This design comes from an exercise in tuning for small area, a short achievable clock period and few clock cycles on the open sky130 flow, not from production work.
At most, simulation tests tie the RTL to the original design; equivalence was not proved.
Some runs may be left out. An edit can pass the tests and still lose a function that they never use.
Function not checked in runs 2 to 7, 10 and 11: the RTL went through the layout flow alone.
No driver is modelled on the clock port, so clock power and skew are understated where the tree is cut down; a real chip needs a root buffer or a tree.
Power figures rest on the tool's default switching activity, not on a simulated workload.

run_1/port_nets.png
Scale bar: 100 um.
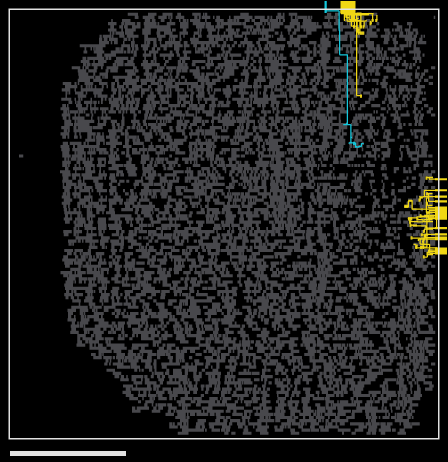
run_1/final_congestion.png
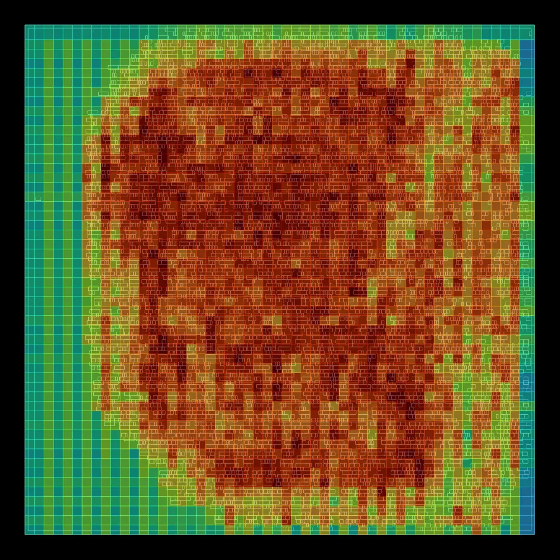
run_1/met3.png
Scale bar: 100 um.
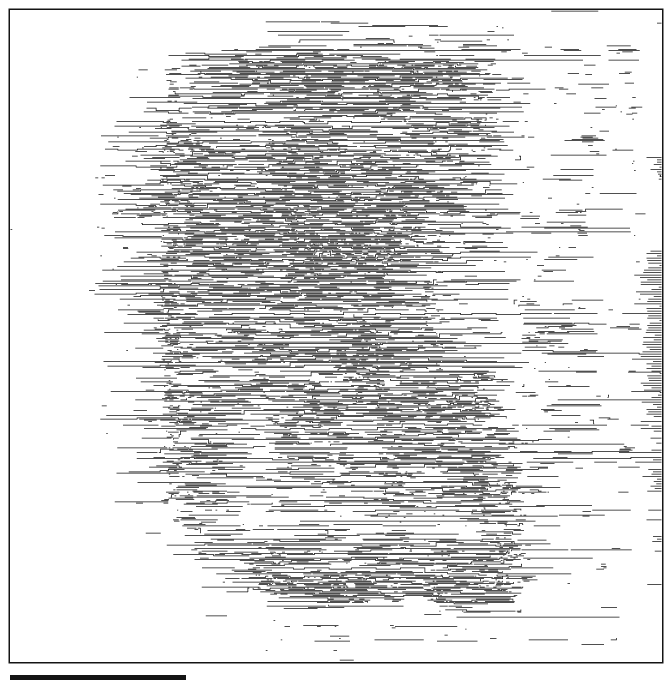
$ cat flow/config.mk
export PLATFORM = sky130hd
export DESIGN_NAME = rv_top
export DESIGN_NICKNAME = rv_top
export VERILOG_FILES = /design/flow/design.v
export SDC_FILE = /design/flow/constraint.sdc
export NUM_CORES = 8
export LEC_CHECK = 0
export CAP_MARGIN = 20
export CORE_MARGIN = 2
export CORE_UTILIZATION = 40
export SETUP_SLACK_MARGIN = 0.5
export SLEW_MARGIN = 20
$ cat flow/constraint.sdc
create_clock -name core_clock -period 12.0 [get_ports {clk_i}]
set_input_delay 2.4000 -clock core_clock [delete_from_list [all_inputs] [get_ports {clk_i}]]
set_output_delay 2.4000 -clock core_clock [all_outputs]
set_load 0.01 [all_outputs]
$ cat flow/design.v
package rv_pkg;
    typedef enum logic [3:0] {
        OP_AND = 4'h0,
        OP_OR  = 4'h1,
        OP_ADD = 4'h2,
        OP_SUB = 4'h6,
        OP_SLT = 4'h7,
        OP_NOR = 4'hC,
        OP_NOP = 4'hF
    } alu_operations_e;
endpackage
module rv_alu (
    input  rv_pkg::alu_operations_e alu_ctrl_i, 
    input        [31:0]             operand_a_i,
    input        [31:0]             operand_b_i,
    output logic [31:0]             result_o,
    output logic                    zero_o
);
    assign zero_o = (result_o == 32'b0);
    always @(alu_ctrl_i, operand_a_i, operand_b_i) begin
        case (alu_ctrl_i)
            rv_pkg::OP_AND: result_o = operand_a_i & operand_b_i;
            rv_pkg::OP_OR : result_o = operand_a_i | operand_b_i;
            rv_pkg::OP_ADD: result_o = operand_a_i + operand_b_i;
            rv_pkg::OP_SUB: result_o = operand_a_i - operand_b_i;
            rv_pkg::OP_SLT: result_o = operand_a_i < operand_b_i ? 1:0;
            rv_pkg::OP_NOR: result_o = ~(operand_a_i | operand_b_i);
            default: result_o = 0;
        endcase
    end
endmodule
module counter (
    input               clk_i,
    input               rst_ni,
    input        [31:0] next_addr_i,
    output logic [31:0] addr_o
);
    always @(posedge clk_i) begin
        if ( !rst_ni ) begin
            addr_o <= 32'b0;
        end else begin
            addr_o <= next_addr_i;
        end 
    end
endmodule
module regfile (
    input clk_i,
    input rst_ni,
    input        [ 4:0] rs_addr_a_i,
    output logic [31:0] rs_data_a_o,
    input        [ 4:0] rs_addr_b_i,
    output logic [31:0] rs_data_b_o,
    input        [ 4:0] rd_addr_i,
    input        [31:0] rd_data_i,
    input               rd_we_i
);
    logic [31:0] reg_array [31:0];
    assign rs_data_a_o = reg_array[rs_addr_a_i];
    assign rs_data_b_o = reg_array[rs_addr_b_i];
    assign reg_array[0] = 32'h0;
    for (genvar i = 1; i < 32; i++) begin
        always_ff @(posedge clk_i) begin : regfile_reset
            if ( !rst_ni ) begin
                reg_array[i] <= 32'h0;
            end else if ( rd_we_i && ( rd_addr_i == 5'(i) ) ) begin
                reg_array[i] <= rd_data_i;
            end
        end
    end
endmodule
module rv_ctrl (
    input        [6:0] opcode_i,
    output logic [1:0] alu_op_o,
    output logic       branch_o,
    output logic       alu_src_o,
    output logic       rd_we_o,
    output logic [1:0] alu_dst_o,
    output logic       data_we_o
);
    assign alu_op_o = {opcode_i[4], opcode_i[6]};
    assign branch_o = opcode_i[6];
    assign alu_src_o = ~(opcode_i[6] | (opcode_i[5] & opcode_i[4]));
    assign rd_we_o = (~opcode_i[6]) & ( ~( opcode_i[5] | opcode_i[2] ) | ( opcode_i[5] & opcode_i[4] ) );
    assign alu_dst_o = { opcode_i[2], ~ { opcode_i[6] | opcode_i[5] | opcode_i[4] | opcode_i[2] } };
    assign data_we_o = ( ~opcode_i[6] ) & opcode_i[5] & ( ~opcode_i[4] );
endmodule
module rv_decoder (
    input        [31:0] instr_i,
    output logic [ 4:0] rs_addr_a_o,
    output logic [ 4:0] rs_addr_b_o,
    output logic [ 4:0] rd_addr_o,
    output logic [31:0] rs_imm_b_o,
    output logic [31:0] rd_imm_o,
    output logic        alu_src_o,
    output rv_pkg::alu_operations_e alu_ctrl_o,
    output logic        rd_we_o,
    output logic [31:0] branch_target_o,
    output logic        branch_o,
    output logic [ 1:0] alu_dst_o,
    output logic        data_we_o
);
    assign rd_imm_o = { instr_i[31:12],  
                        12'b0 };         
    assign rs_imm_b_o = { {21{instr_i[31]}},  
                          instr_i[30:25], 
                          data_we_o ? rd_addr_o : rs_addr_b_o };   
    assign branch_target_o = { {20{instr_i[31]}}, 
                                instr_i[7], instr_i[30:25], 
                                instr_i[11:8], 1'b0};
    assign rs_addr_a_o = instr_i[19:15];
    assign rs_addr_b_o = instr_i[24:20];
    assign rd_addr_o   = instr_i[11:7];
    logic [1:0] alu_op;
    logic [3:0] alu_ctrl_d;  
    assign alu_ctrl_d = {instr_i[30], instr_i[14:12]};
    logic [5:0] alu_case;
    assign alu_case = {alu_op, alu_ctrl_d};
    rv_ctrl u_rv_ctrl(
        .opcode_i ( instr_i[6:0] ),
        .alu_op_o (  alu_op      ),
        .branch_o ( branch_o     ),
        .alu_src_o ( alu_src_o   ),
        .rd_we_o  ( rd_we_o      ),
        .alu_dst_o ( alu_dst_o   ),
        .data_we_o ( data_we_o   )
    );
    always @(*) begin
        casex (alu_case)
            6'b00????: alu_ctrl_o = rv_pkg::OP_ADD;
            6'b?1????: alu_ctrl_o = rv_pkg::OP_SUB;
            6'b1?0000: alu_ctrl_o = rv_pkg::OP_ADD;
            6'b1??000: begin
                if (instr_i[5]) begin
                    alu_ctrl_o = rv_pkg::OP_SUB;
                end else begin
                    alu_ctrl_o = rv_pkg::OP_ADD;
                end           
            end
            6'b1?0111: alu_ctrl_o = rv_pkg::OP_AND;
            6'b1?0110: alu_ctrl_o = rv_pkg::OP_OR;
            default:   alu_ctrl_o = rv_pkg::OP_NOP;
        endcase
    end
endmodule
module rv_top (
    input               clk_i,
    input               rst_ni,
    output logic [31:0] addr_o,
    input        [31:0] instr_i,
    input        [31:0] data_i,
    output logic        data_we_o,
    output logic [31:0] data_o,
    output logic [31:0] data_addr_o
);
    rv_pkg::alu_operations_e alu_ctrl;
    logic        alu_zero;
    logic [ 4:0] rs_addr_a;
    logic [31:0] rs_data_a;
    logic [ 4:0] rs_addr_b;
    logic [31:0] rs_data_b;
    logic [ 4:0] rd_addr;
    logic [31:0] rd_data;
    logic        rd_we;
    logic        operand_b_sel;
    logic [31:0] operand_b;
    logic [31:0] rs_imm_b;
    logic [31:0] rd_imm;
    assign operand_b = operand_b_sel ? rs_imm_b : rs_data_b;
    assign data_o = rs_data_b;
    logic [ 1:0] alu_dst;
    logic [31:0] alu_result;
    assign rd_data = alu_dst[1] ? rd_imm : 
                     alu_dst[0] ? data_i : 
                                  alu_result;
    assign data_addr_o = alu_result;
    logic [31:0] next_addr;
    logic        branch_instr;
    logic [31:0] branch_target;
    logic        test_next_addr;
    assign test_next_addr = branch_instr & alu_zero;
    assign next_addr = test_next_addr ? (addr_o + branch_target) : (addr_o + 'h4);
    counter u_counter(
        .clk_i       (     clk_i ),
        .rst_ni      (    rst_ni ),
        .next_addr_i ( next_addr ),
        .addr_o      (    addr_o )
    );
    rv_decoder u_decoder(
        .instr_i     (       instr_i ),
        .rs_addr_a_o (     rs_addr_a ),
        .rs_addr_b_o (     rs_addr_b ),
        .rd_addr_o   (       rd_addr ),
        .rs_imm_b_o  (      rs_imm_b ),
        .rd_imm_o    (        rd_imm ),
        .alu_src_o   ( operand_b_sel ),
        .alu_ctrl_o  (      alu_ctrl ),
        .rd_we_o     (         rd_we ),
        .branch_target_o ( branch_target ),
        .branch_o    (  branch_instr ),
        .alu_dst_o   (       alu_dst ),
        .data_we_o   (     data_we_o )
    );
    rv_alu u_alu (
        .alu_ctrl_i  (   alu_ctrl ),
        .operand_a_i (  rs_data_a ),
        .operand_b_i (  operand_b ),
        .result_o    ( alu_result ),
        .zero_o      (   alu_zero )
    );
    regfile u_regfile(
        .clk_i       (     clk_i ),
        .rst_ni      (    rst_ni ),
        .rs_addr_a_i ( rs_addr_a ),
        .rs_data_a_o ( rs_data_a ),
        .rs_addr_b_i ( rs_addr_b ),
        .rs_data_b_o ( rs_data_b ),
        .rd_addr_i   (   rd_addr ),
        .rd_data_i   (   rd_data ),
        .rd_we_i     (     rd_we )
    );
endmodule
$ cat flow/run.sh
#!/bin/bash
# synth_recipe.tcl (not shown) runs the flow's synth.tcl, then flattens the netlist and writes it again
# the make line also repeats each setting of config.mk as NAME=value (left out here)
make -C /OpenROAD-flow-scripts/flow DESIGN_CONFIG=/design/flow/config.mk WORK_HOME=/design/flow/orfs CLKGATE_MAP_FILE= SYNTH_SCRIPT=/design/flow/synth_recipe.tcl finish
==> run notes, run 1 <==
status=complete, no violations; commonest cells after routing, fill and taps aside=nor2_1, dfxtp_1, nand2_1; grt total ovfl=0; Clk Latency, worst-skew pair=around 790 ps; reg2reg start=u_regfile.reg_array[16][1]$_SDFFE_PN0P_; DP Wirelength=between 150,000 and 200,000 um; Hold EP=u_regfile.reg_array[22][25]$_SDFFE_PN0P_; pwr/cell area=between 100 and 150 mW/mm2; first-pass iteration count of the detailed router=13; smallest hold slack=475 ps; hold_buf cts=0; Post-synth top flop=dfxtp_1; Setup Viol. Count Final=0; Fmax=approximately 87 MHz; largest net degree at the start of global routing=224; Ports=163; vias per inst=just over 7; M2 GR Usage=0.579; clock slew at reported path FFs=about 70 ps; antenna-violating nets left=0; via count=between 60,000 and 70,000; most numerous cell in the Yosys netlist=nor2_1; Crit path depth=21; CTS Buffer Depth=3; critical path launch point=instr_i[15]; Seq/Total Area, Yosys=0.383; Yosys top cell area share=0.383; Synth area leader=dfxtp_1; DRC viols=0; Avg Inst Size Synth=roughly 7.8 um2; TritonCTS buffer count=107; H-tree levels=3; Routability Congestion=approximately 1.0; critical path, cell by cell=clkdlybuf4s50_1 -> nand3b_1 -> nor2_4 -> buf_4 -> a22oi_1 -> nand3_1 -> nor4_2 -> buf_4 -> inv_1 -> ha_1 -> buf_4 -> nor4_1 -> o21ai_0 -> o211a_1 -> o221ai_2 -> a211oi_2 -> o21ai_1 -> o211ai_1 -> a32oi_1 -> inv_1 -> clkdlybuf4s50_1; Worst path slowest cell=nor2_4; relative slew slack=0.0885; CP dominant cell by count=buf_4; first-pass GRT wire length=approximately 420,000 um; kind of critical path=primary input to output pin; maximum VDD drop=0.134 mV; final setup TNS=0 ps; crit path launch type=primary input; Post-synth ARST share=0; gr usage total=0.429; CORE AREA=~0.13 mm2; Cell Area, Synth=0.0534 mm2; hold_sp=u_regfile.reg_array[22][25]$_SDFFE_PN0P_; die width=369 um; Crit. End Element=output pin; crit-path leading delay family=buffers and inverters; Required @ worst endpoint=between 9000 and 10,000 ps; library cells used by synthesis=86; Rows=between 100 and 150; WHS Path Cells=2; DP Worst Slack=about 430 ps
Testbench counts for the RTL of run 1, summed over its fixed seeds: cycles 63,104.
About port_nets.png:
data_i -> yellow  # direction input, edge 20 east, 12 north, end cells 32, buffers 32, wire 852 um
data_we_o -> cyan  # direction output, edge north, end cells 1, buffers 1, wire 161 um

About final_congestion.png:
final core occ: 0.474
WL/cell: 35.1 um
GRT met3 Usage: 0.216
Top Usage Layer GRT: met2
met1 usage: 0.528

About met3.png:
wire length on this layer = 52.3 mm
share of all routed wire = 17%
longest straight run = 164 um
main direction = horizontal
nets with wire on the layer = 1,173

==> run 1: flip-flops by register name, summed over array words and instances, names as in the netlist <==
name                 cells
u_counter.addr_o        31
u_regfile.reg_array    992
==> run 1: cells by family (layout without fill, tap and decap cells) <==
| logic type | after synthesis | count (layout) | share of synthesized area |
|---|---|---|---|
| xor gates and xnor gates | 63 | 63 | 0.0103 |
| other | 1 | 18 | 0.0000702 |
| and+or+nand+nor | 2337 | 2337 | 0.186 |
| buffers and inverters | 799 | 907 | 0.0569 |
| adders and majority gates | 130 | 130 | 0.0309 |
| AOI/OAI and AO/OA | 2483 | 2483 | 0.328 |
| DFF | 1023 | 1023 | 0.383 |
| muxes | 22 | 22 | 0.00429 |
==> run 1: power by group <==
group | switching, mW | internal [mW]
registers | 0.0173 | 3.41
clock network | 1.56 | 2.07
logic | 0.576 | 0.204
==> run 1: area by class of cell <==
cell class / count / area (um2) / share of cell area
diodes: 17 / 42.5 / 0.000675
multi-input cells: 5036 / 30900 / 0.490
flip-flops and latches: 1023 / 20500 / 0.325
clock inverters: 49 / 656 / 0.0104
inverters: 112 / 428 / 0.00679
repair buffers: 598 / 5240 / 0.0830
well taps: 1768 / 2210 / 0.0351
clock buffers: 148 / 3100 / 0.0492
run_1/pins.png
Scale bar: 100 um. Pins as bars across the die edge, other pins in grey.
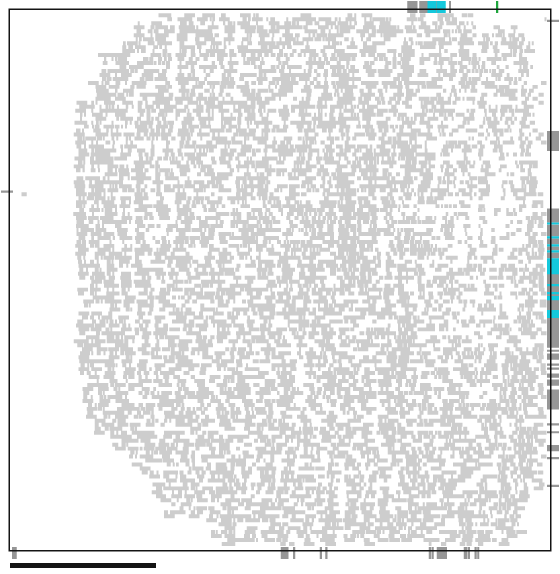

==> run 2: a larger rewrite; changed files in full <==
==> flow/design.v <==
package rv_pkg;
    typedef enum logic [3:0] {
        OP_AND = 4'h0,
        OP_OR  = 4'h1,
        OP_ADD = 4'h2,
        OP_SUB = 4'h6,
        OP_SLT = 4'h7,
        OP_NOR = 4'hC,
        OP_NOP = 4'hF
    } alu_operations_e;
endpackage
module regfile (
    input               clk_i,
    input        [ 4:0] rs_addr_a_i,
    output logic [31:0] rs_data_a_o,
    input        [ 4:0] rs_addr_b_i,
    output logic [31:0] rs_data_b_o,
    input        [ 4:0] rd_addr_i,
    input        [31:0] rd_data_i,
    input               rd_we_i
);
    logic [31:0] reg_array [31:0];
    assign reg_array[0] = 32'h0;
    for (genvar i = 1; i < 32; i++) begin : g_reg
        always_ff @(posedge clk_i) begin
            if (rd_we_i && (rd_addr_i == 5'(i))) begin
                reg_array[i] <= rd_data_i;
            end
        end
    end
    assign rs_data_a_o = reg_array[rs_addr_a_i];
    assign rs_data_b_o = reg_array[rs_addr_b_i];
endmodule
module rv_top (
    input               clk_i,
    input               rst_ni,
    output logic [31:0] addr_o,
    input        [31:0] instr_i,
    input        [31:0] data_i,
    output logic        data_we_o,
    output logic [31:0] data_o,
    output logic [31:0] data_addr_o
);
    logic [11:1] pc_f;           
    logic        v_d;            
    logic [31:0] ir_d;           
    logic [11:1] tgt_d;          
    logic        v_e;
    logic        wr_e, ld_e, st_e, br_e;
    logic        add_e, sub_e, and_e, or_e, lui_e;
    logic        fa_e, fb_e, fs_e;   
    logic [ 4:0] rd_e;
    logic [31:0] a_e, b_e, s_e;
    logic [11:1] tgt_e;
    logic        wr_m, ld_m, st_m;
    logic [ 4:0] rd_m;
    logic [31:0] res_m, s_m;
    logic        stall_d;        
    logic        redir_e;        
    assign addr_o = {20'b0, pc_f, 1'b0};
    logic        jmp_f;
    logic [11:1] tgt_f;
    assign jmp_f = instr_i[6] & (instr_i[19:15] == instr_i[24:20]);
    assign tgt_f = pc_f + {instr_i[7], instr_i[30:25], instr_i[11:8]};
    always_ff @(posedge clk_i) begin
        if (!rst_ni) begin
            pc_f <= '0;
        end else if (redir_e) begin
            pc_f <= tgt_e;
        end else if (!stall_d) begin
            pc_f <= jmp_f ? tgt_f : pc_f + 11'd2;
        end
    end
    always_ff @(posedge clk_i) begin
        if (!rst_ni) begin
            v_d <= 1'b0;
        end else if (redir_e) begin
            v_d <= 1'b0;
        end else if (!stall_d) begin
            v_d <= 1'b1;
        end
    end
    always_ff @(posedge clk_i) begin
        if (!stall_d) begin
            ir_d  <= instr_i;
            tgt_d <= tgt_f;
        end
    end
    logic [6:0] op_d;
    logic [4:0] rs1_d, rs2_d, rd_d;
    logic [2:0] f3_d;
    assign op_d  = ir_d[6:0];
    assign rd_d  = ir_d[11:7];
    assign f3_d  = ir_d[14:12];
    assign rs1_d = ir_d[19:15];
    assign rs2_d = ir_d[24:20];
    logic is_br_d, is_lui_d, is_alu_d, is_r_d, is_ld_d, is_st_d;
    assign is_br_d  = op_d[6];
    assign is_lui_d = op_d[2];
    assign is_alu_d = op_d[4];                        
    assign is_r_d   = op_d[5] & op_d[4] & ~op_d[2];
    assign is_ld_d  = ~op_d[6] & ~op_d[5] & ~op_d[4];
    assign is_st_d  = ~op_d[6] &  op_d[5] & ~op_d[4];
    logic wr_d, use1_d, use2_d;
    assign wr_d   = (is_alu_d | is_ld_d) & (rd_d != 5'd0);
    assign use1_d = ~is_lui_d;
    assign use2_d = op_d[5] & ~op_d[2];                
    logic        wb_en;
    logic [31:0] wb_data;
    logic [31:0] rf_a, rf_b;
    assign wb_en   = wr_m;
    assign wb_data = ld_m ? data_i : res_m;
    regfile u_regfile (
        .clk_i       ( clk_i   ),
        .rs_addr_a_i ( rs1_d   ),
        .rs_data_a_o ( rf_a    ),
        .rs_addr_b_i ( rs2_d   ),
        .rs_data_b_o ( rf_b    ),
        .rd_addr_i   ( rd_m    ),
        .rd_data_i   ( wb_data ),
        .rd_we_i     ( wb_en   )
    );
    logic [31:0] a_d, b_d;
    assign a_d = (wb_en && rd_m == rs1_d) ? wb_data : rf_a;
    assign b_d = (wb_en && rd_m == rs2_d) ? wb_data : rf_b;
    logic [31:0] imm_d;
    always_comb begin
        if (is_lui_d)      imm_d = {ir_d[31:12], 12'b0};
        else if (is_st_d)  imm_d = {{20{ir_d[31]}}, ir_d[31:25], ir_d[11:7]};
        else               imm_d = {{20{ir_d[31]}}, ir_d[31:20]};
    end
    logic hit1_e, hit2_e;
    assign hit1_e  = v_e & wr_e & (rd_e == rs1_d);
    assign hit2_e  = v_e & wr_e & (rd_e == rs2_d);
    assign stall_d = v_d & ld_e & ((use1_d & hit1_e) | (use2_d & hit2_e));
    logic b30_d, zero3_d;
    assign b30_d   = ir_d[30];
    assign zero3_d = (f3_d == 3'b000);
    always_ff @(posedge clk_i) begin
        if (!rst_ni) begin
            v_e <= 1'b0;
        end else begin
            v_e <= v_d & ~stall_d & ~redir_e;
        end
    end
    always_ff @(posedge clk_i) begin
        wr_e  <= wr_d;
        ld_e  <= is_ld_d;
        st_e  <= is_st_d;
        br_e  <= is_br_d & (rs1_d != rs2_d);
        lui_e <= is_lui_d;
        add_e <= is_ld_d | is_st_d | (is_alu_d & ~is_lui_d & zero3_d);
        sub_e <= is_r_d & zero3_d & b30_d;
        and_e <= is_alu_d & ~is_lui_d & (f3_d == 3'b111) & ~b30_d;
        or_e  <= is_alu_d & ~is_lui_d & (f3_d == 3'b110) & ~b30_d;
        fa_e  <= hit1_e;
        fb_e  <= hit2_e & (is_r_d | is_br_d);
        fs_e  <= hit2_e;
        rd_e  <= rd_d;
        a_e   <= a_d;
        b_e   <= (is_r_d | is_br_d) ? b_d : imm_d;
        s_e   <= b_d;
        tgt_e <= tgt_d;
    end
    logic [31:0] a_x, b_x, s_x, sum_e, res_e;
    assign a_x = fa_e ? res_m : a_e;
    assign b_x = fb_e ? res_m : b_e;
    assign s_x = fs_e ? res_m : s_e;
    assign sum_e = a_x + (b_x ^ {32{sub_e}}) + {31'b0, sub_e};
    always_comb begin
        res_e = 32'b0;
        if (add_e)      res_e = sum_e;
        else if (and_e) res_e = a_x & b_x;
        else if (or_e)  res_e = a_x | b_x;
        else if (lui_e) res_e = b_e;
    end
    assign redir_e = v_e & br_e & (a_x == b_x);
    always_ff @(posedge clk_i) begin
        if (!rst_ni) begin
            wr_m <= 1'b0;
            st_m <= 1'b0;
        end else begin
            wr_m <= v_e & wr_e;
            st_m <= v_e & st_e;
        end
    end
    always_ff @(posedge clk_i) begin
        ld_m  <= ld_e;
        rd_m  <= rd_e;
        res_m <= res_e;
        s_m   <= s_x;
    end
    assign data_we_o   = st_m;
    assign data_addr_o = res_m;
    assign data_o      = s_m;
endmodule
run_2/pins.png
Scale bar: 100 um. Pins as bars across the die edge, other pins in grey.
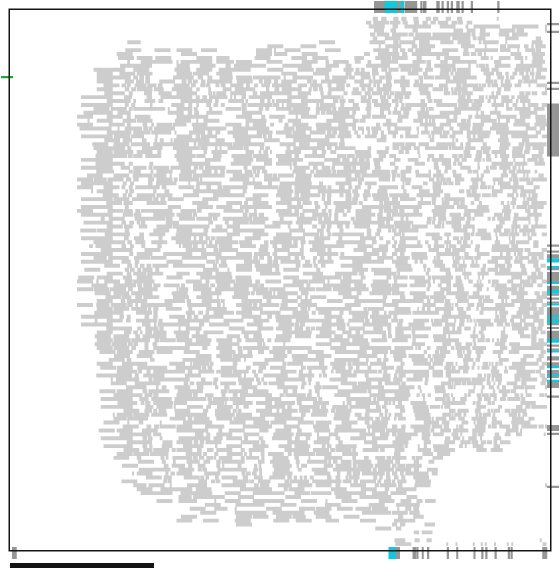
data_i -> cyan  # pins 32, direction input, edge 16 east, 11 north, 5 south
clk_i -> green  # pins 1, direction input, edge west
all pins by edge = 91 east, 44 north, 27 south, 1 west
IO buf count: 138
Vert. Die Dim: 375 um
die width: 375 um

run_2/final_congestion.png
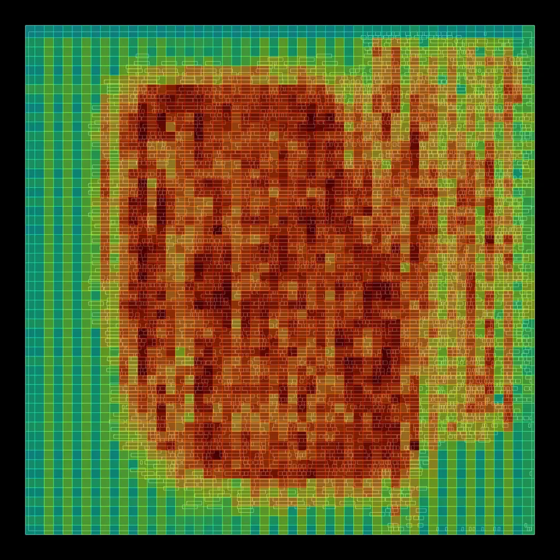
M2 GR Usage: 0.487
gr usage total: 0.343
GRT met3 Usage: 0.165
WL/cell: 40.9 um

run_2/met3.png
Scale bar: 100 um.
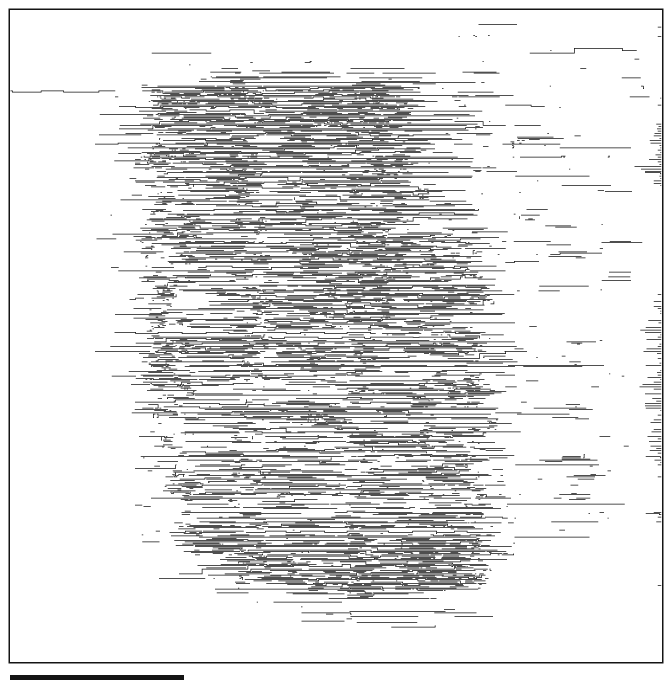
longest straight run = 195 um
main direction = horizontal
wire length on this layer = 43.6 mm
via count: 44,700
WL final: 249,000 um

==> run notes, run 2 <==
most numerous cell in the Yosys netlist=edfxtp_1; post-synthesis xor/xnor area fraction=0.0172; relative slew slack=0.0412; Routability Congestion=~0.96; clock slew at reported path FFs=approximately 60 ps; layout cells sized above 1=0.124; adder-cell share of the synthesized area=0.0247; commonest cells after routing, fill and taps aside=edfxtp_1, a22oi_1, a221oi_1; smallest hold slack=roughly 340 ps; Avg Inst Size Synth=between 10 and 15 um2; Seq. pwr=roughly 5.1 mW; crit-path leading delay family=simple AND/OR/NAND/NOR gates; Rows=between 100 and 150; combinational power=roughly 1.4 mW; grt total ovfl=0; post-synthesis mux area share=0.0375; antenna-violating nets left=0; switching power total=approximately 2.8 mW; status=complete, no violations; Compound-Gate Fraction of Synth Area=0.184; Fmax=about 210 MHz; CTS Buffer Depth=3; Required @ worst endpoint=around 13,000 ps; Crit. End Element=flop; simple-gate area share of the yosys netlist=0.0650; Worst path slowest cell=nor3_1; commonest non-fill, non-tap cell in the layout=edfxtp_1; vias per inst=between 7 and 8; Cell Area, Synth=~0.055 mm2; Clk pwr share=0.390; CORE AREA=roughly 0.14 mm2; pwr/cell area=167 mW/mm2; Int Pwr=approximately 8 mW; Ports=163; crit path launch type=flop; Synth area leader=edfxtp_1; Flop pwr share=0.482; first-pass GRT wire length=between 300,000 and 400,000 um; TritonCTS buffer count=around 130; DP Worst Slack=~6800 ps; maximum VDD drop=0.128 mV; final setup TNS=0 ps; Logic pwr share=0.128; Yosys top cell area share=0.564; R2R Setup Slk=7160 ps; hold_buf cts=0; Power Clock=a little over 4 mW; library cells used by synthesis=71; final core occ=0.468; sw frac=0.266; H-tree levels=4; DP Wirelength=138,000 um; DRC viols=0; largest net degree at the start of global routing=72; Top power group=sequential cells
-- run 2: per-layer routing --
layer | wire length (um) | share of wire | global-route usage
met5 | 587 | 0.0024 | 0.0106
met4 | 19900 | 0.080 | 0.211
met3 | 43600 | 0.17 | 0.165
met2 | 101000 | 0.41 | 0.487
met1 | 83900 | 0.34 | 0.417
-- run 2: path summary, 6_finish.rpt --
| check | from | to | cells after the start |
|---|---|---|---|
| worst max register to register | ir_d[24]$_DFFE_PN_ | b_e[18]$_DFF_P_ | 9 |
| worst min register to register | tgt_d[10]$_DFFE_PN_ | tgt_e[10]$_DFF_P_ | 0 |
| worst min-delay path | tgt_d[10]$_DFFE_PN_ | tgt_e[10]$_DFF_P_ | 0 |
| worst max-delay path | ir_d[24]$_DFFE_PN_ | b_e[18]$_DFF_P_ | 9 |
-- run 2: layout make-up --
class	count	area (um2)
clock buffer	174	3710
multi-input combinational	2436	19000
tap	1781	2230
fill	11800	72400
inverter	121	454
antenna	8	20.0
timing repair buffer	271	2390
clock inverter	67	627
sequential	1241	35200
run_2/port_nets.png
Scale bar: 100 um.
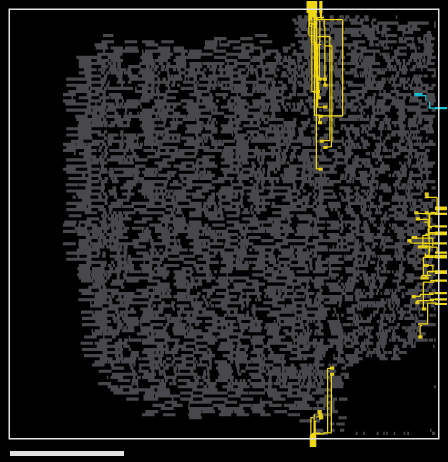

--- run 3 (diff from run 2) ---
--- a/flow/config.mk
+++ b/flow/config.mk
@@ -9,4 +9,5 @@
 export CORE_MARGIN = 2
 export CORE_UTILIZATION = 40
+export CTS_BUF_LIST = sky130_fd_sc_hd__clkbuf_4
 export SETUP_SLACK_MARGIN = 0.5
 export SLEW_MARGIN = 20
run_3/port_nets.png
Scale bar: 100 um.
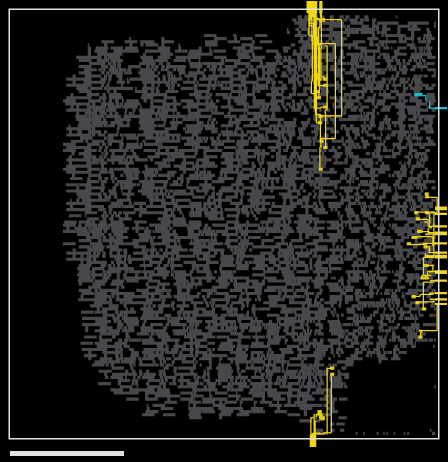
Ports: 163

run_3/met3.png
Scale bar: 100 um.
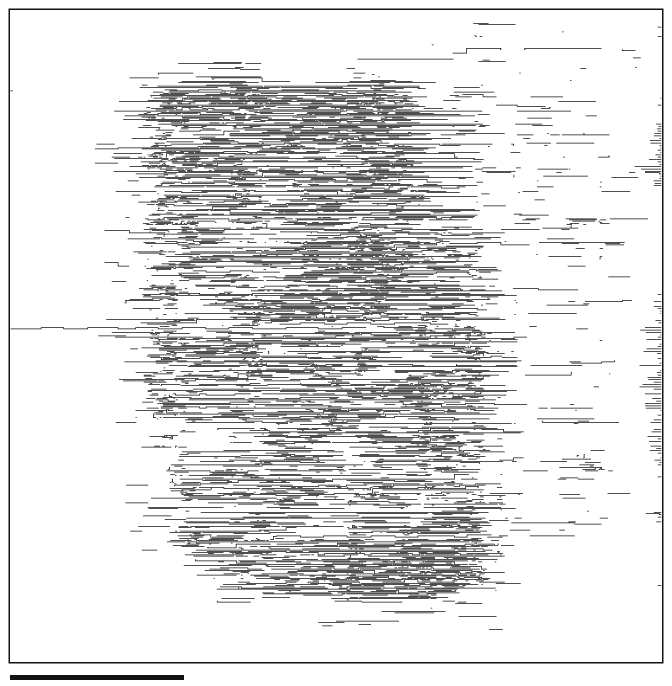
main direction = horizontal
wire length on this layer = 44.3 mm
share of all routed wire = 18%
via count: 45,900
GRT met3 Usage: 0.179
WL final: 251,000 um

==> run notes, run 3 <==
commonest cells after routing, fill and taps aside=edfxtp_1, clkbuf_4, a22oi_1; max FFs per register=~1,000; H-tree levels=5; critical path, cell by cell=clkdlybuf4s50_1; Cell Area, Synth=0.0549 mm2; Top power group=sequential cells; Crit. End Element=output pin; Flop pwr share=0.505; CORE AREA=between 0.1 and 0.15 mm2; Post-synth top flop=edfxtp_1; crit path launch type=flop; hold_buf cts=0; vias per inst=7.13; largest net degree at the start of global routing=72; Synth area leader=edfxtp_1; Clk pwr share=0.361; R2R Setup Slk=~7200 ps; Post-synth ARST share=0; status=complete, no violations; Logic pwr share=0.134; Routability Congestion=0.959; Worst path slowest cell=clkdlybuf4s50_1; Seq. pwr=between 5 and 6 mW; most numerous cell in the Yosys netlist=edfxtp_1; crit-path leading delay family=buffers and inverters; die width=between 300 and 400 um; layout cells sized above 1=0.180; final core occ=0.465; Power Clock=~3.7 mW; combinational power=~1.4 mW; wire length on met1=roughly 84,000 um; CTS Buffer Depth=4; clock slew at reported path FFs=roughly 70 ps; metal2 WL=around 100,000 um; antenna-violating nets left=0; smallest hold slack=342 ps; Avg Inst Size Synth=roughly 13 um2; Setup Viol. Count Final=0; Clk Latency, worst-skew pair=between 1000 and 1500 ps; DP Wirelength=approximately 140,000 um; first-pass iteration count of the detailed router=13; met3 wire len=between 40,000 and 50,000 um; Yosys top cell area share=0.564; Rows=approximately 140; switching power total=2.86 mW; Required @ worst endpoint=around 9600 ps; pwr/cell area=between 150 and 200 mW/mm2; grt total ovfl=0; sw frac=0.282; Largest Register=u_regfile.reg_array; first-pass GRT wire length=about 340,000 um; commonest non-fill, non-tap cell in the layout=edfxtp_1; final setup TNS=0 ps; Int Pwr=~7.3 mW; DRC viols=0
run_3/final_congestion.png
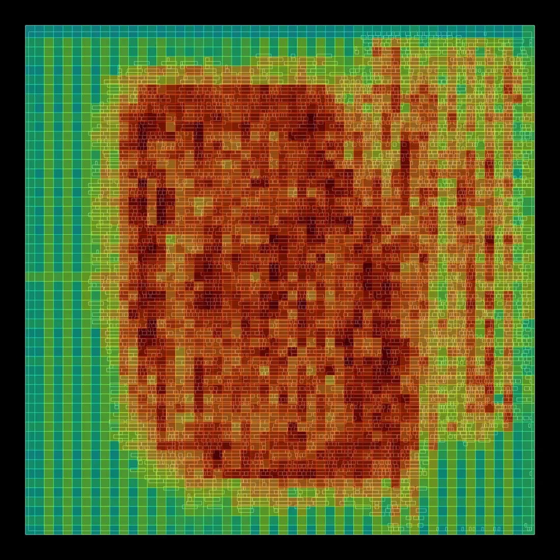
M2 GR Usage: 0.493
gr usage total: 0.346
WL/cell: 39.1 um

[run 3: layout make-up]
cell class / instances / area, um2
Timing Repair Buffer: 271 / 2390
Fill cell: 12000 / 72700
Inverter: 121 / 454
Antenna cell: 10 / 25.0
Clock buffer: 462 / 3470
Clock inverter: 107 / 531
Sequential cell: 1241 / 35200
Tap cell: 1781 / 2230
Multi-Input combinational cell: 2436 / 19000
[run 3: final timing paths]
check                      from          endpoint  depth (start not counted)
max           res_m[31]$_DFF_P_   data_addr_o[31]                          1
min          tgt_d[4]$_DFFE_PN_  tgt_e[4]$_DFF_P_                          0
max reg2reg  ir_d[20]$_DFFE_PN_   b_e[28]$_DFF_P_                         10
min reg2reg  tgt_d[4]$_DFFE_PN_  tgt_e[4]$_DFF_P_                          0
[run 3: kinds of logic (layout without fill, tap and decap cells)]
group                    count (synthesis)  after routing  share of synthesized area
buffers and inverters                  430            961                     0.0311
adder cells (fa/ha/maj)                108            108                     0.0247
other                                    1             31                  0.0000683
AO/OA/AOI/OAI                         1288           1288                      0.184
XOR/XNOR                               108            108                     0.0172
flip-flops                            1241           1241                      0.640
multiplexers                           196            196                     0.0375
AND/OR/NAND/NOR                        715            715                     0.0650
run_3/pins.png
Scale bar: 100 um. Pins as bars across the die edge, other pins in grey.
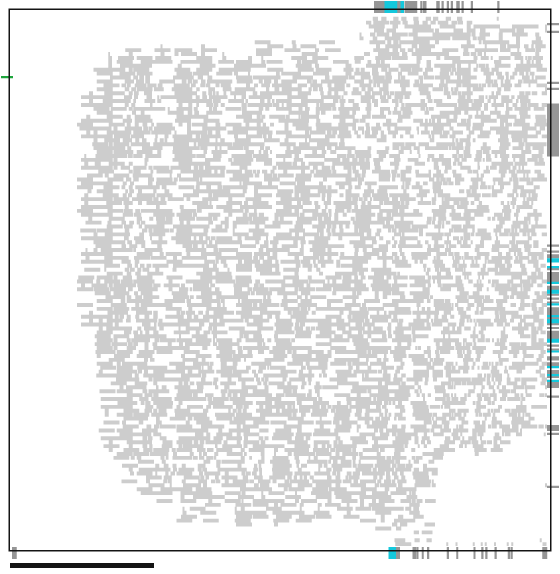

--- run 4 (diff from run 3) ---
==> flow/flow/run.sh (new file) <==
#!/bin/bash
set -e
bash standard.sh SETUP_SLACK_MARGIN=8.5 finish > standard.log 2>&1
==> flow/standard.sh (new file) <==
#!/bin/bash
# synth_recipe.tcl (not shown) runs the flow's synth.tcl, then flattens the netlist and writes it again
# the make line also repeats each setting of config.mk as NAME=value (left out here)
make -C /OpenROAD-flow-scripts/flow DESIGN_CONFIG=/design/flow/config.mk WORK_HOME=/design/flow/orfs CLKGATE_MAP_FILE= SYNTH_SCRIPT=/design/flow/synth_recipe.tcl "${@:-finish}"
--- a/flow/config.mk
+++ b/flow/config.mk
@@ -9,5 +9,4 @@
 export CORE_MARGIN = 2
 export CORE_UTILIZATION = 40
-export CTS_BUF_LIST = sky130_fd_sc_hd__clkbuf_4
 export SETUP_SLACK_MARGIN = 0.5
 export SLEW_MARGIN = 20
removed: flow/run.sh
run_4/pins.png
Scale bar: 100 um. Pins as bars across the die edge, other pins in grey.
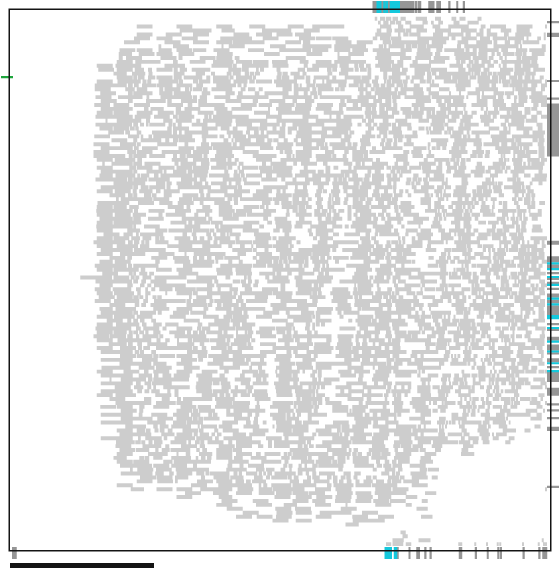
clk_i -> green  # pins 1, direction input, edge west
data_i -> cyan  # pins 32, direction input, edge 13 east, 12 north, 7 south
all pins by edge = 91 east, 44 north, 27 south, 1 west

run_4/met3.png
Scale bar: 100 um.
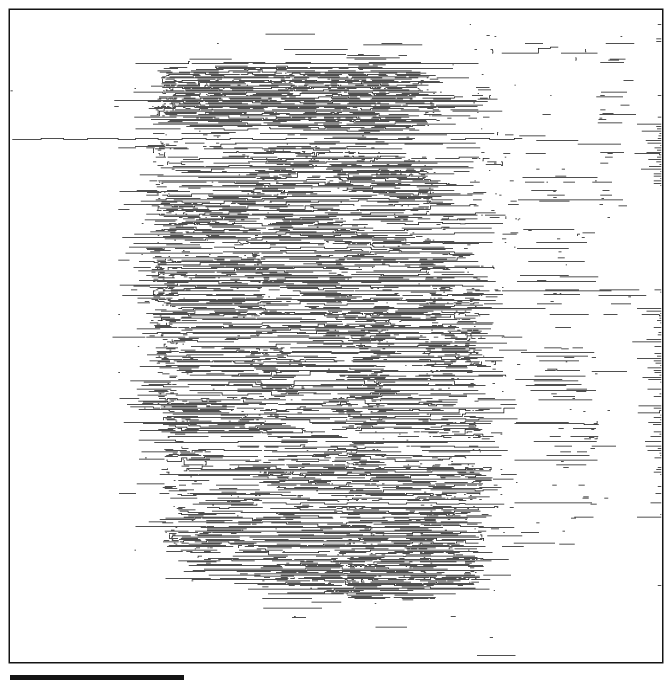
via count: 46,200
GRT met3 Usage: 0.170
WL final: 259,000 um

run_4/final_congestion.png
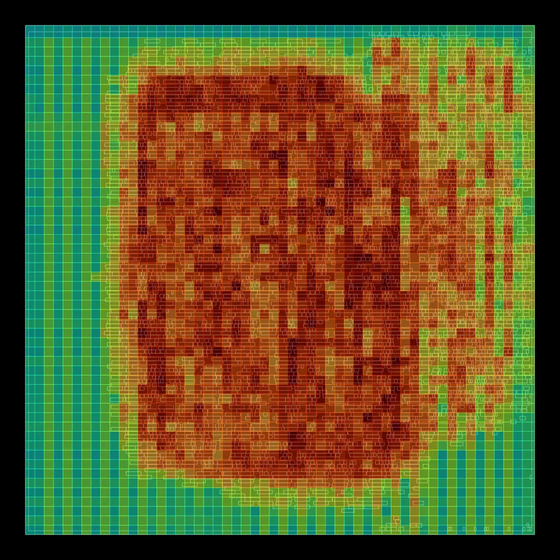
WL/cell: 41.3 um
final core occ: 0.489
gr usage total: 0.353

==> run notes, run 4 <==
DRC viols=0; Clk Latency, worst-skew pair=slightly below 800 ps; Post-synth ARST share=0; status=complete, no violations; Top power group=sequential cells; multi-input gates=2,437; sw frac=0.275; Required @ worst endpoint=between 10,000 and 15,000 ps; H-tree levels=4; CTS Buffer Depth=3; DP Wirelength=roughly 140,000 um; met3 wire len=46,800 um; Cell Area, Synth=0.0549 mm2; Tap Cells=between 1,500 and 2,000; wire length on met1=around 84,000 um; commonest non-fill, non-tap cell in the layout=edfxtp_1; crit path to=res_m[24]$_DFF_P_; number of sequential cells=~1,200; R2R depth=14; library cells used by synthesis=71; hold_buf cts=0; Rows=roughly 140; crit path launch type=flop; Ports=163; fraction of area in multi-input gates=0.302; die width=375 um
[run 4: cell counts after synthesis]
No cell type changed its count.
[run 4: logic make-up after synthesis]
group / synth area share
AOI/OAI and AO/OA: 0.184
DFF: 0.640
and+or+nand+nor: 0.0650
buffers and inverters: 0.0311
muxes: 0.0375
adders and majority gates: 0.0247
xor gates and xnor gates: 0.0172
other: 0.0000683
[run 4: worst min path at each step]
stage | from | endpoint | slack (ps)
2_1_floorplan | tgt_d[10]$_DFFE_PN_ | tgt_e[10]$_DFF_P_ | 320
3_3_place_gp | tgt_d[1]$_DFFE_PN_ | tgt_e[1]$_DFF_P_ | 320
3_5_place_dp | tgt_d[6]$_DFFE_PN_ | tgt_e[6]$_DFF_P_ | 330
4_1_cts | tgt_d[6]$_DFFE_PN_ | tgt_e[6]$_DFF_P_ | 340
5_1_grt | tgt_d[6]$_DFFE_PN_ | tgt_e[6]$_DFF_P_ | 340
6_report | tgt_d[6]$_DFFE_PN_ | tgt_e[6]$_DFF_P_ | 340
[run 4: per-stage QoR]
step	hold WS [ps]	std cells
global placement	323	5848
global route	345	6255
CTS	342	6210
finish	340	6261
floorplan	323	4107
detailed placement	328	5850
run_4/port_nets.png
Scale bar: 100 um.
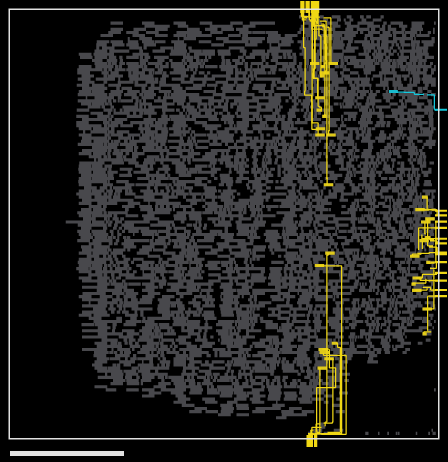

--- run 5 (diff from run 4) ---
--- a/flow/design.v
+++ b/flow/design.v
@@ -63,4 +63,23 @@
     assign jmp_f = instr_i[6] & (instr_i[19:15] == instr_i[24:20]);
     assign tgt_f = pc_f + {instr_i[7], instr_i[30:25], instr_i[11:8]};
+    logic        btb_v;
+    logic [11:1] btb_pc, btb_tgt;
+    logic [11:1] seq_f;
+    logic        hit_f;
+    assign seq_f = pc_f + 11'd2;
+    assign hit_f = btb_v & (seq_f == btb_pc);
+    always_ff @(posedge clk_i) begin
+        if (!rst_ni) begin
+            btb_v <= 1'b0;
+        end else if (jmp_f) begin
+            btb_v <= 1'b1;
+        end
+    end
+    always_ff @(posedge clk_i) begin
+        if (jmp_f) begin
+            btb_pc  <= pc_f;
+            btb_tgt <= tgt_f;
+        end
+    end
     always_ff @(posedge clk_i) begin
         if (!rst_ni) begin
@@ -69,5 +88,5 @@
             pc_f <= tgt_e;
         end else if (!stall_d) begin
-            pc_f <= jmp_f ? tgt_f : pc_f + 11'd2;
+            pc_f <= jmp_f ? tgt_f : hit_f ? btb_tgt : seq_f;
         end
     end
==> flow/flow/run.sh (replaced) <==
#!/bin/bash
# Layout flow: the standard flow (standard.sh: ORFS synthesis through
# final layout, unchanged constraints), with two settings changed:
#  - repair_timing is asked for a larger setup margin, so it keeps improving
#    paths beyond the 12 ns clock (the SDC and the clock are unchanged);
#  - clock tree synthesis clusters up to 25 flip-flops per leaf buffer and
#    inserts no dummy loads, which makes a smaller tree.
# Each tool's output goes to the ORFS logs under orfs/logs/; the make output
# goes to standard.log in this folder.
set -e
bash standard.sh \
  SETUP_SLACK_MARGIN=8.5 \
  "CTS_ARGS=-sink_clustering_enable -repair_clock_nets -dont_use_dummy_load -buf_list sky130_fd_sc_hd__clkbuf_16 -sink_clustering_size 25 -sink_clustering_max_diameter 100" \
  finish > standard.log 2>&1
run_5/port_nets.png
Scale bar: 100 um.
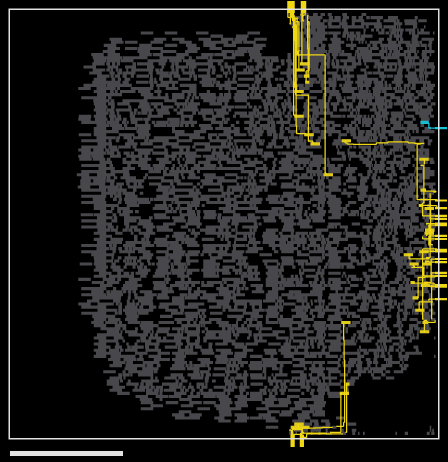
data_we_o -> cyan  # direction output, edge east, end cells 1, buffers 1, wire 12.1 um
data_i -> yellow  # direction input, edge 17 east, 9 north, 6 south, end cells 32, buffers 32, wire 1,950 um

run_5/pins.png
Scale bar: 100 um. Pins as bars across the die edge, other pins in grey.
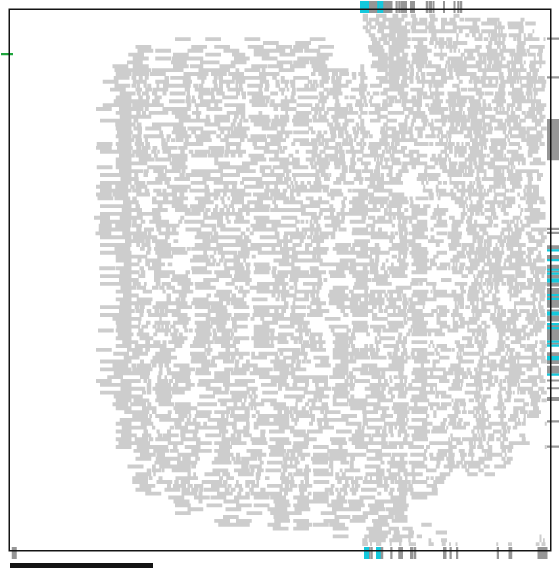
data_i -> cyan  # pins 32, direction input, edge 17 east, 9 north, 6 south
clk_i -> green  # pins 1, direction input, edge west
all pins by edge = 87 east, 41 north, 34 south, 1 west

==> run notes, run 5 <==
Crit path depth=13; reg2reg start=ir_d[21]$_DFFE_PN_; DP Worst Slack=between 7000 and 8000 ps; Post-synth ARST share=0; crit path launch type=primary input; Setup Viol. Count Final=0; placed instance count=between 5,000 and 6,000; grt total ovfl=0; met3 wire len=43,000 um; commonest non-fill, non-tap cell in the layout=edfxtp_1; Crit. End Element=flop; Yosys top cell area share=0.566; layout cells sized above 1=0.212; Seq/Total Area, Yosys=0.641; Clk Latency, worst-skew pair=around 740 ps; final setup TNS=0 ps; kind of critical path=primary input to flop; status=complete, no violations; # fillers=12,200; wire length on met1=84,300 um; Worst path slowest cell=fa_2; Ports=between 150 and 200; first-pass iteration count of the detailed router=13; Cell Area, Synth=roughly 0.056 mm2; fin cells=6,232; Sequential Area=approximately 0.036 mm2; vias per inst=between 7 and 8
run_5/final_congestion.png
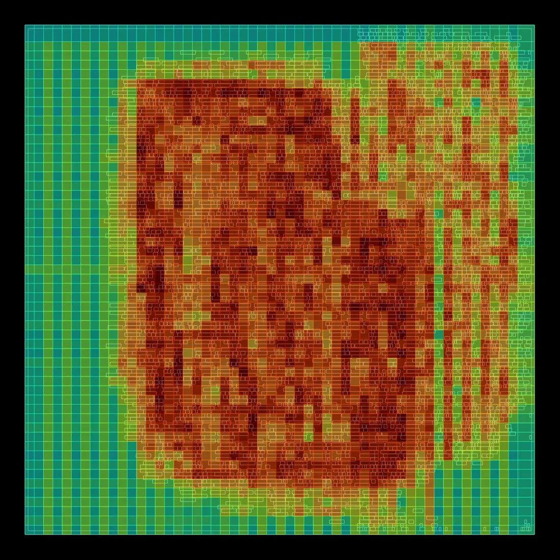
WL/cell: 40.7 um
met1 usage: 0.416

==> run 5: cell count changes after synthesis, sizes merged, moves of 7 or more <==
cell and change:
buf +7, clkbuf -8, a22o -12, a221oi -14
mux2i +7, edfxtp +22, nand4 -9, xnor2 +12
a22oi +24, xor2 +13, nor4 +7
==> run 5: power breakdown <==
part / switching, mW / leakage, nW / internal (mW)
clock network: 1.37 / 0.702 / 0.848
logic: 1.11 / 9.31 / 0.604
registers: 0.0965 / 11.4 / 5.09
total: 2.58 / 21.4 / 6.54
==> run 5: layout make-up <==
class                   count  area share
repair buffers            427      0.0590
inverters                 120     0.00861
multi-input cells        2454       0.316
clock buffers              57      0.0220
repair inverters           29     0.00335
well taps                1876      0.0361
diodes                      5    0.000193
flip-flops and latches   1264       0.555
==> run 5: cell families after synthesis <==
logic type               share of synthesized area
AND/OR/NAND/NOR                             0.0639
AO/OA/AOI/OAI                                0.181
flip-flops                                   0.641
adder cells (fa/ha/maj)                     0.0239
XOR/XNOR                                    0.0211
buffers and inverters                       0.0310
other                                    0.0000670
multiplexers                                0.0388
run_5/met3.png
Scale bar: 100 um.
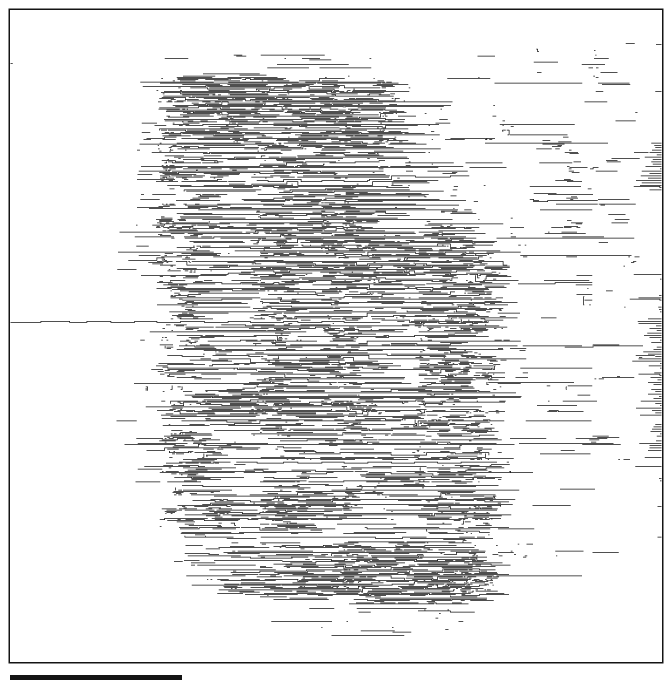

--- run 6 (diff from run 5) ---
--- a/flow/design.v
+++ b/flow/design.v
@@ -10,4 +10,27 @@
     } alu_operations_e;
 endpackage
+module rf_aoi3 (
+    input  a0, b0, a1, b1, a2, b2,
+    output y
+);
+    assign y = ~((a0 & b0) | (a1 & b1) | (a2 & b2));
+endmodule
+module rf_bit (
+    input  [31:1] q,
+    input  [31:1] sel,
+    output        o
+);
+    logic [10:0] n;
+    for (genvar g = 0; g < 10; g++) begin : g_aoi
+        rf_aoi3 u_aoi (
+            .a0 ( q[3*g+1] ), .b0 ( sel[3*g+1] ),
+            .a1 ( q[3*g+2] ), .b1 ( sel[3*g+2] ),
+            .a2 ( q[3*g+3] ), .b2 ( sel[3*g+3] ),
+            .y  ( n[g]     )
+        );
+    end
+    assign n[10] = ~(q[31] & sel[31]);
+    assign o = ~&n;
+endmodule
 module regfile (
     input               clk_i,
@@ -20,6 +43,5 @@
     input               rd_we_i
 );
-    logic [31:0] reg_array [31:0];
-    assign reg_array[0] = 32'h0;
+    logic [31:0] reg_array [31:1];
     for (genvar i = 1; i < 32; i++) begin : g_reg
         always_ff @(posedge clk_i) begin
@@ -29,6 +51,19 @@
         end
     end
-    assign rs_data_a_o = reg_array[rs_addr_a_i];
-    assign rs_data_b_o = reg_array[rs_addr_b_i];
+    logic [31:1] sel_a, sel_b;
+    always_comb begin
+        for (int i = 1; i < 32; i++) begin
+            sel_a[i] = (rs_addr_a_i == 5'(i));
+            sel_b[i] = (rs_addr_b_i == 5'(i));
+        end
+    end
+    for (genvar b = 0; b < 32; b++) begin : g_bit
+        logic [31:1] col;
+        for (genvar i = 1; i < 32; i++) begin : g_col
+            assign col[i] = reg_array[i][b];
+        end
+        rf_bit u_rd_a (.q(col), .sel(sel_a), .o(rs_data_a_o[b]));
+        rf_bit u_rd_b (.q(col), .sel(sel_b), .o(rs_data_b_o[b]));
+    end
 endmodule
 module rv_top (
--- a/flow/config.mk
+++ b/flow/config.mk
@@ -11,2 +11,4 @@
 export SETUP_SLACK_MARGIN = 0.5
 export SLEW_MARGIN = 20
+export SYNTH_HIERARCHICAL = 1
+export SYNTH_MINIMUM_KEEP_SIZE = 0
run_6/met3.png
Scale bar: 100 um.
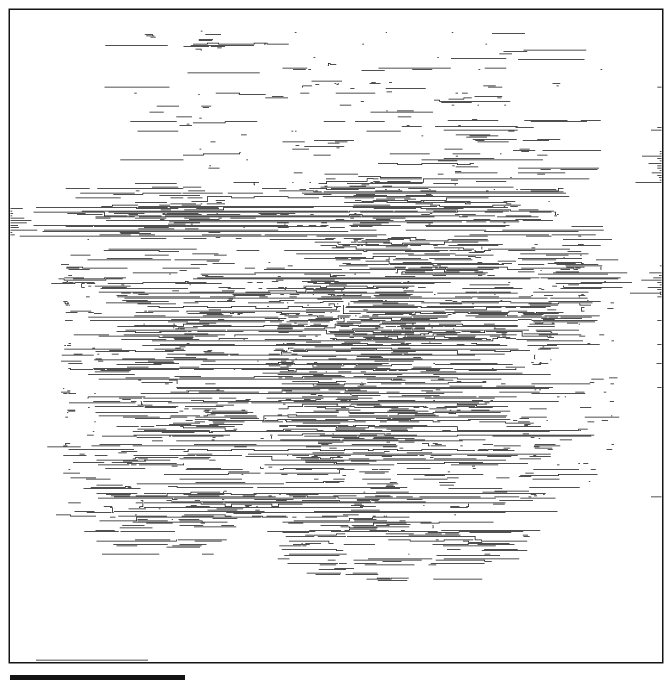
longest straight run = 215 um
nets with wire on the layer = 662
via count: 41,000
WL final: 218,000 um

run_6/pins.png
Scale bar: 100 um. Pins as bars across the die edge, other pins in grey.
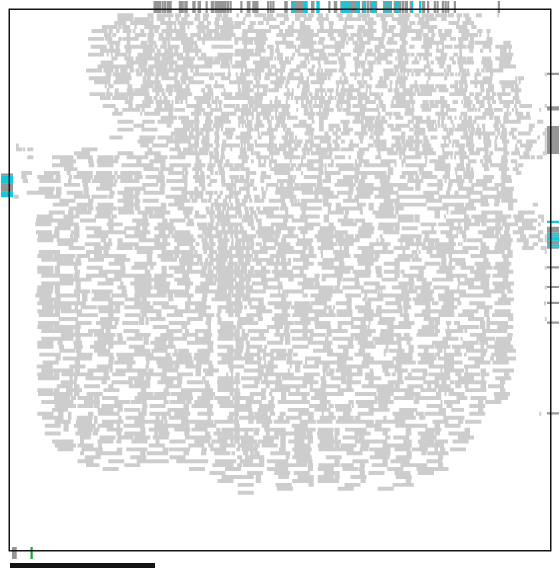
data_i -> cyan  # pins 32, direction input, edge 20 north, 7 west, 5 east
clk_i -> green  # pins 1, direction input, edge south
all pins by edge = 113 north, 34 east, 12 west, 4 south

==> run notes, run 6 <==
vias per inst=between 6 and 7; post-synthesis xor/xnor area fraction=0.0223; adder-cell share of the synthesized area=0.0247; Fmax=~250 MHz; CTS Buffer Depth=3; critical path, cell by cell=buf_8 -> ha_4 -> fa_2 -> a21o_1 -> a21oi_2 -> o21bai_1 -> a2111o_1 -> o211ai_1 -> o21ai_1 -> xnor2_1 -> buf_4 -> buf_6; kind of critical path=primary input to flop; Crit. End Element=flop; final core occ=0.470; Crit Reg-Reg Endpoint=b_e[5]$_DFF_P_; gr usage total=0.298; Tap Cells=around 1,800; multi-input gates=approximately 2,200; TritonCTS buffer count=a little under 60; first-pass GRT wire length=about 290,000 um; Compound-Gate Fraction of Synth Area=0.166; grt total ovfl=0; smallest hold slack=about 330 ps; Sequential Area=between 0.03 and 0.04 mm2; DP Worst Slack=6580 ps; Required @ worst endpoint=around 12,000 ps; IO buf count=approximately 140; most numerous cell in the Yosys netlist=edfxtp_1; DP Wirelength=approximately 120,000 um; # fillers=between 10,000 and 15,000; Clk Latency, worst-skew pair=approximately 770 ps; Cell Area, Synth=approximately 0.054 mm2; antenna-violating nets left=0; Setup Viol. Count Final=0; CORE AREA=about 0.13 mm2; Worst path slowest cell=a2111o_1; DRC viols=0; Largest Register=u_regfile.reg_array; commonest cells after routing, fill and taps aside=edfxtp_1, a222oi_1, buf_4; die width=372 um; Hold EP=tgt_e[5]$_DFF_P_; H-tree levels=2; hold_sp=tgt_d[5]$_DFFE_PN_; commonest non-fill, non-tap cell in the layout=edfxtp_1; layout cells sized above 1=0.220; bufs w/o clock=between 400 and 500; clock slew at reported path FFs=approximately 100 ps; Seq/Total Area, Yosys=0.661; maximum VDD drop=between 0.1 and 0.15 mV; critical path launch point=instr_i[8]; Vert. Die Dim=around 370 um; fraction of area in registers=0.569; placed instance count=~5,600; first-pass iteration count of the detailed router=14; status=complete, no violations; max FFs per register=992; R2R Setup Slk=between 8000 and 9000 ps; WHS Path Cells=0
run_6/port_nets.png
Scale bar: 100 um.
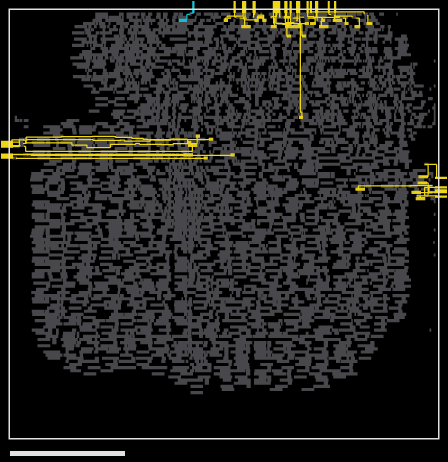
data_i -> yellow  # direction input, edge 20 north, 7 west, 5 east, end cells 32, buffers 32, wire 1,950 um
data_we_o -> cyan  # direction output, edge north, end cells 1, buffers 1, wire 11.5 um

run 6: changes by cell type after synthesis, moves of 82 or more:
| cell | previous run | this run |
|---|---|---|
| a221oi_1 | 257 | 1 |
| a222oi_1 | 64 | 640 |
| a22o_1 | 257 | 1 |
| a22oi_1 | 382 | 0 |
| clkbuf_1 | 230 | 63 |
| nand3_1 | 135 | 23 |
| nor2_1 | 164 | 246 |
run 6: metal layers:
metal | track usage | up-vias | routed length (um)
met4 | 0.145 | 12 | 11000
met2 | 0.435 | 3293 | 93700
li1 | - | 16600 | -
met5 | 0.0154 | - | 355
met3 | 0.115 | 556 | 34400
met1 | 0.387 | 20500 | 78300
run 6: timing repair:
action	in CTS	in global routing
cloned	26	7
hold buffers	0	0
setup buffers	119	55
resized for setup	608	154
endpoints found under the setup margin	915	558
pin swaps	29	48
run 6: modules after synthesis, one instance, submodules excluded:
module | cells inside | flops+latches
rv_top | 1639 | 272
regfile | 1130 | 992
rf_aoi3 | 1 | 0
rf_bit | 4 | 0
run 6: report_power, final:
part           leakage (nW)  switching (mW)  total [mW]  internal (mW)
clock network         0.727            1.35        2.22          0.874
registers              11.4           0.108        5.21           5.10
logic                  9.18            1.19        1.81          0.623
run_6/final_congestion.png
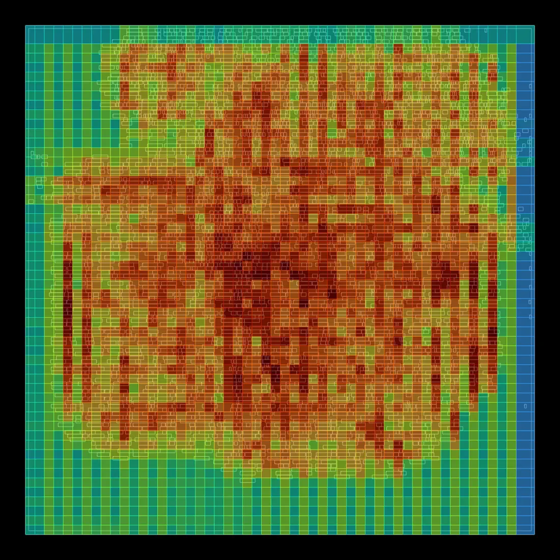

--- run 7 (diff from run 6) ---
--- a/flow/design.v
+++ b/flow/design.v
@@ -141,4 +141,9 @@
         end
     end
+    logic [4:0] ra1_d, ra2_d;
+    always_ff @(posedge clk_i) begin
+        ra1_d <= stall_d ? ir_d[19:15] : instr_i[19:15];
+        ra2_d <= stall_d ? ir_d[24:20] : instr_i[24:20];
+    end
     logic [6:0] op_d;
     logic [4:0] rs1_d, rs2_d, rd_d;
@@ -167,7 +172,7 @@
     regfile u_regfile (
         .clk_i       ( clk_i   ),
-        .rs_addr_a_i ( rs1_d   ),
+        .rs_addr_a_i ( ra1_d   ),
         .rs_data_a_o ( rf_a    ),
-        .rs_addr_b_i ( rs2_d   ),
+        .rs_addr_b_i ( ra2_d   ),
         .rs_data_b_o ( rf_b    ),
         .rd_addr_i   ( rd_m    ),
==> flow/flow/run.sh (replaced) <==
#!/bin/bash
# Layout flow: the standard flow (standard.sh: ORFS synthesis through
# final layout, unchanged constraints), with these settings changed:
#  - repair_timing is asked for a larger setup margin, so it keeps improving
#    paths beyond the 12 ns clock (the SDC and the clock are unchanged);
#  - clock tree synthesis clusters up to 25 flip-flops per leaf buffer and
#    inserts no dummy loads, which makes a smaller tree;
#  - flow/cts_hook.tcl removes the tree's root buffer, so the clock port
#    drives the four first-level buffers directly.
# Each tool's output goes to the ORFS logs under orfs/logs/; the make output
# goes to standard.log in this folder.
set -e
bash standard.sh \
  SETUP_SLACK_MARGIN=8.7 \
  "CTS_ARGS=-sink_clustering_enable -repair_clock_nets -dont_use_dummy_load -buf_list sky130_fd_sc_hd__clkbuf_16 -sink_clustering_size 25 -sink_clustering_max_diameter 100" \
  PRE_CTS_TCL=$PWD/flow/cts_hook.tcl \
  finish > standard.log 2>&1
==> flow/flow/cts_hook.tcl (new file) <==
rename clock_tree_synthesis orig_clock_tree_synthesis
proc clock_tree_synthesis { args } {
  orig_clock_tree_synthesis {*}$args
  set block [ord::get_db_block]
  set port [$block findBTerm clk_i]
  if { $port == "NULL" } { puts "cts_hook: no clk_i port"; return }
  set pnet [$port getNet]
  set pins [$pnet getITerms]
  if { [llength $pins] != 1 } {
    puts "cts_hook: clk_i drives [llength $pins] pins, tree left as built"
    return
  }
  set root [[lindex $pins 0] getInst]
  set onet ""
  foreach it [$root getITerms] {
    if { [$it isOutputSignal] } { set onet [$it getNet] }
  }
  if { $onet == "" || $onet == "NULL" } { puts "cts_hook: root has no output net"; return }
  set loads {}
  foreach it [$onet getITerms] {
    if { [$it getInst] != $root } { lappend loads $it }
  }
  if { [llength $loads] > 4 || [llength $loads] == 0 || [llength [$onet getBTerms]] > 0 } {
    puts "cts_hook: root [$root getName] drives [llength $loads] pins, tree left as built"
    return
  }
  foreach it $loads {
    puts "cts_hook: [[$it getInst] getName] now driven by clk_i"
    $it disconnect
    $it connect $pnet
  }
  puts "cts_hook: removed root buffer [$root getName] ([[$root getMaster] getName])"
  odb::dbInst_destroy $root
  odb::dbNet_destroy $onet
}
run_7/final_congestion.png
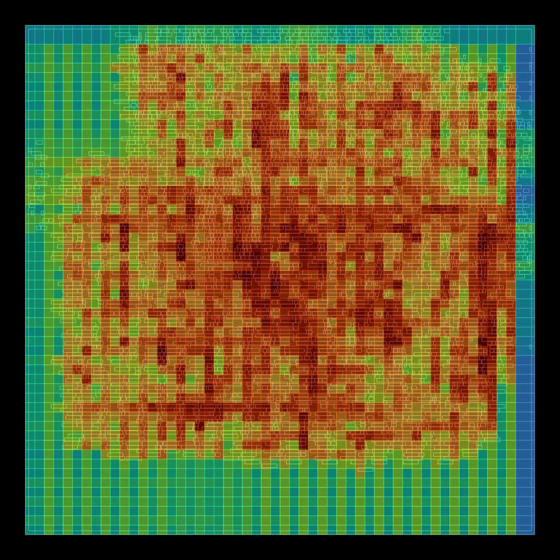
final core occ: 0.485
M2 GR Usage: 0.428
GRT met3 Usage: 0.127
gr usage total: 0.299
WL/cell: 36.4 um

run_7/met3.png
Scale bar: 100 um.
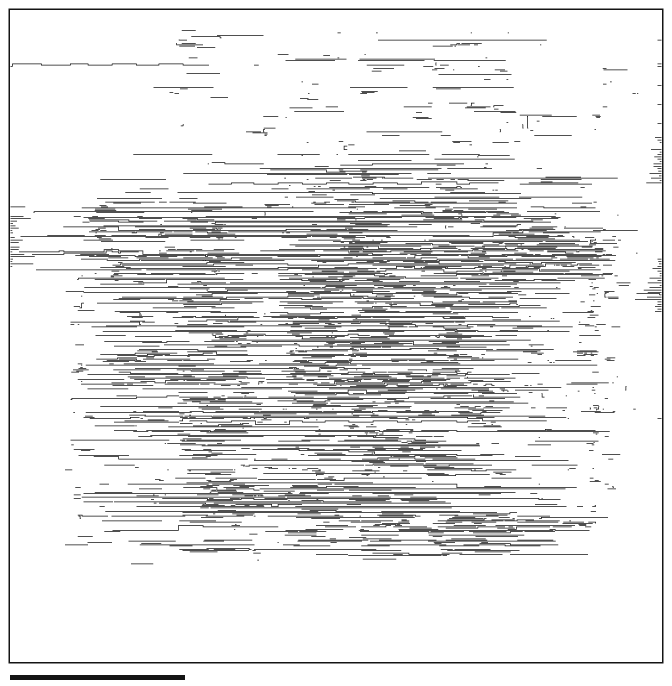
via count: 42,100
WL final: 218,000 um

run_7/port_nets.png
Scale bar: 100 um.
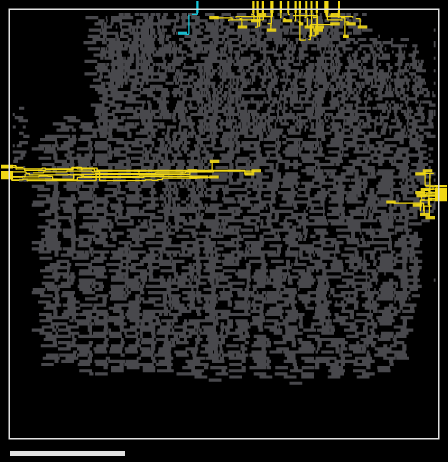
data_we_o -> cyan  # direction output, edge north, end cells 1, buffers 1, wire 27.5 um
data_i -> yellow  # direction input, edge 16 north, 9 east, 7 west, end cells 32, buffers 32, wire 2,050 um

==> run notes, run 7 <==
pwr/cell area=~150 mW/mm2; adder-cell share of the synthesized area=0.0250; commonest non-fill, non-tap cell in the layout=edfxtp_1; hold_buf cts=0; placed instance count=5,626; crit path launch type=primary input; Synth area leader=edfxtp_1; commonest cells after routing, fill and taps aside=edfxtp_1, a222oi_1, buf_4; post-cts resize count=around 850; max FFs per register=992; Hold EP=tgt_e[2]$_DFF_P_; fin cells=~6,000; DP Worst Slack=just under 7000 ps; Avg Inst Size Synth=about 15 um2; Setup Viol. Count Final=0; Rows=between 100 and 150; largest net degree at the start of global routing=74; R2R Setup Slk=~8500 ps; Clk pwr share=0.228; sw frac=0.287; status=complete, no violations; critical path launch point=instr_i[8]; WHS Path Cells=0; kind of critical path=primary input to flop; Vert. Die Dim=approximately 370 um; Int Pwr=between 6 and 7 mW; Cell Area, Synth=between 0.05 and 0.06 mm2; DP Wirelength=around 120,000 um; post-synthesis mux area share=0.0395; Seq/Total Area, Yosys=0.664; Crit. End Element=flop; Required @ worst endpoint=about 12,000 ps; crit path to=pc_f[11]$_SDFFE_PN0P_; clock slew at reported path FFs=approximately 100 ps; IO buf count=approximately 140; Post-synth ARST share=0; die width=approximately 370 um; Routability Congestion=about 0.92; DRC viols=0; Flop pwr share=0.548; main combinational cell family by area after synthesis=compound AO/OA/AOI/OAI gates; met3 wire len=between 30,000 and 40,000 um
## run 7: power by group through the flow
stage / Clock, mW / Sequential [mW] / Combinational [mW]
global route: 2.31 / 5.23 / 2.22
finish: 2.17 / 5.22 / 2.14
CTS: 2.18 / 5.22 / 1.90
global placement: 0 / 5.35 / 1.34
floorplan: 0 / 5.30 / 0.762
detailed placement: 0 / 5.35 / 1.36
## run 7: area by class of cell
class	count	area, um2	share of cell area
Sequential cell	1274	36300	0.553
Timing Repair inverter	43	358	0.00546
Timing Repair Buffer	520	5230	0.0798
Inverter	118	576	0.00878
Multi-Input combinational cell	2203	19500	0.297
Clock buffer	57	1430	0.0218
Tap cell	1781	2230	0.0340
Antenna cell	1	2.50	0.0000382
## run 7: critical path, stage by stage
cell and delay (ps):
buf_8 110, ha_4 160, fa_2 350, a21o_1 180, a21oi_2 160, o21bai_1 90
a21oi_2 190, o21ai_2 90, a31oi_1 170, xnor2_1 110, a22oi_1 180, a31oi_1 100
## run 7: modules after synthesis (local to each module, per instance)
module	cells	times used	flip-flops and latches
rf_aoi3	1	640	0
rv_top	1666	1	282
regfile	1130	1	992
rf_bit	4	64	0
run_7/pins.png
Scale bar: 100 um. Pins as bars across the die edge, other pins in grey.
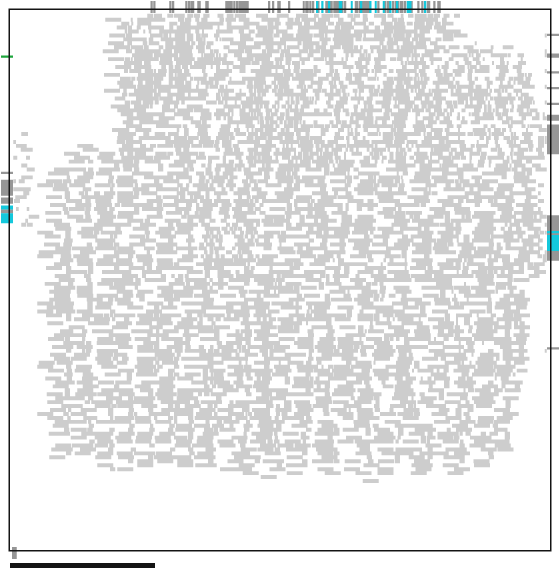

--- run 8 (diff from run 7) ---
--- a/flow/design.v
+++ b/flow/design.v
@@ -80,5 +80,5 @@
     logic        v_d;            
     logic [31:0] ir_d;           
-    logic [11:1] tgt_d;          
+    logic [11:1] pc_d;           
     logic        v_e;
     logic        wr_e, ld_e, st_e, br_e;
@@ -94,12 +94,10 @@
     logic        redir_e;        
     assign addr_o = {20'b0, pc_f, 1'b0};
-    logic        jmp_f;
-    logic [11:1] tgt_f;
-    assign jmp_f = instr_i[6] & (instr_i[19:15] == instr_i[24:20]);
-    assign tgt_f = pc_f + {instr_i[7], instr_i[30:25], instr_i[11:8]};
     logic        btb_v;
     logic [11:1] btb_pc, btb_tgt;
     logic [11:1] seq_f;
     logic        hit_f;
+    logic        jmp_d;          
+    logic [11:1] tgt_d;
     assign seq_f = pc_f + 11'd2;
     assign hit_f = btb_v & (seq_f == btb_pc);
@@ -107,42 +105,32 @@
         if (!rst_ni) begin
             btb_v <= 1'b0;
-        end else if (jmp_f) begin
+        end else if (jmp_d) begin
             btb_v <= 1'b1;
         end
     end
     always_ff @(posedge clk_i) begin
-        if (jmp_f) begin
-            btb_pc  <= pc_f;
-            btb_tgt <= tgt_f;
-        end
-    end
-    always_ff @(posedge clk_i) begin
-        if (!rst_ni) begin
-            pc_f <= '0;
-        end else if (redir_e) begin
-            pc_f <= tgt_e;
-        end else if (!stall_d) begin
-            pc_f <= jmp_f ? tgt_f : hit_f ? btb_tgt : seq_f;
-        end
+        if (jmp_d) begin
+            btb_pc  <= pc_d;
+            btb_tgt <= tgt_d;
+        end
+    end
+    always_ff @(posedge clk_i) begin
+        if (!rst_ni)       pc_f <= '0;
+        else if (redir_e)  pc_f <= tgt_e;
+        else if (stall_d)  pc_f <= pc_d;
+        else if (jmp_d)    pc_f <= tgt_d;
+        else if (hit_f)    pc_f <= btb_tgt;
+        else               pc_f <= seq_f;
     end
     always_ff @(posedge clk_i) begin
         if (!rst_ni) begin
             v_d <= 1'b0;
-        end else if (redir_e) begin
-            v_d <= 1'b0;
-        end else if (!stall_d) begin
-            v_d <= 1'b1;
-        end
-    end
-    always_ff @(posedge clk_i) begin
-        if (!stall_d) begin
-            ir_d  <= instr_i;
-            tgt_d <= tgt_f;
-        end
-    end
-    logic [4:0] ra1_d, ra2_d;
-    always_ff @(posedge clk_i) begin
-        ra1_d <= stall_d ? ir_d[19:15] : instr_i[19:15];
-        ra2_d <= stall_d ? ir_d[24:20] : instr_i[24:20];
+        end else begin
+            v_d <= ~redir_e & ~stall_d & ~jmp_d;
+        end
+    end
+    always_ff @(posedge clk_i) begin
+        ir_d <= instr_i;
+        pc_d <= pc_f;
     end
     logic [6:0] op_d;
@@ -172,7 +160,7 @@
     regfile u_regfile (
         .clk_i       ( clk_i   ),
-        .rs_addr_a_i ( ra1_d   ),
+        .rs_addr_a_i ( rs1_d   ),
         .rs_data_a_o ( rf_a    ),
-        .rs_addr_b_i ( ra2_d   ),
+        .rs_addr_b_i ( rs2_d   ),
         .rs_data_b_o ( rf_b    ),
         .rd_addr_i   ( rd_m    ),
@@ -189,8 +177,12 @@
         else               imm_d = {{20{ir_d[31]}}, ir_d[31:20]};
     end
+    logic is_jmp_d;
+    assign is_jmp_d = is_br_d & (rs1_d == rs2_d);
+    assign jmp_d    = v_d & is_jmp_d;
+    assign tgt_d    = pc_d + {ir_d[7], ir_d[30:25], ir_d[11:8]};
     logic hit1_e, hit2_e;
     assign hit1_e  = v_e & wr_e & (rd_e == rs1_d);
     assign hit2_e  = v_e & wr_e & (rd_e == rs2_d);
-    assign stall_d = v_d & ld_e & ((use1_d & hit1_e) | (use2_d & hit2_e));
+    assign stall_d = v_d & ~is_jmp_d & ld_e & ((use1_d & hit1_e) | (use2_d & hit2_e));
     logic b30_d, zero3_d;
     assign b30_d   = ir_d[30];
@@ -207,5 +199,5 @@
         ld_e  <= is_ld_d;
         st_e  <= is_st_d;
-        br_e  <= is_br_d & (rs1_d != rs2_d);
+        br_e  <= is_br_d & ~is_jmp_d;
         lui_e <= is_lui_d;
         add_e <= is_ld_d | is_st_d | (is_alu_d & ~is_lui_d & zero3_d);
run_8/pins.png
Scale bar: 100 um. Pins as bars across the die edge, other pins in grey.
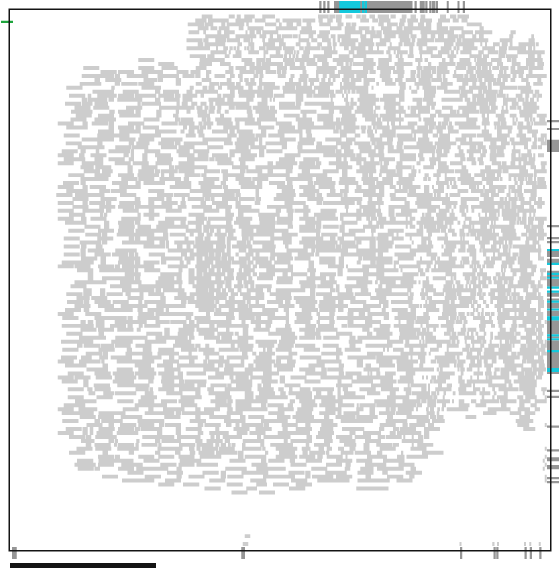
clk_i -> green  # pins 1, direction input, edge west
data_i -> cyan  # pins 32, direction input, edge 17 north, 15 east
all pins by edge = 78 east, 73 north, 11 south, 1 west
die width: 370 um
Vert. Die Dim: 370 um

run_8/met3.png
Scale bar: 100 um.
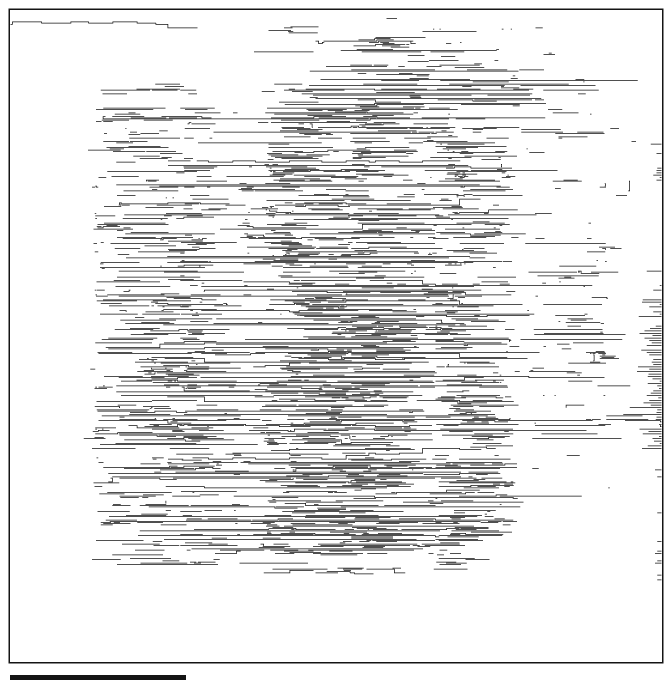
share of all routed wire = 17%
longest straight run = 210 um
via count: 40,900
WL final: 210,000 um
GRT met3 Usage: 0.111

run_8/final_congestion.png
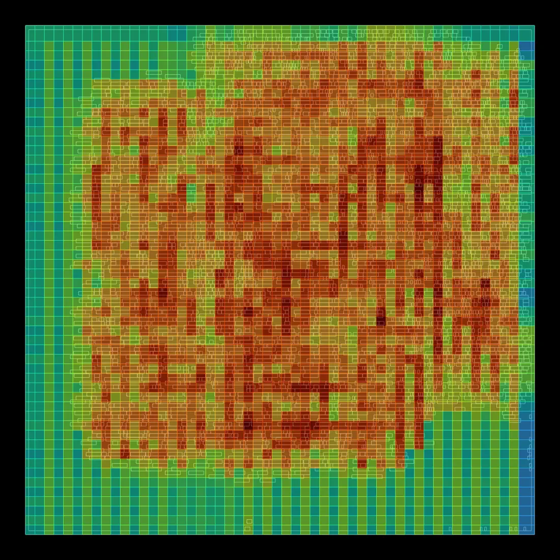
M2 GR Usage: 0.430
gr usage total: 0.293
WL/cell: 35.4 um
met1 usage: 0.398
final core occ: 0.485

==> run notes, run 8 <==
critical path, cell by cell=buf_12 -> buf_16 -> mux2i_4 -> xnor2_2 -> ha_2 -> and2_4 -> a22o_1 -> or2_4 -> a311oi_2 -> o2bb2ai_2 -> a221oi_2 -> o31ai_4 -> or4_4 -> a41o_1; max FFs per register=approximately 1,000; CORE AREA=0.133 mm2; Seq. pwr=5.16 mW; Fmax=about 280 MHz; worst path bufs/invs=2; crit path launch type=flop; commonest cells after routing, fill and taps aside=edfxtp_1, a222oi_1, buf_4; hold_buf cts=0; Power Clock=around 2.2 mW; vias per inst=6.88; wire length on met1=a little under 80,000 um; status=complete, no violations; Crit Reg-Reg Endpoint=res_m[31]$_DFF_P_; Top Usage Layer GRT=met2; Clk Latency, worst-skew pair=approximately 530 ps; DRC viols=0; commonest non-fill, non-tap cell in the layout=edfxtp_1; placed instance count=5,584; kind of critical path=flop to flop; combinational power=2.10 mW; adder-cell share of the synthesized area=0.0253; Hold EP=ld_m$_DFF_P_; Clk pwr share=0.230; layout cells sized above 1=0.243; clock slew at reported path FFs=100 ps; setup bufs post-CTS=196; first-pass iteration count of the detailed router=15; Post-synth ARST share=0; switching power total=around 2.7 mW; Seq/Total Area, Yosys=0.661; sw frac=0.287; Yosys top cell area share=0.567; simple-gate area share of the yosys netlist=0.0651; largest stage delay on the critical path=around 450 ps; Crit. End Element=flop; Post-synth top flop=edfxtp_1; Flop pwr share=0.547; smallest hold slack=363 ps; first-pass GRT wire length=around 290,000 um; grt total ovfl=0; main combinational cell family by area after synthesis=compound AO/OA/AOI/OAI gates; DP Worst Slack=roughly 7400 ps; R2R Setup Slk=8420 ps; post-cts resize count=746
Testbench counts for the RTL of run 8, summed over its fixed seeds: cycles 64,215.
==> run 8: modules after synthesis (local to each module, per instance) <==
module | cell area, um2 | flops+latches | times used
regfile | 30400 | 992 | 1
rf_aoi3 | 10.0 | 0 | 640
rf_bit | 27.5 | 0 | 64
rv_top | 15100 | 272 | 1
==> run 8: final cells by class <==
type                       instances  area, um2
antenna                            2       5.00
clock buffer                      57       1430
fill                           11500      68600
inverter                         115        554
multi-input combinational       2184      19300
sequential                      1264      35700
tap                             1768       2210
timing repair buffer             515       5240
timing repair inverter            36        263
==> run 8: how the worst max path moves through the flow <==
stage | from | end | slack, ps | depth (start not counted)
after CTS | fb_e$_DFF_P_ | res_m[26]$_DFF_P_ | 8400 | 15
after global routing | fb_e$_DFF_P_ | res_m[31]$_DFF_P_ | 8290 | 14
final | fb_e$_DFF_P_ | res_m[31]$_DFF_P_ | 8420 | 14
after global placement | data_i[25] | u_regfile.reg_array[14][25]$_DFFE_PP_ | 7460 | 3
after detailed placement | data_i[25] | u_regfile.reg_array[24][25]$_DFFE_PP_ | 7440 | 3
after floorplan | fb_e$_DFF_P_ | res_m[31]$_DFF_P_ | 8430 | 16
run_8/port_nets.png
Scale bar: 100 um.
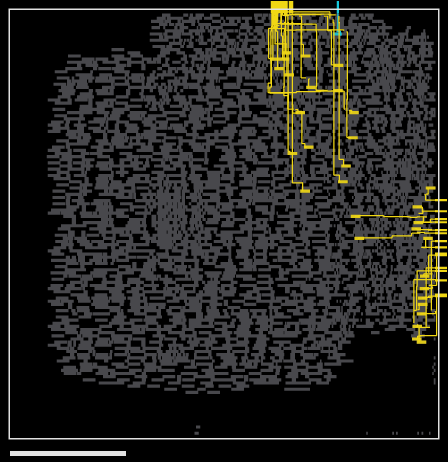

--- run 9 (diff from run 8) ---
--- a/flow/config.mk
+++ b/flow/config.mk
@@ -11,4 +11,2 @@
 export SETUP_SLACK_MARGIN = 0.5
 export SLEW_MARGIN = 20
-export SYNTH_HIERARCHICAL = 1
-export SYNTH_MINIMUM_KEEP_SIZE = 0
run_9/port_nets.png
Scale bar: 100 um.
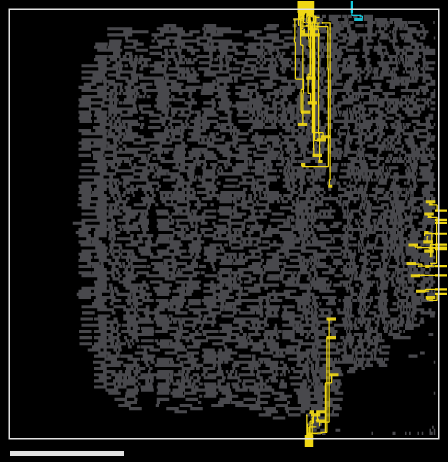

run_9/final_congestion.png
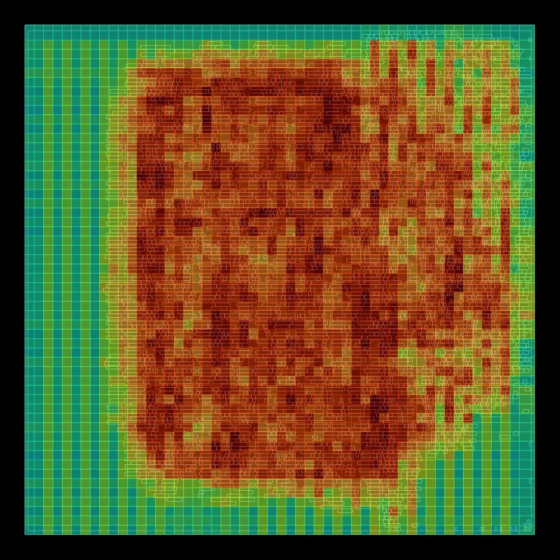
met1 usage: 0.432
M2 GR Usage: 0.515
final core occ: 0.474
gr usage total: 0.355

==> run notes, run 9 <==
final setup TNS=0 ps; status=complete, no violations; sw frac=0.284; maximum VDD drop=between 0.1 and 0.15 mV; reg2reg start=ir_d[16]$_DFF_P_; antenna-violating nets left=0; area of the multi-input gates=a little over 0.02 mm2; most numerous cell in the Yosys netlist=edfxtp_1; # fillers=~12,000; DRC viols=0; Hold EP=ld_m$_DFF_P_; Routability Congestion=around 0.93; vias per inst=between 7 and 8; crit path launch type=flop; commonest cells after routing, fill and taps aside=edfxtp_1, a221oi_1, a22o_1; fin cells=slightly above 6,000; commonest non-fill, non-tap cell in the layout=edfxtp_1; Int Pwr=between 6 and 7 mW; inverter count=177; switching power total=between 2 and 3 mW; Post-synth ARST share=0; Rows=between 100 and 150; CORE AREA=between 0.1 and 0.15 mm2; R2R depth=9; Largest Register=u_regfile.reg_array; clkbuf count=56; Vert. Die Dim=approximately 380 um; clock slew at reported path FFs=between 100 and 150 ps; WHS Path Cells=0; Seq. pwr=between 5 and 6 mW; Setup Viol. Count Final=0; Cell Area, Synth=0.0556 mm2; R2R Setup Slk=~8600 ps; Avg Inst Size Synth=around 13 um2; ClkCell Share=0.0215; first-pass GRT wire length=351,000 um; Clk pwr share=0.238; Crit Reg-Reg Endpoint=a_e[7]$_DFF_P_; fraction of area in multi-input gates=0.314
run_9/met3.png
Scale bar: 100 um.
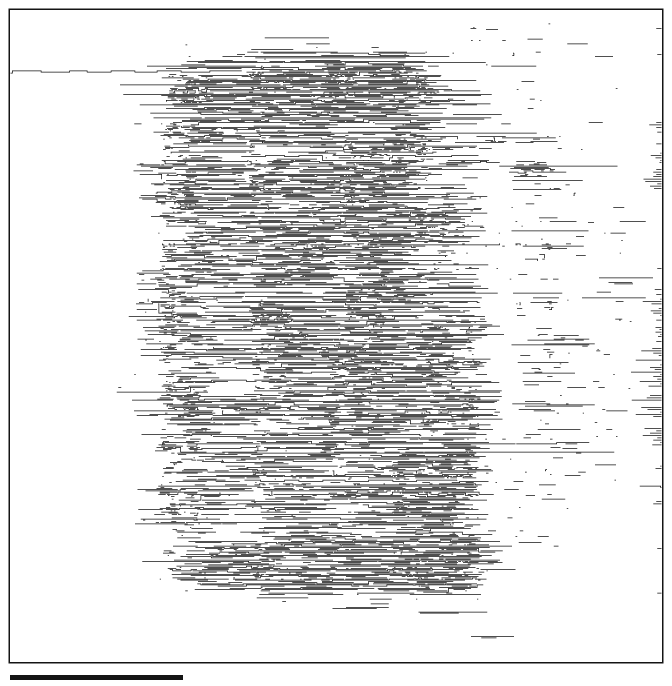
nets with wire on the layer = 910
wire length on this layer = 46.5 mm
main direction = horizontal
GRT met3 Usage: 0.155
WL final: 263,000 um
via count: 46,200

==> run 9: cell count changes after synthesis, sizes merged, moves of 64 or more <==
cell    delta
clkbuf   +183
a221oi   +446
a222oi   -576
nor2     -111
a22o     +448
a2111o    -64
==> run 9: timing repair <==
action | CTS | global route
pin swaps | 31 | 43
buffers inserted | 142 | 43
resized for setup | 712 | 176
cloned | 37 | 21
setup endpoints to repair | 1203 | 593
==> run 9: cells by family after synthesis <==
logic type | after synthesis | synth area share
other | 1 | 0.0000674
DFF | 1264 | 0.638
and+or+nand+nor | 690 | 0.0638
buffers and inverters | 439 | 0.0317
adders and majority gates | 107 | 0.0243
AOI/OAI and AO/OA | 1360 | 0.195
muxes | 147 | 0.0277
xor gates and xnor gates | 120 | 0.0197
==> run 9: worst max-delay path: stages, from the launching register on <==
cell and delay [ps]:
dfxtp_2 560, or3b_2 620, nor2_4 110, buf_4 410, buf_4 600, a22o_1 250
a221oi_1 50, nand4_1 160, nor3_1 100, a21oi_2 410
==> run 9: layer usage <==
metal  part of all wire  track usage  vias up
met3               0.18        0.155     1492
met1               0.32        0.432    22200
met4              0.090        0.225       10
met5            0.00060      0.00240        -
li1                   -            -    17300
met2               0.41        0.515     5223
run_9/pins.png
Scale bar: 100 um. Pins as bars across the die edge, other pins in grey.
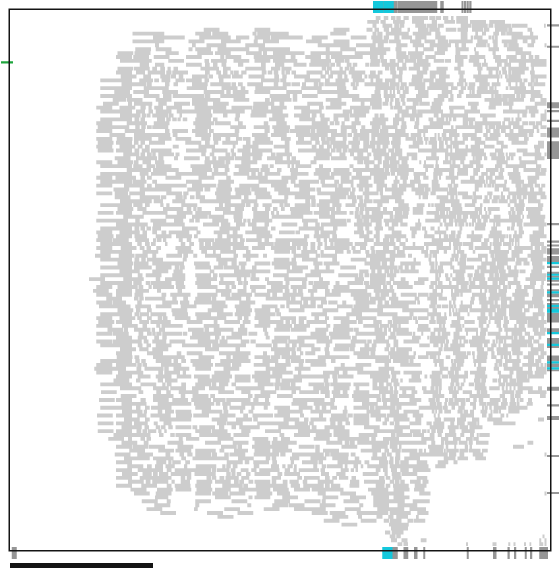

--- run 10: outline of the changes from run 9 ---
flow/design.v: 247 -> 694 lines; modules unchanged: 3
  cl_inv: new, 1 lines
  cl_nand2: new, 1 lines
  cl_nor2: new, 1 lines
  cl_xor2: new, 1 lines
  cl_xnor2: new, 1 lines
  cl_aoi21: new, 1 lines
  cl_oai21: new, 1 lines
  cl_mux2: new, 1 lines
  rv_add32c: new, 326 lines
  rv_add11: new, 91 lines
  rv_top: edited, 179 -> 201 lines
==> module cl_xor2 as of run 10 <==
module cl_xor2  (input a, b, output y);              assign y = a ^ b;                 endmodule
==> module cl_aoi21 as of run 10 <==
module cl_aoi21 (input a1, a2, b1, output y);        assign y = ~((a1 & a2) | b1);     endmodule
==> module rv_add11 as of run 10 <==
module rv_add11 (
    input  [10:0] a_i,
    input  [10:0] b_i,
    output [10:0] s_o
);
    wire w1, w2, w3, w4, w5, w6, w7, w8, w9, w10, w11, w12, w13, w14, w15, w16, w17, w18, w19, w20, w21, w22, w23, w24, w25, w26, w27, w28, w29, w30, w31, w32, w33, w34, w35, w36, w37, w38, w39, w40, w41, w42, w43, w44, w45, w46, w47, w48, w49, w50, w51, w52, w53, w54, w55, w56, w57, w58, w59, w60, w61, w62, w63, w64, w65, w66, w67, w68, w69, w70, w71, w72, w73;
    cl_nand2 u1 (.a(a_i[0]), .b(b_i[0]), .y(w1));
    cl_xor2 u2 (.a(a_i[0]), .b(b_i[0]), .y(w2));
    cl_nand2 u3 (.a(a_i[1]), .b(b_i[1]), .y(w3));
    cl_nor2 u4 (.a(a_i[1]), .b(b_i[1]), .y(w4));
    cl_xor2 u5 (.a(a_i[1]), .b(b_i[1]), .y(w5));
    cl_nand2 u6 (.a(a_i[2]), .b(b_i[2]), .y(w6));
    cl_nor2 u7 (.a(a_i[2]), .b(b_i[2]), .y(w7));
    cl_xor2 u8 (.a(a_i[2]), .b(b_i[2]), .y(w8));
    cl_nand2 u9 (.a(a_i[3]), .b(b_i[3]), .y(w9));
    cl_nor2 u10 (.a(a_i[3]), .b(b_i[3]), .y(w10));
    cl_xor2 u11 (.a(a_i[3]), .b(b_i[3]), .y(w11));
    cl_nand2 u12 (.a(a_i[4]), .b(b_i[4]), .y(w12));
    cl_nor2 u13 (.a(a_i[4]), .b(b_i[4]), .y(w13));
    cl_xor2 u14 (.a(a_i[4]), .b(b_i[4]), .y(w14));
    cl_nand2 u15 (.a(a_i[5]), .b(b_i[5]), .y(w15));
    cl_nor2 u16 (.a(a_i[5]), .b(b_i[5]), .y(w16));
    cl_xor2 u17 (.a(a_i[5]), .b(b_i[5]), .y(w17));
    cl_nand2 u18 (.a(a_i[6]), .b(b_i[6]), .y(w18));
    cl_nor2 u19 (.a(a_i[6]), .b(b_i[6]), .y(w19));
    cl_xor2 u20 (.a(a_i[6]), .b(b_i[6]), .y(w20));
    cl_nand2 u21 (.a(a_i[7]), .b(b_i[7]), .y(w21));
    cl_nor2 u22 (.a(a_i[7]), .b(b_i[7]), .y(w22));
    cl_xor2 u23 (.a(a_i[7]), .b(b_i[7]), .y(w23));
    cl_nand2 u24 (.a(a_i[8]), .b(b_i[8]), .y(w24));
    cl_nor2 u25 (.a(a_i[8]), .b(b_i[8]), .y(w25));
    cl_xor2 u26 (.a(a_i[8]), .b(b_i[8]), .y(w26));
    cl_nand2 u27 (.a(a_i[9]), .b(b_i[9]), .y(w27));
    cl_nor2 u28 (.a(a_i[9]), .b(b_i[9]), .y(w28));
    cl_xor2 u29 (.a(a_i[9]), .b(b_i[9]), .y(w29));
    cl_nand2 u30 (.a(a_i[10]), .b(b_i[10]), .y(w30));
    cl_nor2 u31 (.a(a_i[10]), .b(b_i[10]), .y(w31));
    cl_xor2 u32 (.a(a_i[10]), .b(b_i[10]), .y(w32));
    cl_oai21 u33 (.a1(w4), .a2(w1), .b1(w3), .y(w33));
    cl_oai21 u34 (.a1(w10), .a2(w6), .b1(w9), .y(w34));
    cl_nor2 u35 (.a(w10), .b(w7), .y(w35));
    cl_oai21 u36 (.a1(w16), .a2(w12), .b1(w15), .y(w36));
    cl_nor2 u37 (.a(w16), .b(w13), .y(w37));
    cl_oai21 u38 (.a1(w22), .a2(w18), .b1(w21), .y(w38));
    cl_nor2 u39 (.a(w22), .b(w19), .y(w39));
    cl_oai21 u40 (.a1(w28), .a2(w24), .b1(w27), .y(w40));
    cl_nor2 u41 (.a(w28), .b(w25), .y(w41));
    cl_inv u42 (.a(w33), .y(w42));
    cl_oai21 u43 (.a1(w7), .a2(w42), .b1(w6), .y(w43));
    cl_aoi21 u44 (.a1(w35), .a2(w33), .b1(w34), .y(w44));
    cl_inv u45 (.a(w36), .y(w45));
    cl_inv u46 (.a(w37), .y(w46));
    cl_oai21 u47 (.a1(w19), .a2(w45), .b1(w18), .y(w47));
    cl_nor2 u48 (.a(w19), .b(w46), .y(w48));
    cl_aoi21 u49 (.a1(w39), .a2(w36), .b1(w38), .y(w49));
    cl_nand2 u50 (.a(w39), .b(w37), .y(w50));
    cl_inv u51 (.a(w40), .y(w51));
    cl_inv u52 (.a(w41), .y(w52));
    cl_oai21 u53 (.a1(w31), .a2(w51), .b1(w30), .y(w53));
    cl_nor2 u54 (.a(w31), .b(w52), .y(w54));
    cl_oai21 u55 (.a1(w13), .a2(w44), .b1(w12), .y(w55));
    cl_inv u56 (.a(w44), .y(w56));
    cl_aoi21 u57 (.a1(w37), .a2(w56), .b1(w36), .y(w57));
    cl_aoi21 u58 (.a1(w48), .a2(w56), .b1(w47), .y(w58));
    cl_oai21 u59 (.a1(w50), .a2(w44), .b1(w49), .y(w59));
    cl_inv u60 (.a(w59), .y(w60));
    cl_oai21 u61 (.a1(w25), .a2(w60), .b1(w24), .y(w61));
    cl_aoi21 u62 (.a1(w41), .a2(w59), .b1(w40), .y(w62));
    cl_aoi21 u63 (.a1(w54), .a2(w59), .b1(w53), .y(w63));
    cl_xnor2 u64 (.a(w5), .b(w1), .y(w64));
    cl_xor2 u65 (.a(w8), .b(w33), .y(w65));
    cl_xor2 u66 (.a(w11), .b(w43), .y(w66));
    cl_xnor2 u67 (.a(w14), .b(w44), .y(w67));
    cl_xor2 u68 (.a(w17), .b(w55), .y(w68));
    cl_xnor2 u69 (.a(w20), .b(w57), .y(w69));
    cl_xnor2 u70 (.a(w23), .b(w58), .y(w70));
    cl_xor2 u71 (.a(w26), .b(w59), .y(w71));
    cl_xor2 u72 (.a(w29), .b(w61), .y(w72));
    cl_xnor2 u73 (.a(w32), .b(w62), .y(w73));
    assign s_o[0] = w2;
    assign s_o[1] = w64;
    assign s_o[2] = w65;
    assign s_o[3] = w66;
    assign s_o[4] = w67;
    assign s_o[5] = w68;
    assign s_o[6] = w69;
    assign s_o[7] = w70;
    assign s_o[8] = w71;
    assign s_o[9] = w72;
    assign s_o[10] = w73;
endmodule
==> module cl_nor2 as of run 10 <==
module cl_nor2  (input a, b, output y);              assign y = ~(a | b);              endmodule
==> module cl_oai21 as of run 10 <==
module cl_oai21 (input a1, a2, b1, output y);        assign y = ~((a1 | a2) & b1);     endmodule
==> module cl_inv as of run 10 <==
module cl_inv   (input a, output y);                 assign y = ~a;                    endmodule
==> module cl_mux2 as of run 10 <==
module cl_mux2  (input a, b, s, output y);           assign y = s ? b : a;             endmodule
==> module cl_nand2 as of run 10 <==
module cl_nand2 (input a, b, output y);              assign y = ~(a & b);              endmodule
==> module cl_xnor2 as of run 10 <==
module cl_xnor2 (input a, b, output y);              assign y = ~(a ^ b);              endmodule
--- a/flow/config.mk
+++ b/flow/config.mk
@@ -11,2 +11,4 @@
 export SETUP_SLACK_MARGIN = 0.5
 export SLEW_MARGIN = 20
+export SYNTH_HIERARCHICAL = 1
+export SYNTH_MINIMUM_KEEP_SIZE = 0
run_10/pins.png
Scale bar: 100 um. Pins as bars across the die edge, other pins in grey.
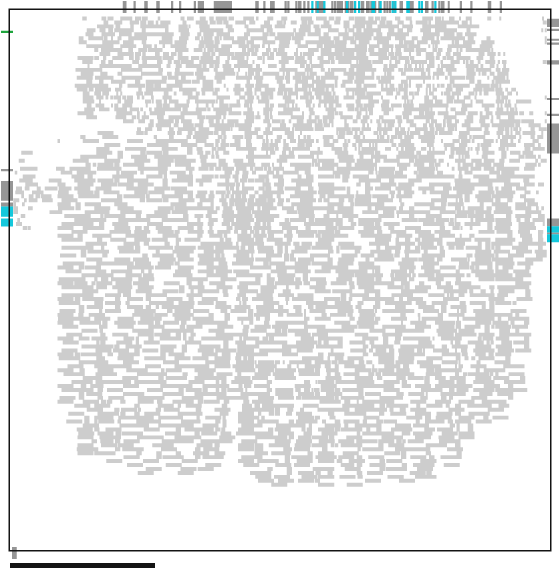
Vert. Die Dim: 372 um
die width: 372 um

run_10/final_congestion.png
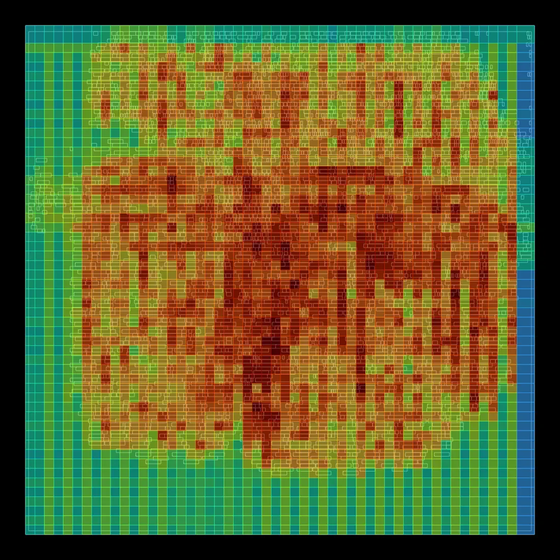
met1 usage: 0.375
GRT met3 Usage: 0.0916
M2 GR Usage: 0.430

run_10/port_nets.png
Scale bar: 100 um.
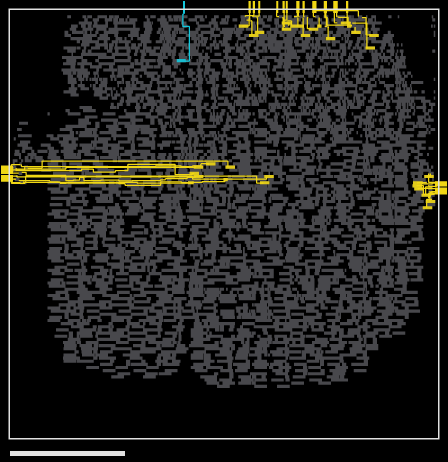

==> run notes, run 10 <==
simple-gate area share of the yosys netlist=0.0661; via count=around 41,000; Fmax=281 MHz; hold_buf cts=0; Seq/Total Area, Yosys=0.656; met3 wire len=approximately 32,000 um; most numerous cell in the Yosys netlist=edfxtp_1; main combinational cell family by area after synthesis=compound AO/OA/AOI/OAI gates; CORE AREA=0.134 mm2; antenna-violating nets left=0; Routability Congestion=between 0.9 and 1; R2R Setup Slk=8550 ps; Required @ worst endpoint=approximately 12,000 ps; commonest non-fill, non-tap cell in the layout=edfxtp_1; Seq. pwr=between 5 and 6 mW; Rows=~130; max FFs per register=992; Avg Inst Size Synth=roughly 14 um2; status=complete, no violations; Max Used Layer=met5; commonest cells after routing, fill and taps aside=edfxtp_1, a222oi_1, buf_4; # fillers=11,700; first-pass iteration count of the detailed router=14; Setup Viol. Count Final=0; smallest hold slack=about 350 ps; reg2reg start=fb_e$_DFF_P_; vias per inst=just under 7; Clk Latency, worst-skew pair=roughly 510 ps; DP Wirelength=116,000 um; Crit Reg-Reg Endpoint=pc_f[3]$_DFF_P_; post-synthesis mux area share=0.0404; Power Clock=around 2.2 mW; worst path bufs/invs=2; kind of critical path=primary input to flop; WL final=208,000 um; relative slew slack=0.342; antenna fix cells=0; DRC viols=0; grt total ovfl=0; Hold EP=ld_m$_DFF_P_; WHS Path Cells=0; Cell Area, Synth=between 0.05 and 0.06 mm2; library cells used by synthesis=70; critical path, cell by cell=buf_6 -> xor2_1 -> nor4_4 -> nand3_2 -> nor2_4 -> buf_12 -> mux2_4; crit-path leading delay family=simple AND/OR/NAND/NOR gates; Logic pwr share=0.205; metal2 WL=~90,000 um; first-pass GRT wire length=around 280,000 um; hold_sp=ld_e$_DFF_P_; IO buf count=between 100 and 150; layout cells sized above 1=0.226; Yosys top cell area share=0.563; Ports=about 160; Clk pwr share=0.233; maximum VDD drop=about 0.099 mV
run 10: how the worst max path moves through the flow:
stage,start,endpoint,slack [ps],depth (start not counted)
3_3_place_gp,instr_i[21],pc_f[6]$_DFF_P_,7190,6
3_5_place_dp,instr_i[23],pc_f[6]$_DFF_P_,7170,6
2_1_floorplan,instr_i[21],pc_f[10]$_DFF_P_,8290,5
5_1_grt,instr_i[16],pc_f[5]$_DFF_P_,8410,7
6_report,instr_i[16],pc_f[3]$_DFF_P_,8440,7
4_1_cts,instr_i[16],pc_f[4]$_DFF_P_,8300,7
run 10: final cells by class:
class	instances	area, um2	share of cell area
sequential	1264	35700	0.565
multi-input combinational	2258	18700	0.296
timing repair inverter	39	290	0.00460
clock buffer	56	1400	0.0222
tap	1768	2210	0.0350
inverter	143	661	0.0105
timing repair buffer	423	4190	0.0664
run 10: what timing repair did:
item,CTS,global route
gates cloned,34,10
setup endpoints to repair,1188,398
resized for setup,716,136
pin swaps,20,24
setup buffers,127,36
run 10: cells by family after synthesis:
kind of cell | after synthesis
xor gates and xnor gates | 171
buffers and inverters | 296
muxes | 203
adders and majority gates | 77
DFF | 1264
other | 1
AOI/OAI and AO/OA | 1020
and+or+nand+nor | 766
run_10/met3.png
Scale bar: 100 um.
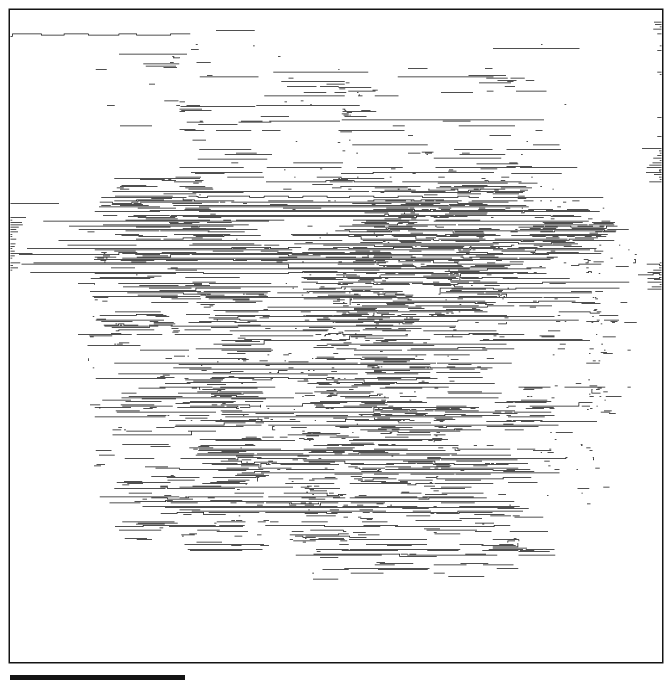

--- run 11 (diff from run 10) ---
--- a/flow/design.v
+++ b/flow/design.v
@@ -441,36 +441,50 @@
     assign y = ~((a0 & b0) | (a1 & b1) | (a2 & b2));
 endmodule
-module rf_bit (
-    input  [31:1] q,
-    input  [31:1] sel,
-    output        o
+module rf_bit #(
+    parameter int N = 33
+) (
+    input  [N-1:0] q,
+    input  [N-1:0] sel,
+    output         o
 );
-    logic [10:0] n;
-    for (genvar g = 0; g < 10; g++) begin : g_aoi
+    localparam int G = (N + 2) / 3;
+    logic [3*G-1:0] qq, ss;
+    logic [G-1:0]   n;
+    assign qq = {{(3*G-N){1'b0}}, q};
+    assign ss = {{(3*G-N){1'b0}}, sel};
+    for (genvar g = 0; g < G; g++) begin : g_aoi
         rf_aoi3 u_aoi (
-            .a0 ( q[3*g+1] ), .b0 ( sel[3*g+1] ),
-            .a1 ( q[3*g+2] ), .b1 ( sel[3*g+2] ),
-            .a2 ( q[3*g+3] ), .b2 ( sel[3*g+3] ),
-            .y  ( n[g]     )
+            .a0 ( qq[3*g]   ), .b0 ( ss[3*g]   ),
+            .a1 ( qq[3*g+1] ), .b1 ( ss[3*g+1] ),
+            .a2 ( qq[3*g+2] ), .b2 ( ss[3*g+2] ),
+            .y  ( n[g]      )
         );
     end
-    assign n[10] = ~(q[31] & sel[31]);
     assign o = ~&n;
 endmodule
-module regfile (
+module regfile #(
+    parameter int NA = 2,
+    parameter int NB = 3
+) (
     input               clk_i,
-    input        [ 4:0] rs_addr_a_i,
-    output logic [31:0] rs_data_a_o,
-    input        [ 4:0] rs_addr_b_i,
-    output logic [31:0] rs_data_b_o,
-    input        [ 4:0] rd_addr_i,
-    input        [31:0] rd_data_i,
-    input               rd_we_i
+    input        [ 4:0] ra_a_i,
+    input               mask_a_i,
+    input        [NA-1:0]      xa_en_i,
+    input        [NA-1:0][31:0] xa_i,
+    output logic [31:0] rd_a_o,
+    input        [ 4:0] ra_b_i,
+    input               mask_b_i,
+    input        [NB-1:0]      xb_en_i,
+    input        [NB-1:0][31:0] xb_i,
+    output logic [31:0] rd_b_o,
+    input        [ 4:0] wa_i,
+    input        [31:0] wd_i,
+    input               we_i
 );
     logic [31:0] reg_array [31:1];
     for (genvar i = 1; i < 32; i++) begin : g_reg
         always_ff @(posedge clk_i) begin
-            if (rd_we_i && (rd_addr_i == 5'(i))) begin
-                reg_array[i] <= rd_data_i;
+            if (we_i && (wa_i == 5'(i))) begin
+                reg_array[i] <= wd_i;
             end
         end
@@ -479,6 +493,6 @@
     always_comb begin
         for (int i = 1; i < 32; i++) begin
-            sel_a[i] = (rs_addr_a_i == 5'(i));
-            sel_b[i] = (rs_addr_b_i == 5'(i));
+            sel_a[i] = (ra_a_i == 5'(i)) & ~mask_a_i;
+            sel_b[i] = (ra_b_i == 5'(i)) & ~mask_b_i;
         end
     end
@@ -488,6 +502,22 @@
             assign col[i] = reg_array[i][b];
         end
-        rf_bit u_rd_a (.q(col), .sel(sel_a), .o(rs_data_a_o[b]));
-        rf_bit u_rd_b (.q(col), .sel(sel_b), .o(rs_data_b_o[b]));
+        logic [NA-1:0] xa_b;
+        logic [NB-1:0] xb_b;
+        for (genvar j = 0; j < NA; j++) begin : g_xa
+            assign xa_b[j] = xa_i[j][b];
+        end
+        for (genvar j = 0; j < NB; j++) begin : g_xb
+            assign xb_b[j] = xb_i[j][b];
+        end
+        rf_bit #(.N(31 + NA)) u_rd_a (
+            .q   ( {col, xa_b}      ),
+            .sel ( {sel_a, xa_en_i} ),
+            .o   ( rd_a_o[b]        )
+        );
+        rf_bit #(.N(31 + NB)) u_rd_b (
+            .q   ( {col, xb_b}      ),
+            .sel ( {sel_b, xb_en_i} ),
+            .o   ( rd_b_o[b]        )
+        );
     end
 endmodule
@@ -506,10 +536,14 @@
     logic [31:0] ir_d;           
     logic [11:1] pc_d;           
+    logic        byp_a_d;        
+    logic        byp_b_d;        
+    logic        imm_d;          
     logic        v_e;
     logic        wr_e, ld_e, st_e, br_e;
     logic        add_e, sub_e, and_e, or_e, lui_e;
-    logic        fa_e, fb_e, fs_e;   
+    logic        fa_e, fb_e;     
     logic [ 4:0] rd_e;
-    logic [31:0] a_e, b_e, s_e;
+    logic [31:0] a_e, b_e;       
+    logic [11:0] simm_e;         
     logic [11:1] tgt_e;
     logic        wr_m, ld_m, st_m;
@@ -575,6 +609,9 @@
     end
     always_ff @(posedge clk_i) begin
-        ir_d <= instr_i;
-        pc_d <= pc_f;
+        ir_d    <= instr_i;
+        pc_d    <= pc_f;
+        byp_a_d <= v_e & wr_e & (rd_e == instr_i[19:15]);
+        byp_b_d <= v_e & wr_e & (rd_e == instr_i[24:20]);
+        imm_d   <= ~instr_i[5] | instr_i[2];              
     end
     logic [6:0] op_d;
@@ -597,28 +634,25 @@
     assign use1_d = ~is_lui_d;
     assign use2_d = op_d[5] & ~op_d[2];                
-    logic        wb_en;
+    logic [31:0] immb_d;
+    assign immb_d = is_lui_d ? {ir_d[31:12], 12'b0} : {{20{ir_d[31]}}, ir_d[31:20]};
     logic [31:0] wb_data;
-    logic [31:0] rf_a, rf_b;
-    assign wb_en   = wr_m;
+    logic [31:0] a_d, b_d;
     assign wb_data = ld_m ? data_i : res_m;
-    regfile u_regfile (
-        .clk_i       ( clk_i   ),
-        .rs_addr_a_i ( rs1_d   ),
-        .rs_data_a_o ( rf_a    ),
-        .rs_addr_b_i ( rs2_d   ),
-        .rs_data_b_o ( rf_b    ),
-        .rd_addr_i   ( rd_m    ),
-        .rd_data_i   ( wb_data ),
-        .rd_we_i     ( wb_en   )
+    regfile #(.NA(2), .NB(3)) u_regfile (
+        .clk_i    ( clk_i                ),
+        .ra_a_i   ( rs1_d                ),
+        .mask_a_i ( byp_a_d              ),
+        .xa_en_i  ( {byp_a_d & ld_m, byp_a_d & ~ld_m} ),
+        .xa_i     ( {data_i, res_m}      ),
+        .rd_a_o   ( a_d                  ),
+        .ra_b_i   ( rs2_d                ),
+        .mask_b_i ( byp_b_d | imm_d      ),
+        .xb_en_i  ( {byp_b_d & ~imm_d & ld_m, byp_b_d & ~imm_d & ~ld_m, imm_d} ),
+        .xb_i     ( {data_i, res_m, immb_d} ),
+        .rd_b_o   ( b_d                  ),
+        .wa_i     ( rd_m                 ),
+        .wd_i     ( wb_data              ),
+        .we_i     ( wr_m                 )
     );
-    logic [31:0] a_d, b_d;
-    assign a_d = (wb_en && rd_m == rs1_d) ? wb_data : rf_a;
-    assign b_d = (wb_en && rd_m == rs2_d) ? wb_data : rf_b;
-    logic [31:0] imm_d;
-    always_comb begin
-        if (is_lui_d)      imm_d = {ir_d[31:12], 12'b0};
-        else if (is_st_d)  imm_d = {{20{ir_d[31]}}, ir_d[31:25], ir_d[11:7]};
-        else               imm_d = {{20{ir_d[31]}}, ir_d[31:20]};
-    end
     assign jmp_d = is_br_d & (rs1_d == rs2_d);
     assign tgt_d = pc_d + {ir_d[7], ir_d[30:25], ir_d[11:8]};
@@ -638,29 +672,28 @@
     end
     always_ff @(posedge clk_i) begin
-        wr_e  <= wr_d;
-        ld_e  <= is_ld_d;
-        st_e  <= is_st_d;
-        br_e  <= is_br_d & ~jmp_d;
-        lui_e <= is_lui_d;
-        add_e <= is_ld_d | is_st_d | (is_alu_d & ~is_lui_d & zero3_d);
-        sub_e <= is_r_d & zero3_d & b30_d;
-        and_e <= is_alu_d & ~is_lui_d & (f3_d == 3'b111) & ~b30_d;
-        or_e  <= is_alu_d & ~is_lui_d & (f3_d == 3'b110) & ~b30_d;
-        fa_e  <= hit1_e;
-        fb_e  <= hit2_e & (is_r_d | is_br_d);
-        fs_e  <= hit2_e;
-        rd_e  <= rd_d;
-        a_e   <= a_d;
-        b_e   <= (is_r_d | is_br_d) ? b_d : imm_d;
-        s_e   <= b_d;
-        tgt_e <= tgt_d;
+        wr_e   <= wr_d;
+        ld_e   <= is_ld_d;
+        st_e   <= is_st_d;
+        br_e   <= is_br_d & ~jmp_d;
+        lui_e  <= is_lui_d;
+        add_e  <= is_ld_d | is_st_d | (is_alu_d & ~is_lui_d & zero3_d);
+        sub_e  <= is_r_d & zero3_d & b30_d;
+        and_e  <= is_alu_d & ~is_lui_d & (f3_d == 3'b111) & ~b30_d;
+        or_e   <= is_alu_d & ~is_lui_d & (f3_d == 3'b110) & ~b30_d;
+        fa_e   <= hit1_e;
+        fb_e   <= hit2_e & use2_d;
+        rd_e   <= rd_d;
+        a_e    <= a_d;
+        b_e    <= b_d;
+        simm_e <= {ir_d[31:25], ir_d[11:7]};
+        tgt_e  <= tgt_d;
     end
-    logic [31:0] a_x, b_x, s_x, sum_e, res_e;
+    logic [31:0] a_x, b_x, o_x, sum_e, res_e;
     assign a_x = fa_e ? res_m : a_e;
     assign b_x = fb_e ? res_m : b_e;
-    assign s_x = fs_e ? res_m : s_e;
+    assign o_x = st_e ? {{20{simm_e[11]}}, simm_e} : b_x ^ {32{sub_e}};
     rv_add32c u_add (
-        .a_i   ( a_x ),
-        .b_i   ( b_x ^ {32{sub_e}} ),
+        .a_i   ( a_x   ),
+        .b_i   ( o_x   ),
         .cin_i ( sub_e ),
         .s_o   ( sum_e )
@@ -687,5 +720,5 @@
         rd_m  <= rd_e;
         res_m <= res_e;
-        s_m   <= s_x;
+        s_m   <= b_x;
     end
     assign data_we_o   = st_m;
run_11/met3.png
Scale bar: 100 um.
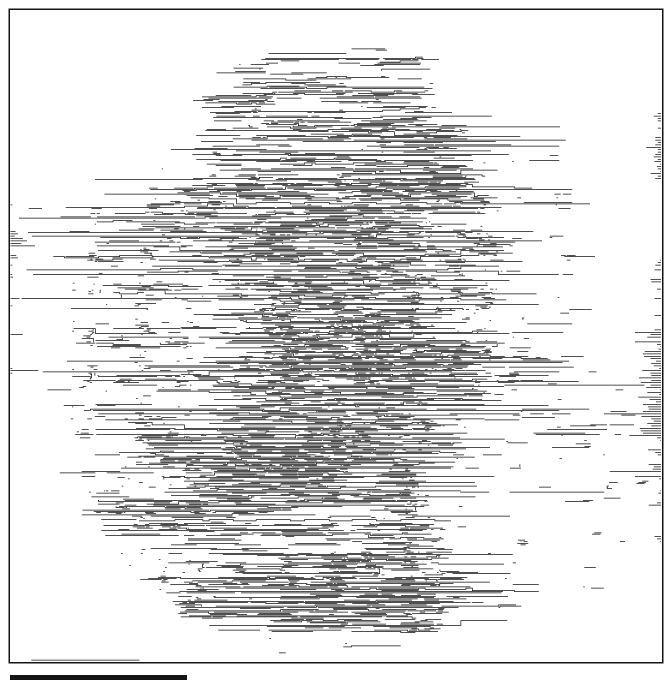
nets with wire on the layer = 914
share of all routed wire = 19%
wire length on this layer = 45.8 mm
longest straight run = 200 um

run_11/pins.png
Scale bar: 100 um. Pins as bars across the die edge, other pins in grey.
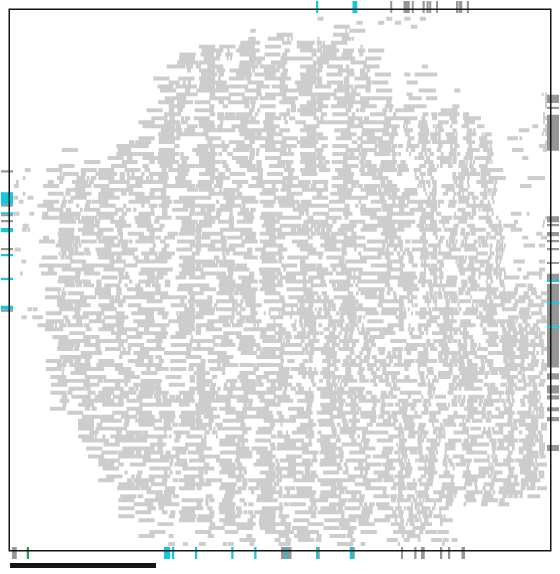
Vert. Die Dim: 369 um
die width: 369 um

==> run notes, run 11 <==
ClkCell Share=0.0224; first-pass iteration count of the detailed router=22; Max Used Layer=met5; Final non-clock buffer share=0.0547; Required @ worst endpoint=12,370 ps; Avg Inst Size Synth=~14 um2; Cell Area, Synth=0.0533 mm2; critical path launch point=data_i[30]; hold_buf cts=0; Synth area leader=edfxtp_1; pwr/cell area=around 140 mW/mm2; crit path to=b_e[30]$_DFF_P_; wire length on met1=roughly 81,000 um; first-pass GRT wire length=about 310,000 um; WL final=238,000 um; most numerous cell in the Yosys netlist=edfxtp_1; via count=approximately 43,000; Crit path depth=4; status=complete, no violations; kind of critical path=primary input to flop; IO buf count=approximately 140; DRC viols=0; placed instance count=between 5,000 and 6,000; max FFs per register=992; R2R depth=6; Top Usage Layer GRT=met2; met3 wire len=45,800 um; commonest cells after routing, fill and taps aside=edfxtp_1, a222oi_1, buf_4; Ports=approximately 160; gr usage total=0.333; Largest area class, layout=sequential cells; Worst path slowest cell=a222oi_1; Rows=about 130; Hold EP=ld_m$_DFF_P_; number of sequential cells=about 1,200; largest net degree at the start of global routing=65; crit-path leading delay family=compound AO/OA/AOI/OAI gates; inverter count=about 110; Setup Viol. Count Final=0; Post-synth ARST share=0; fin cells=5,867; final core occ=0.465; fraction of area in multi-input gates=0.307; antenna-violating nets left=0; bufs w/o clock=365; Clk Latency, worst-skew pair=between 500 and 600 ps; multi-input gates=2,339; metal2 WL=approximately 96,000 um; layout cells sized above 1=0.188; Post-synth top flop=edfxtp_1; Sequential Area=~0.035 mm2; Yosys top cell area share=0.571; clkbuf count=55; Seq/Total Area, Yosys=0.656; relative slew slack=0.256
run_11/final_congestion.png
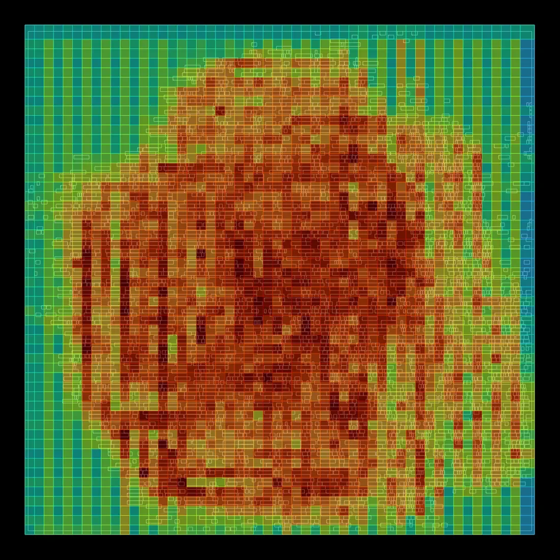
GRT met3 Usage: 0.176
met1 usage: 0.413
M2 GR Usage: 0.472
WL/cell: 40.5 um

run 11: changes by cell type in the layout (fill, tap and decap cells not counted), moves of 29 or more:
cell,change
conb_1,+128
buf_12,-32
nand4_1,+36
clkinvlp_4,-70
nor2_2,-33
nor2_1,-84
nand3_1,+40
nor2_4,+29
a222oi_1,+96
a2111o_1,-64
or3_1,+48
a21oi_1,-71
run 11: logic make-up after synthesis:
kind of cell    after synthesis  share of synthesized area
fa+ha+maj                    76                     0.0180
xor+xnor                    170                     0.0279
compound gates              974                      0.164
mux                         150                     0.0307
simple gates                819                     0.0781
flops                      1241                      0.656
buf+inv                     248                     0.0225
other cells                  33                    0.00232
run 11: repair_timing:
item | in CTS | in global routing
pin swaps | 77 | 47
gates resized for setup | 679 | 104
endpoints found under the setup margin | 850 | 142
buffers inserted | 91 | 16
gates cloned | 4 | 2
run 11: power breakdown:
| part | internal (mW) | total [mW] | switching, mW |
|---|---|---|---|
| Combinational | 0.452 | 1.35 | 0.902 |
| Sequential | 4.97 | 5.12 | 0.148 |
| Clock | 0.819 | 2.12 | 1.31 |

[re-timing with driven ports]
The results above use ideal ports. As a check the final layouts listed here were re-extracted and re-timed, cells and wires unchanged.
Step 1 (the two cells are an assumption about what drives the block):
set clk [get_ports {clk_i}]
set_driving_cell -lib_cell sky130_fd_sc_hd__clkbuf_16 $clk
set_driving_cell -lib_cell sky130_fd_sc_hd__buf_2 [delete_from_list [all_inputs] $clk]
Step 2 also shifts input and output timing later by t, the mid clock arrival at the registers, as if the neighbouring blocks saw the same clock.
Three values: ideal, step 1, step 2; two values: the first two.
run	shift t [ns]	slack for setup (ns)	pins driven straight from the clock port
run 1	0.849	0.473 / 0.438 / 0.438	1
run 2	0.856	7.156 / 7.156 / 6.759	1
run 3	1.329	7.076 / 7.007 / 6.747	1
run 4	0.855	8.296 / 8.244 / 7.523	1
run 5	0.785	8.280 / 8.263 / 7.519	1
run 6	0.805	7.947 / 7.991 / 7.186	1
run 7	0.641	8.045 / 7.962 / 7.527	4
run 8	0.648	8.417 / 8.417 / 8.106	4
run 9	0.662	8.569 / 8.424 / 8.115	4
run 10	0.621	8.445 / 8.435 / 7.950	4
run 11	0.639	8.486 / 8.362 / 7.961	4
After both steps every run listed still meets setup and hold. For run 4, which loses most, drivers alone change the setup slack by -0.052 ns; drivers and shift together by -0.773 ns.
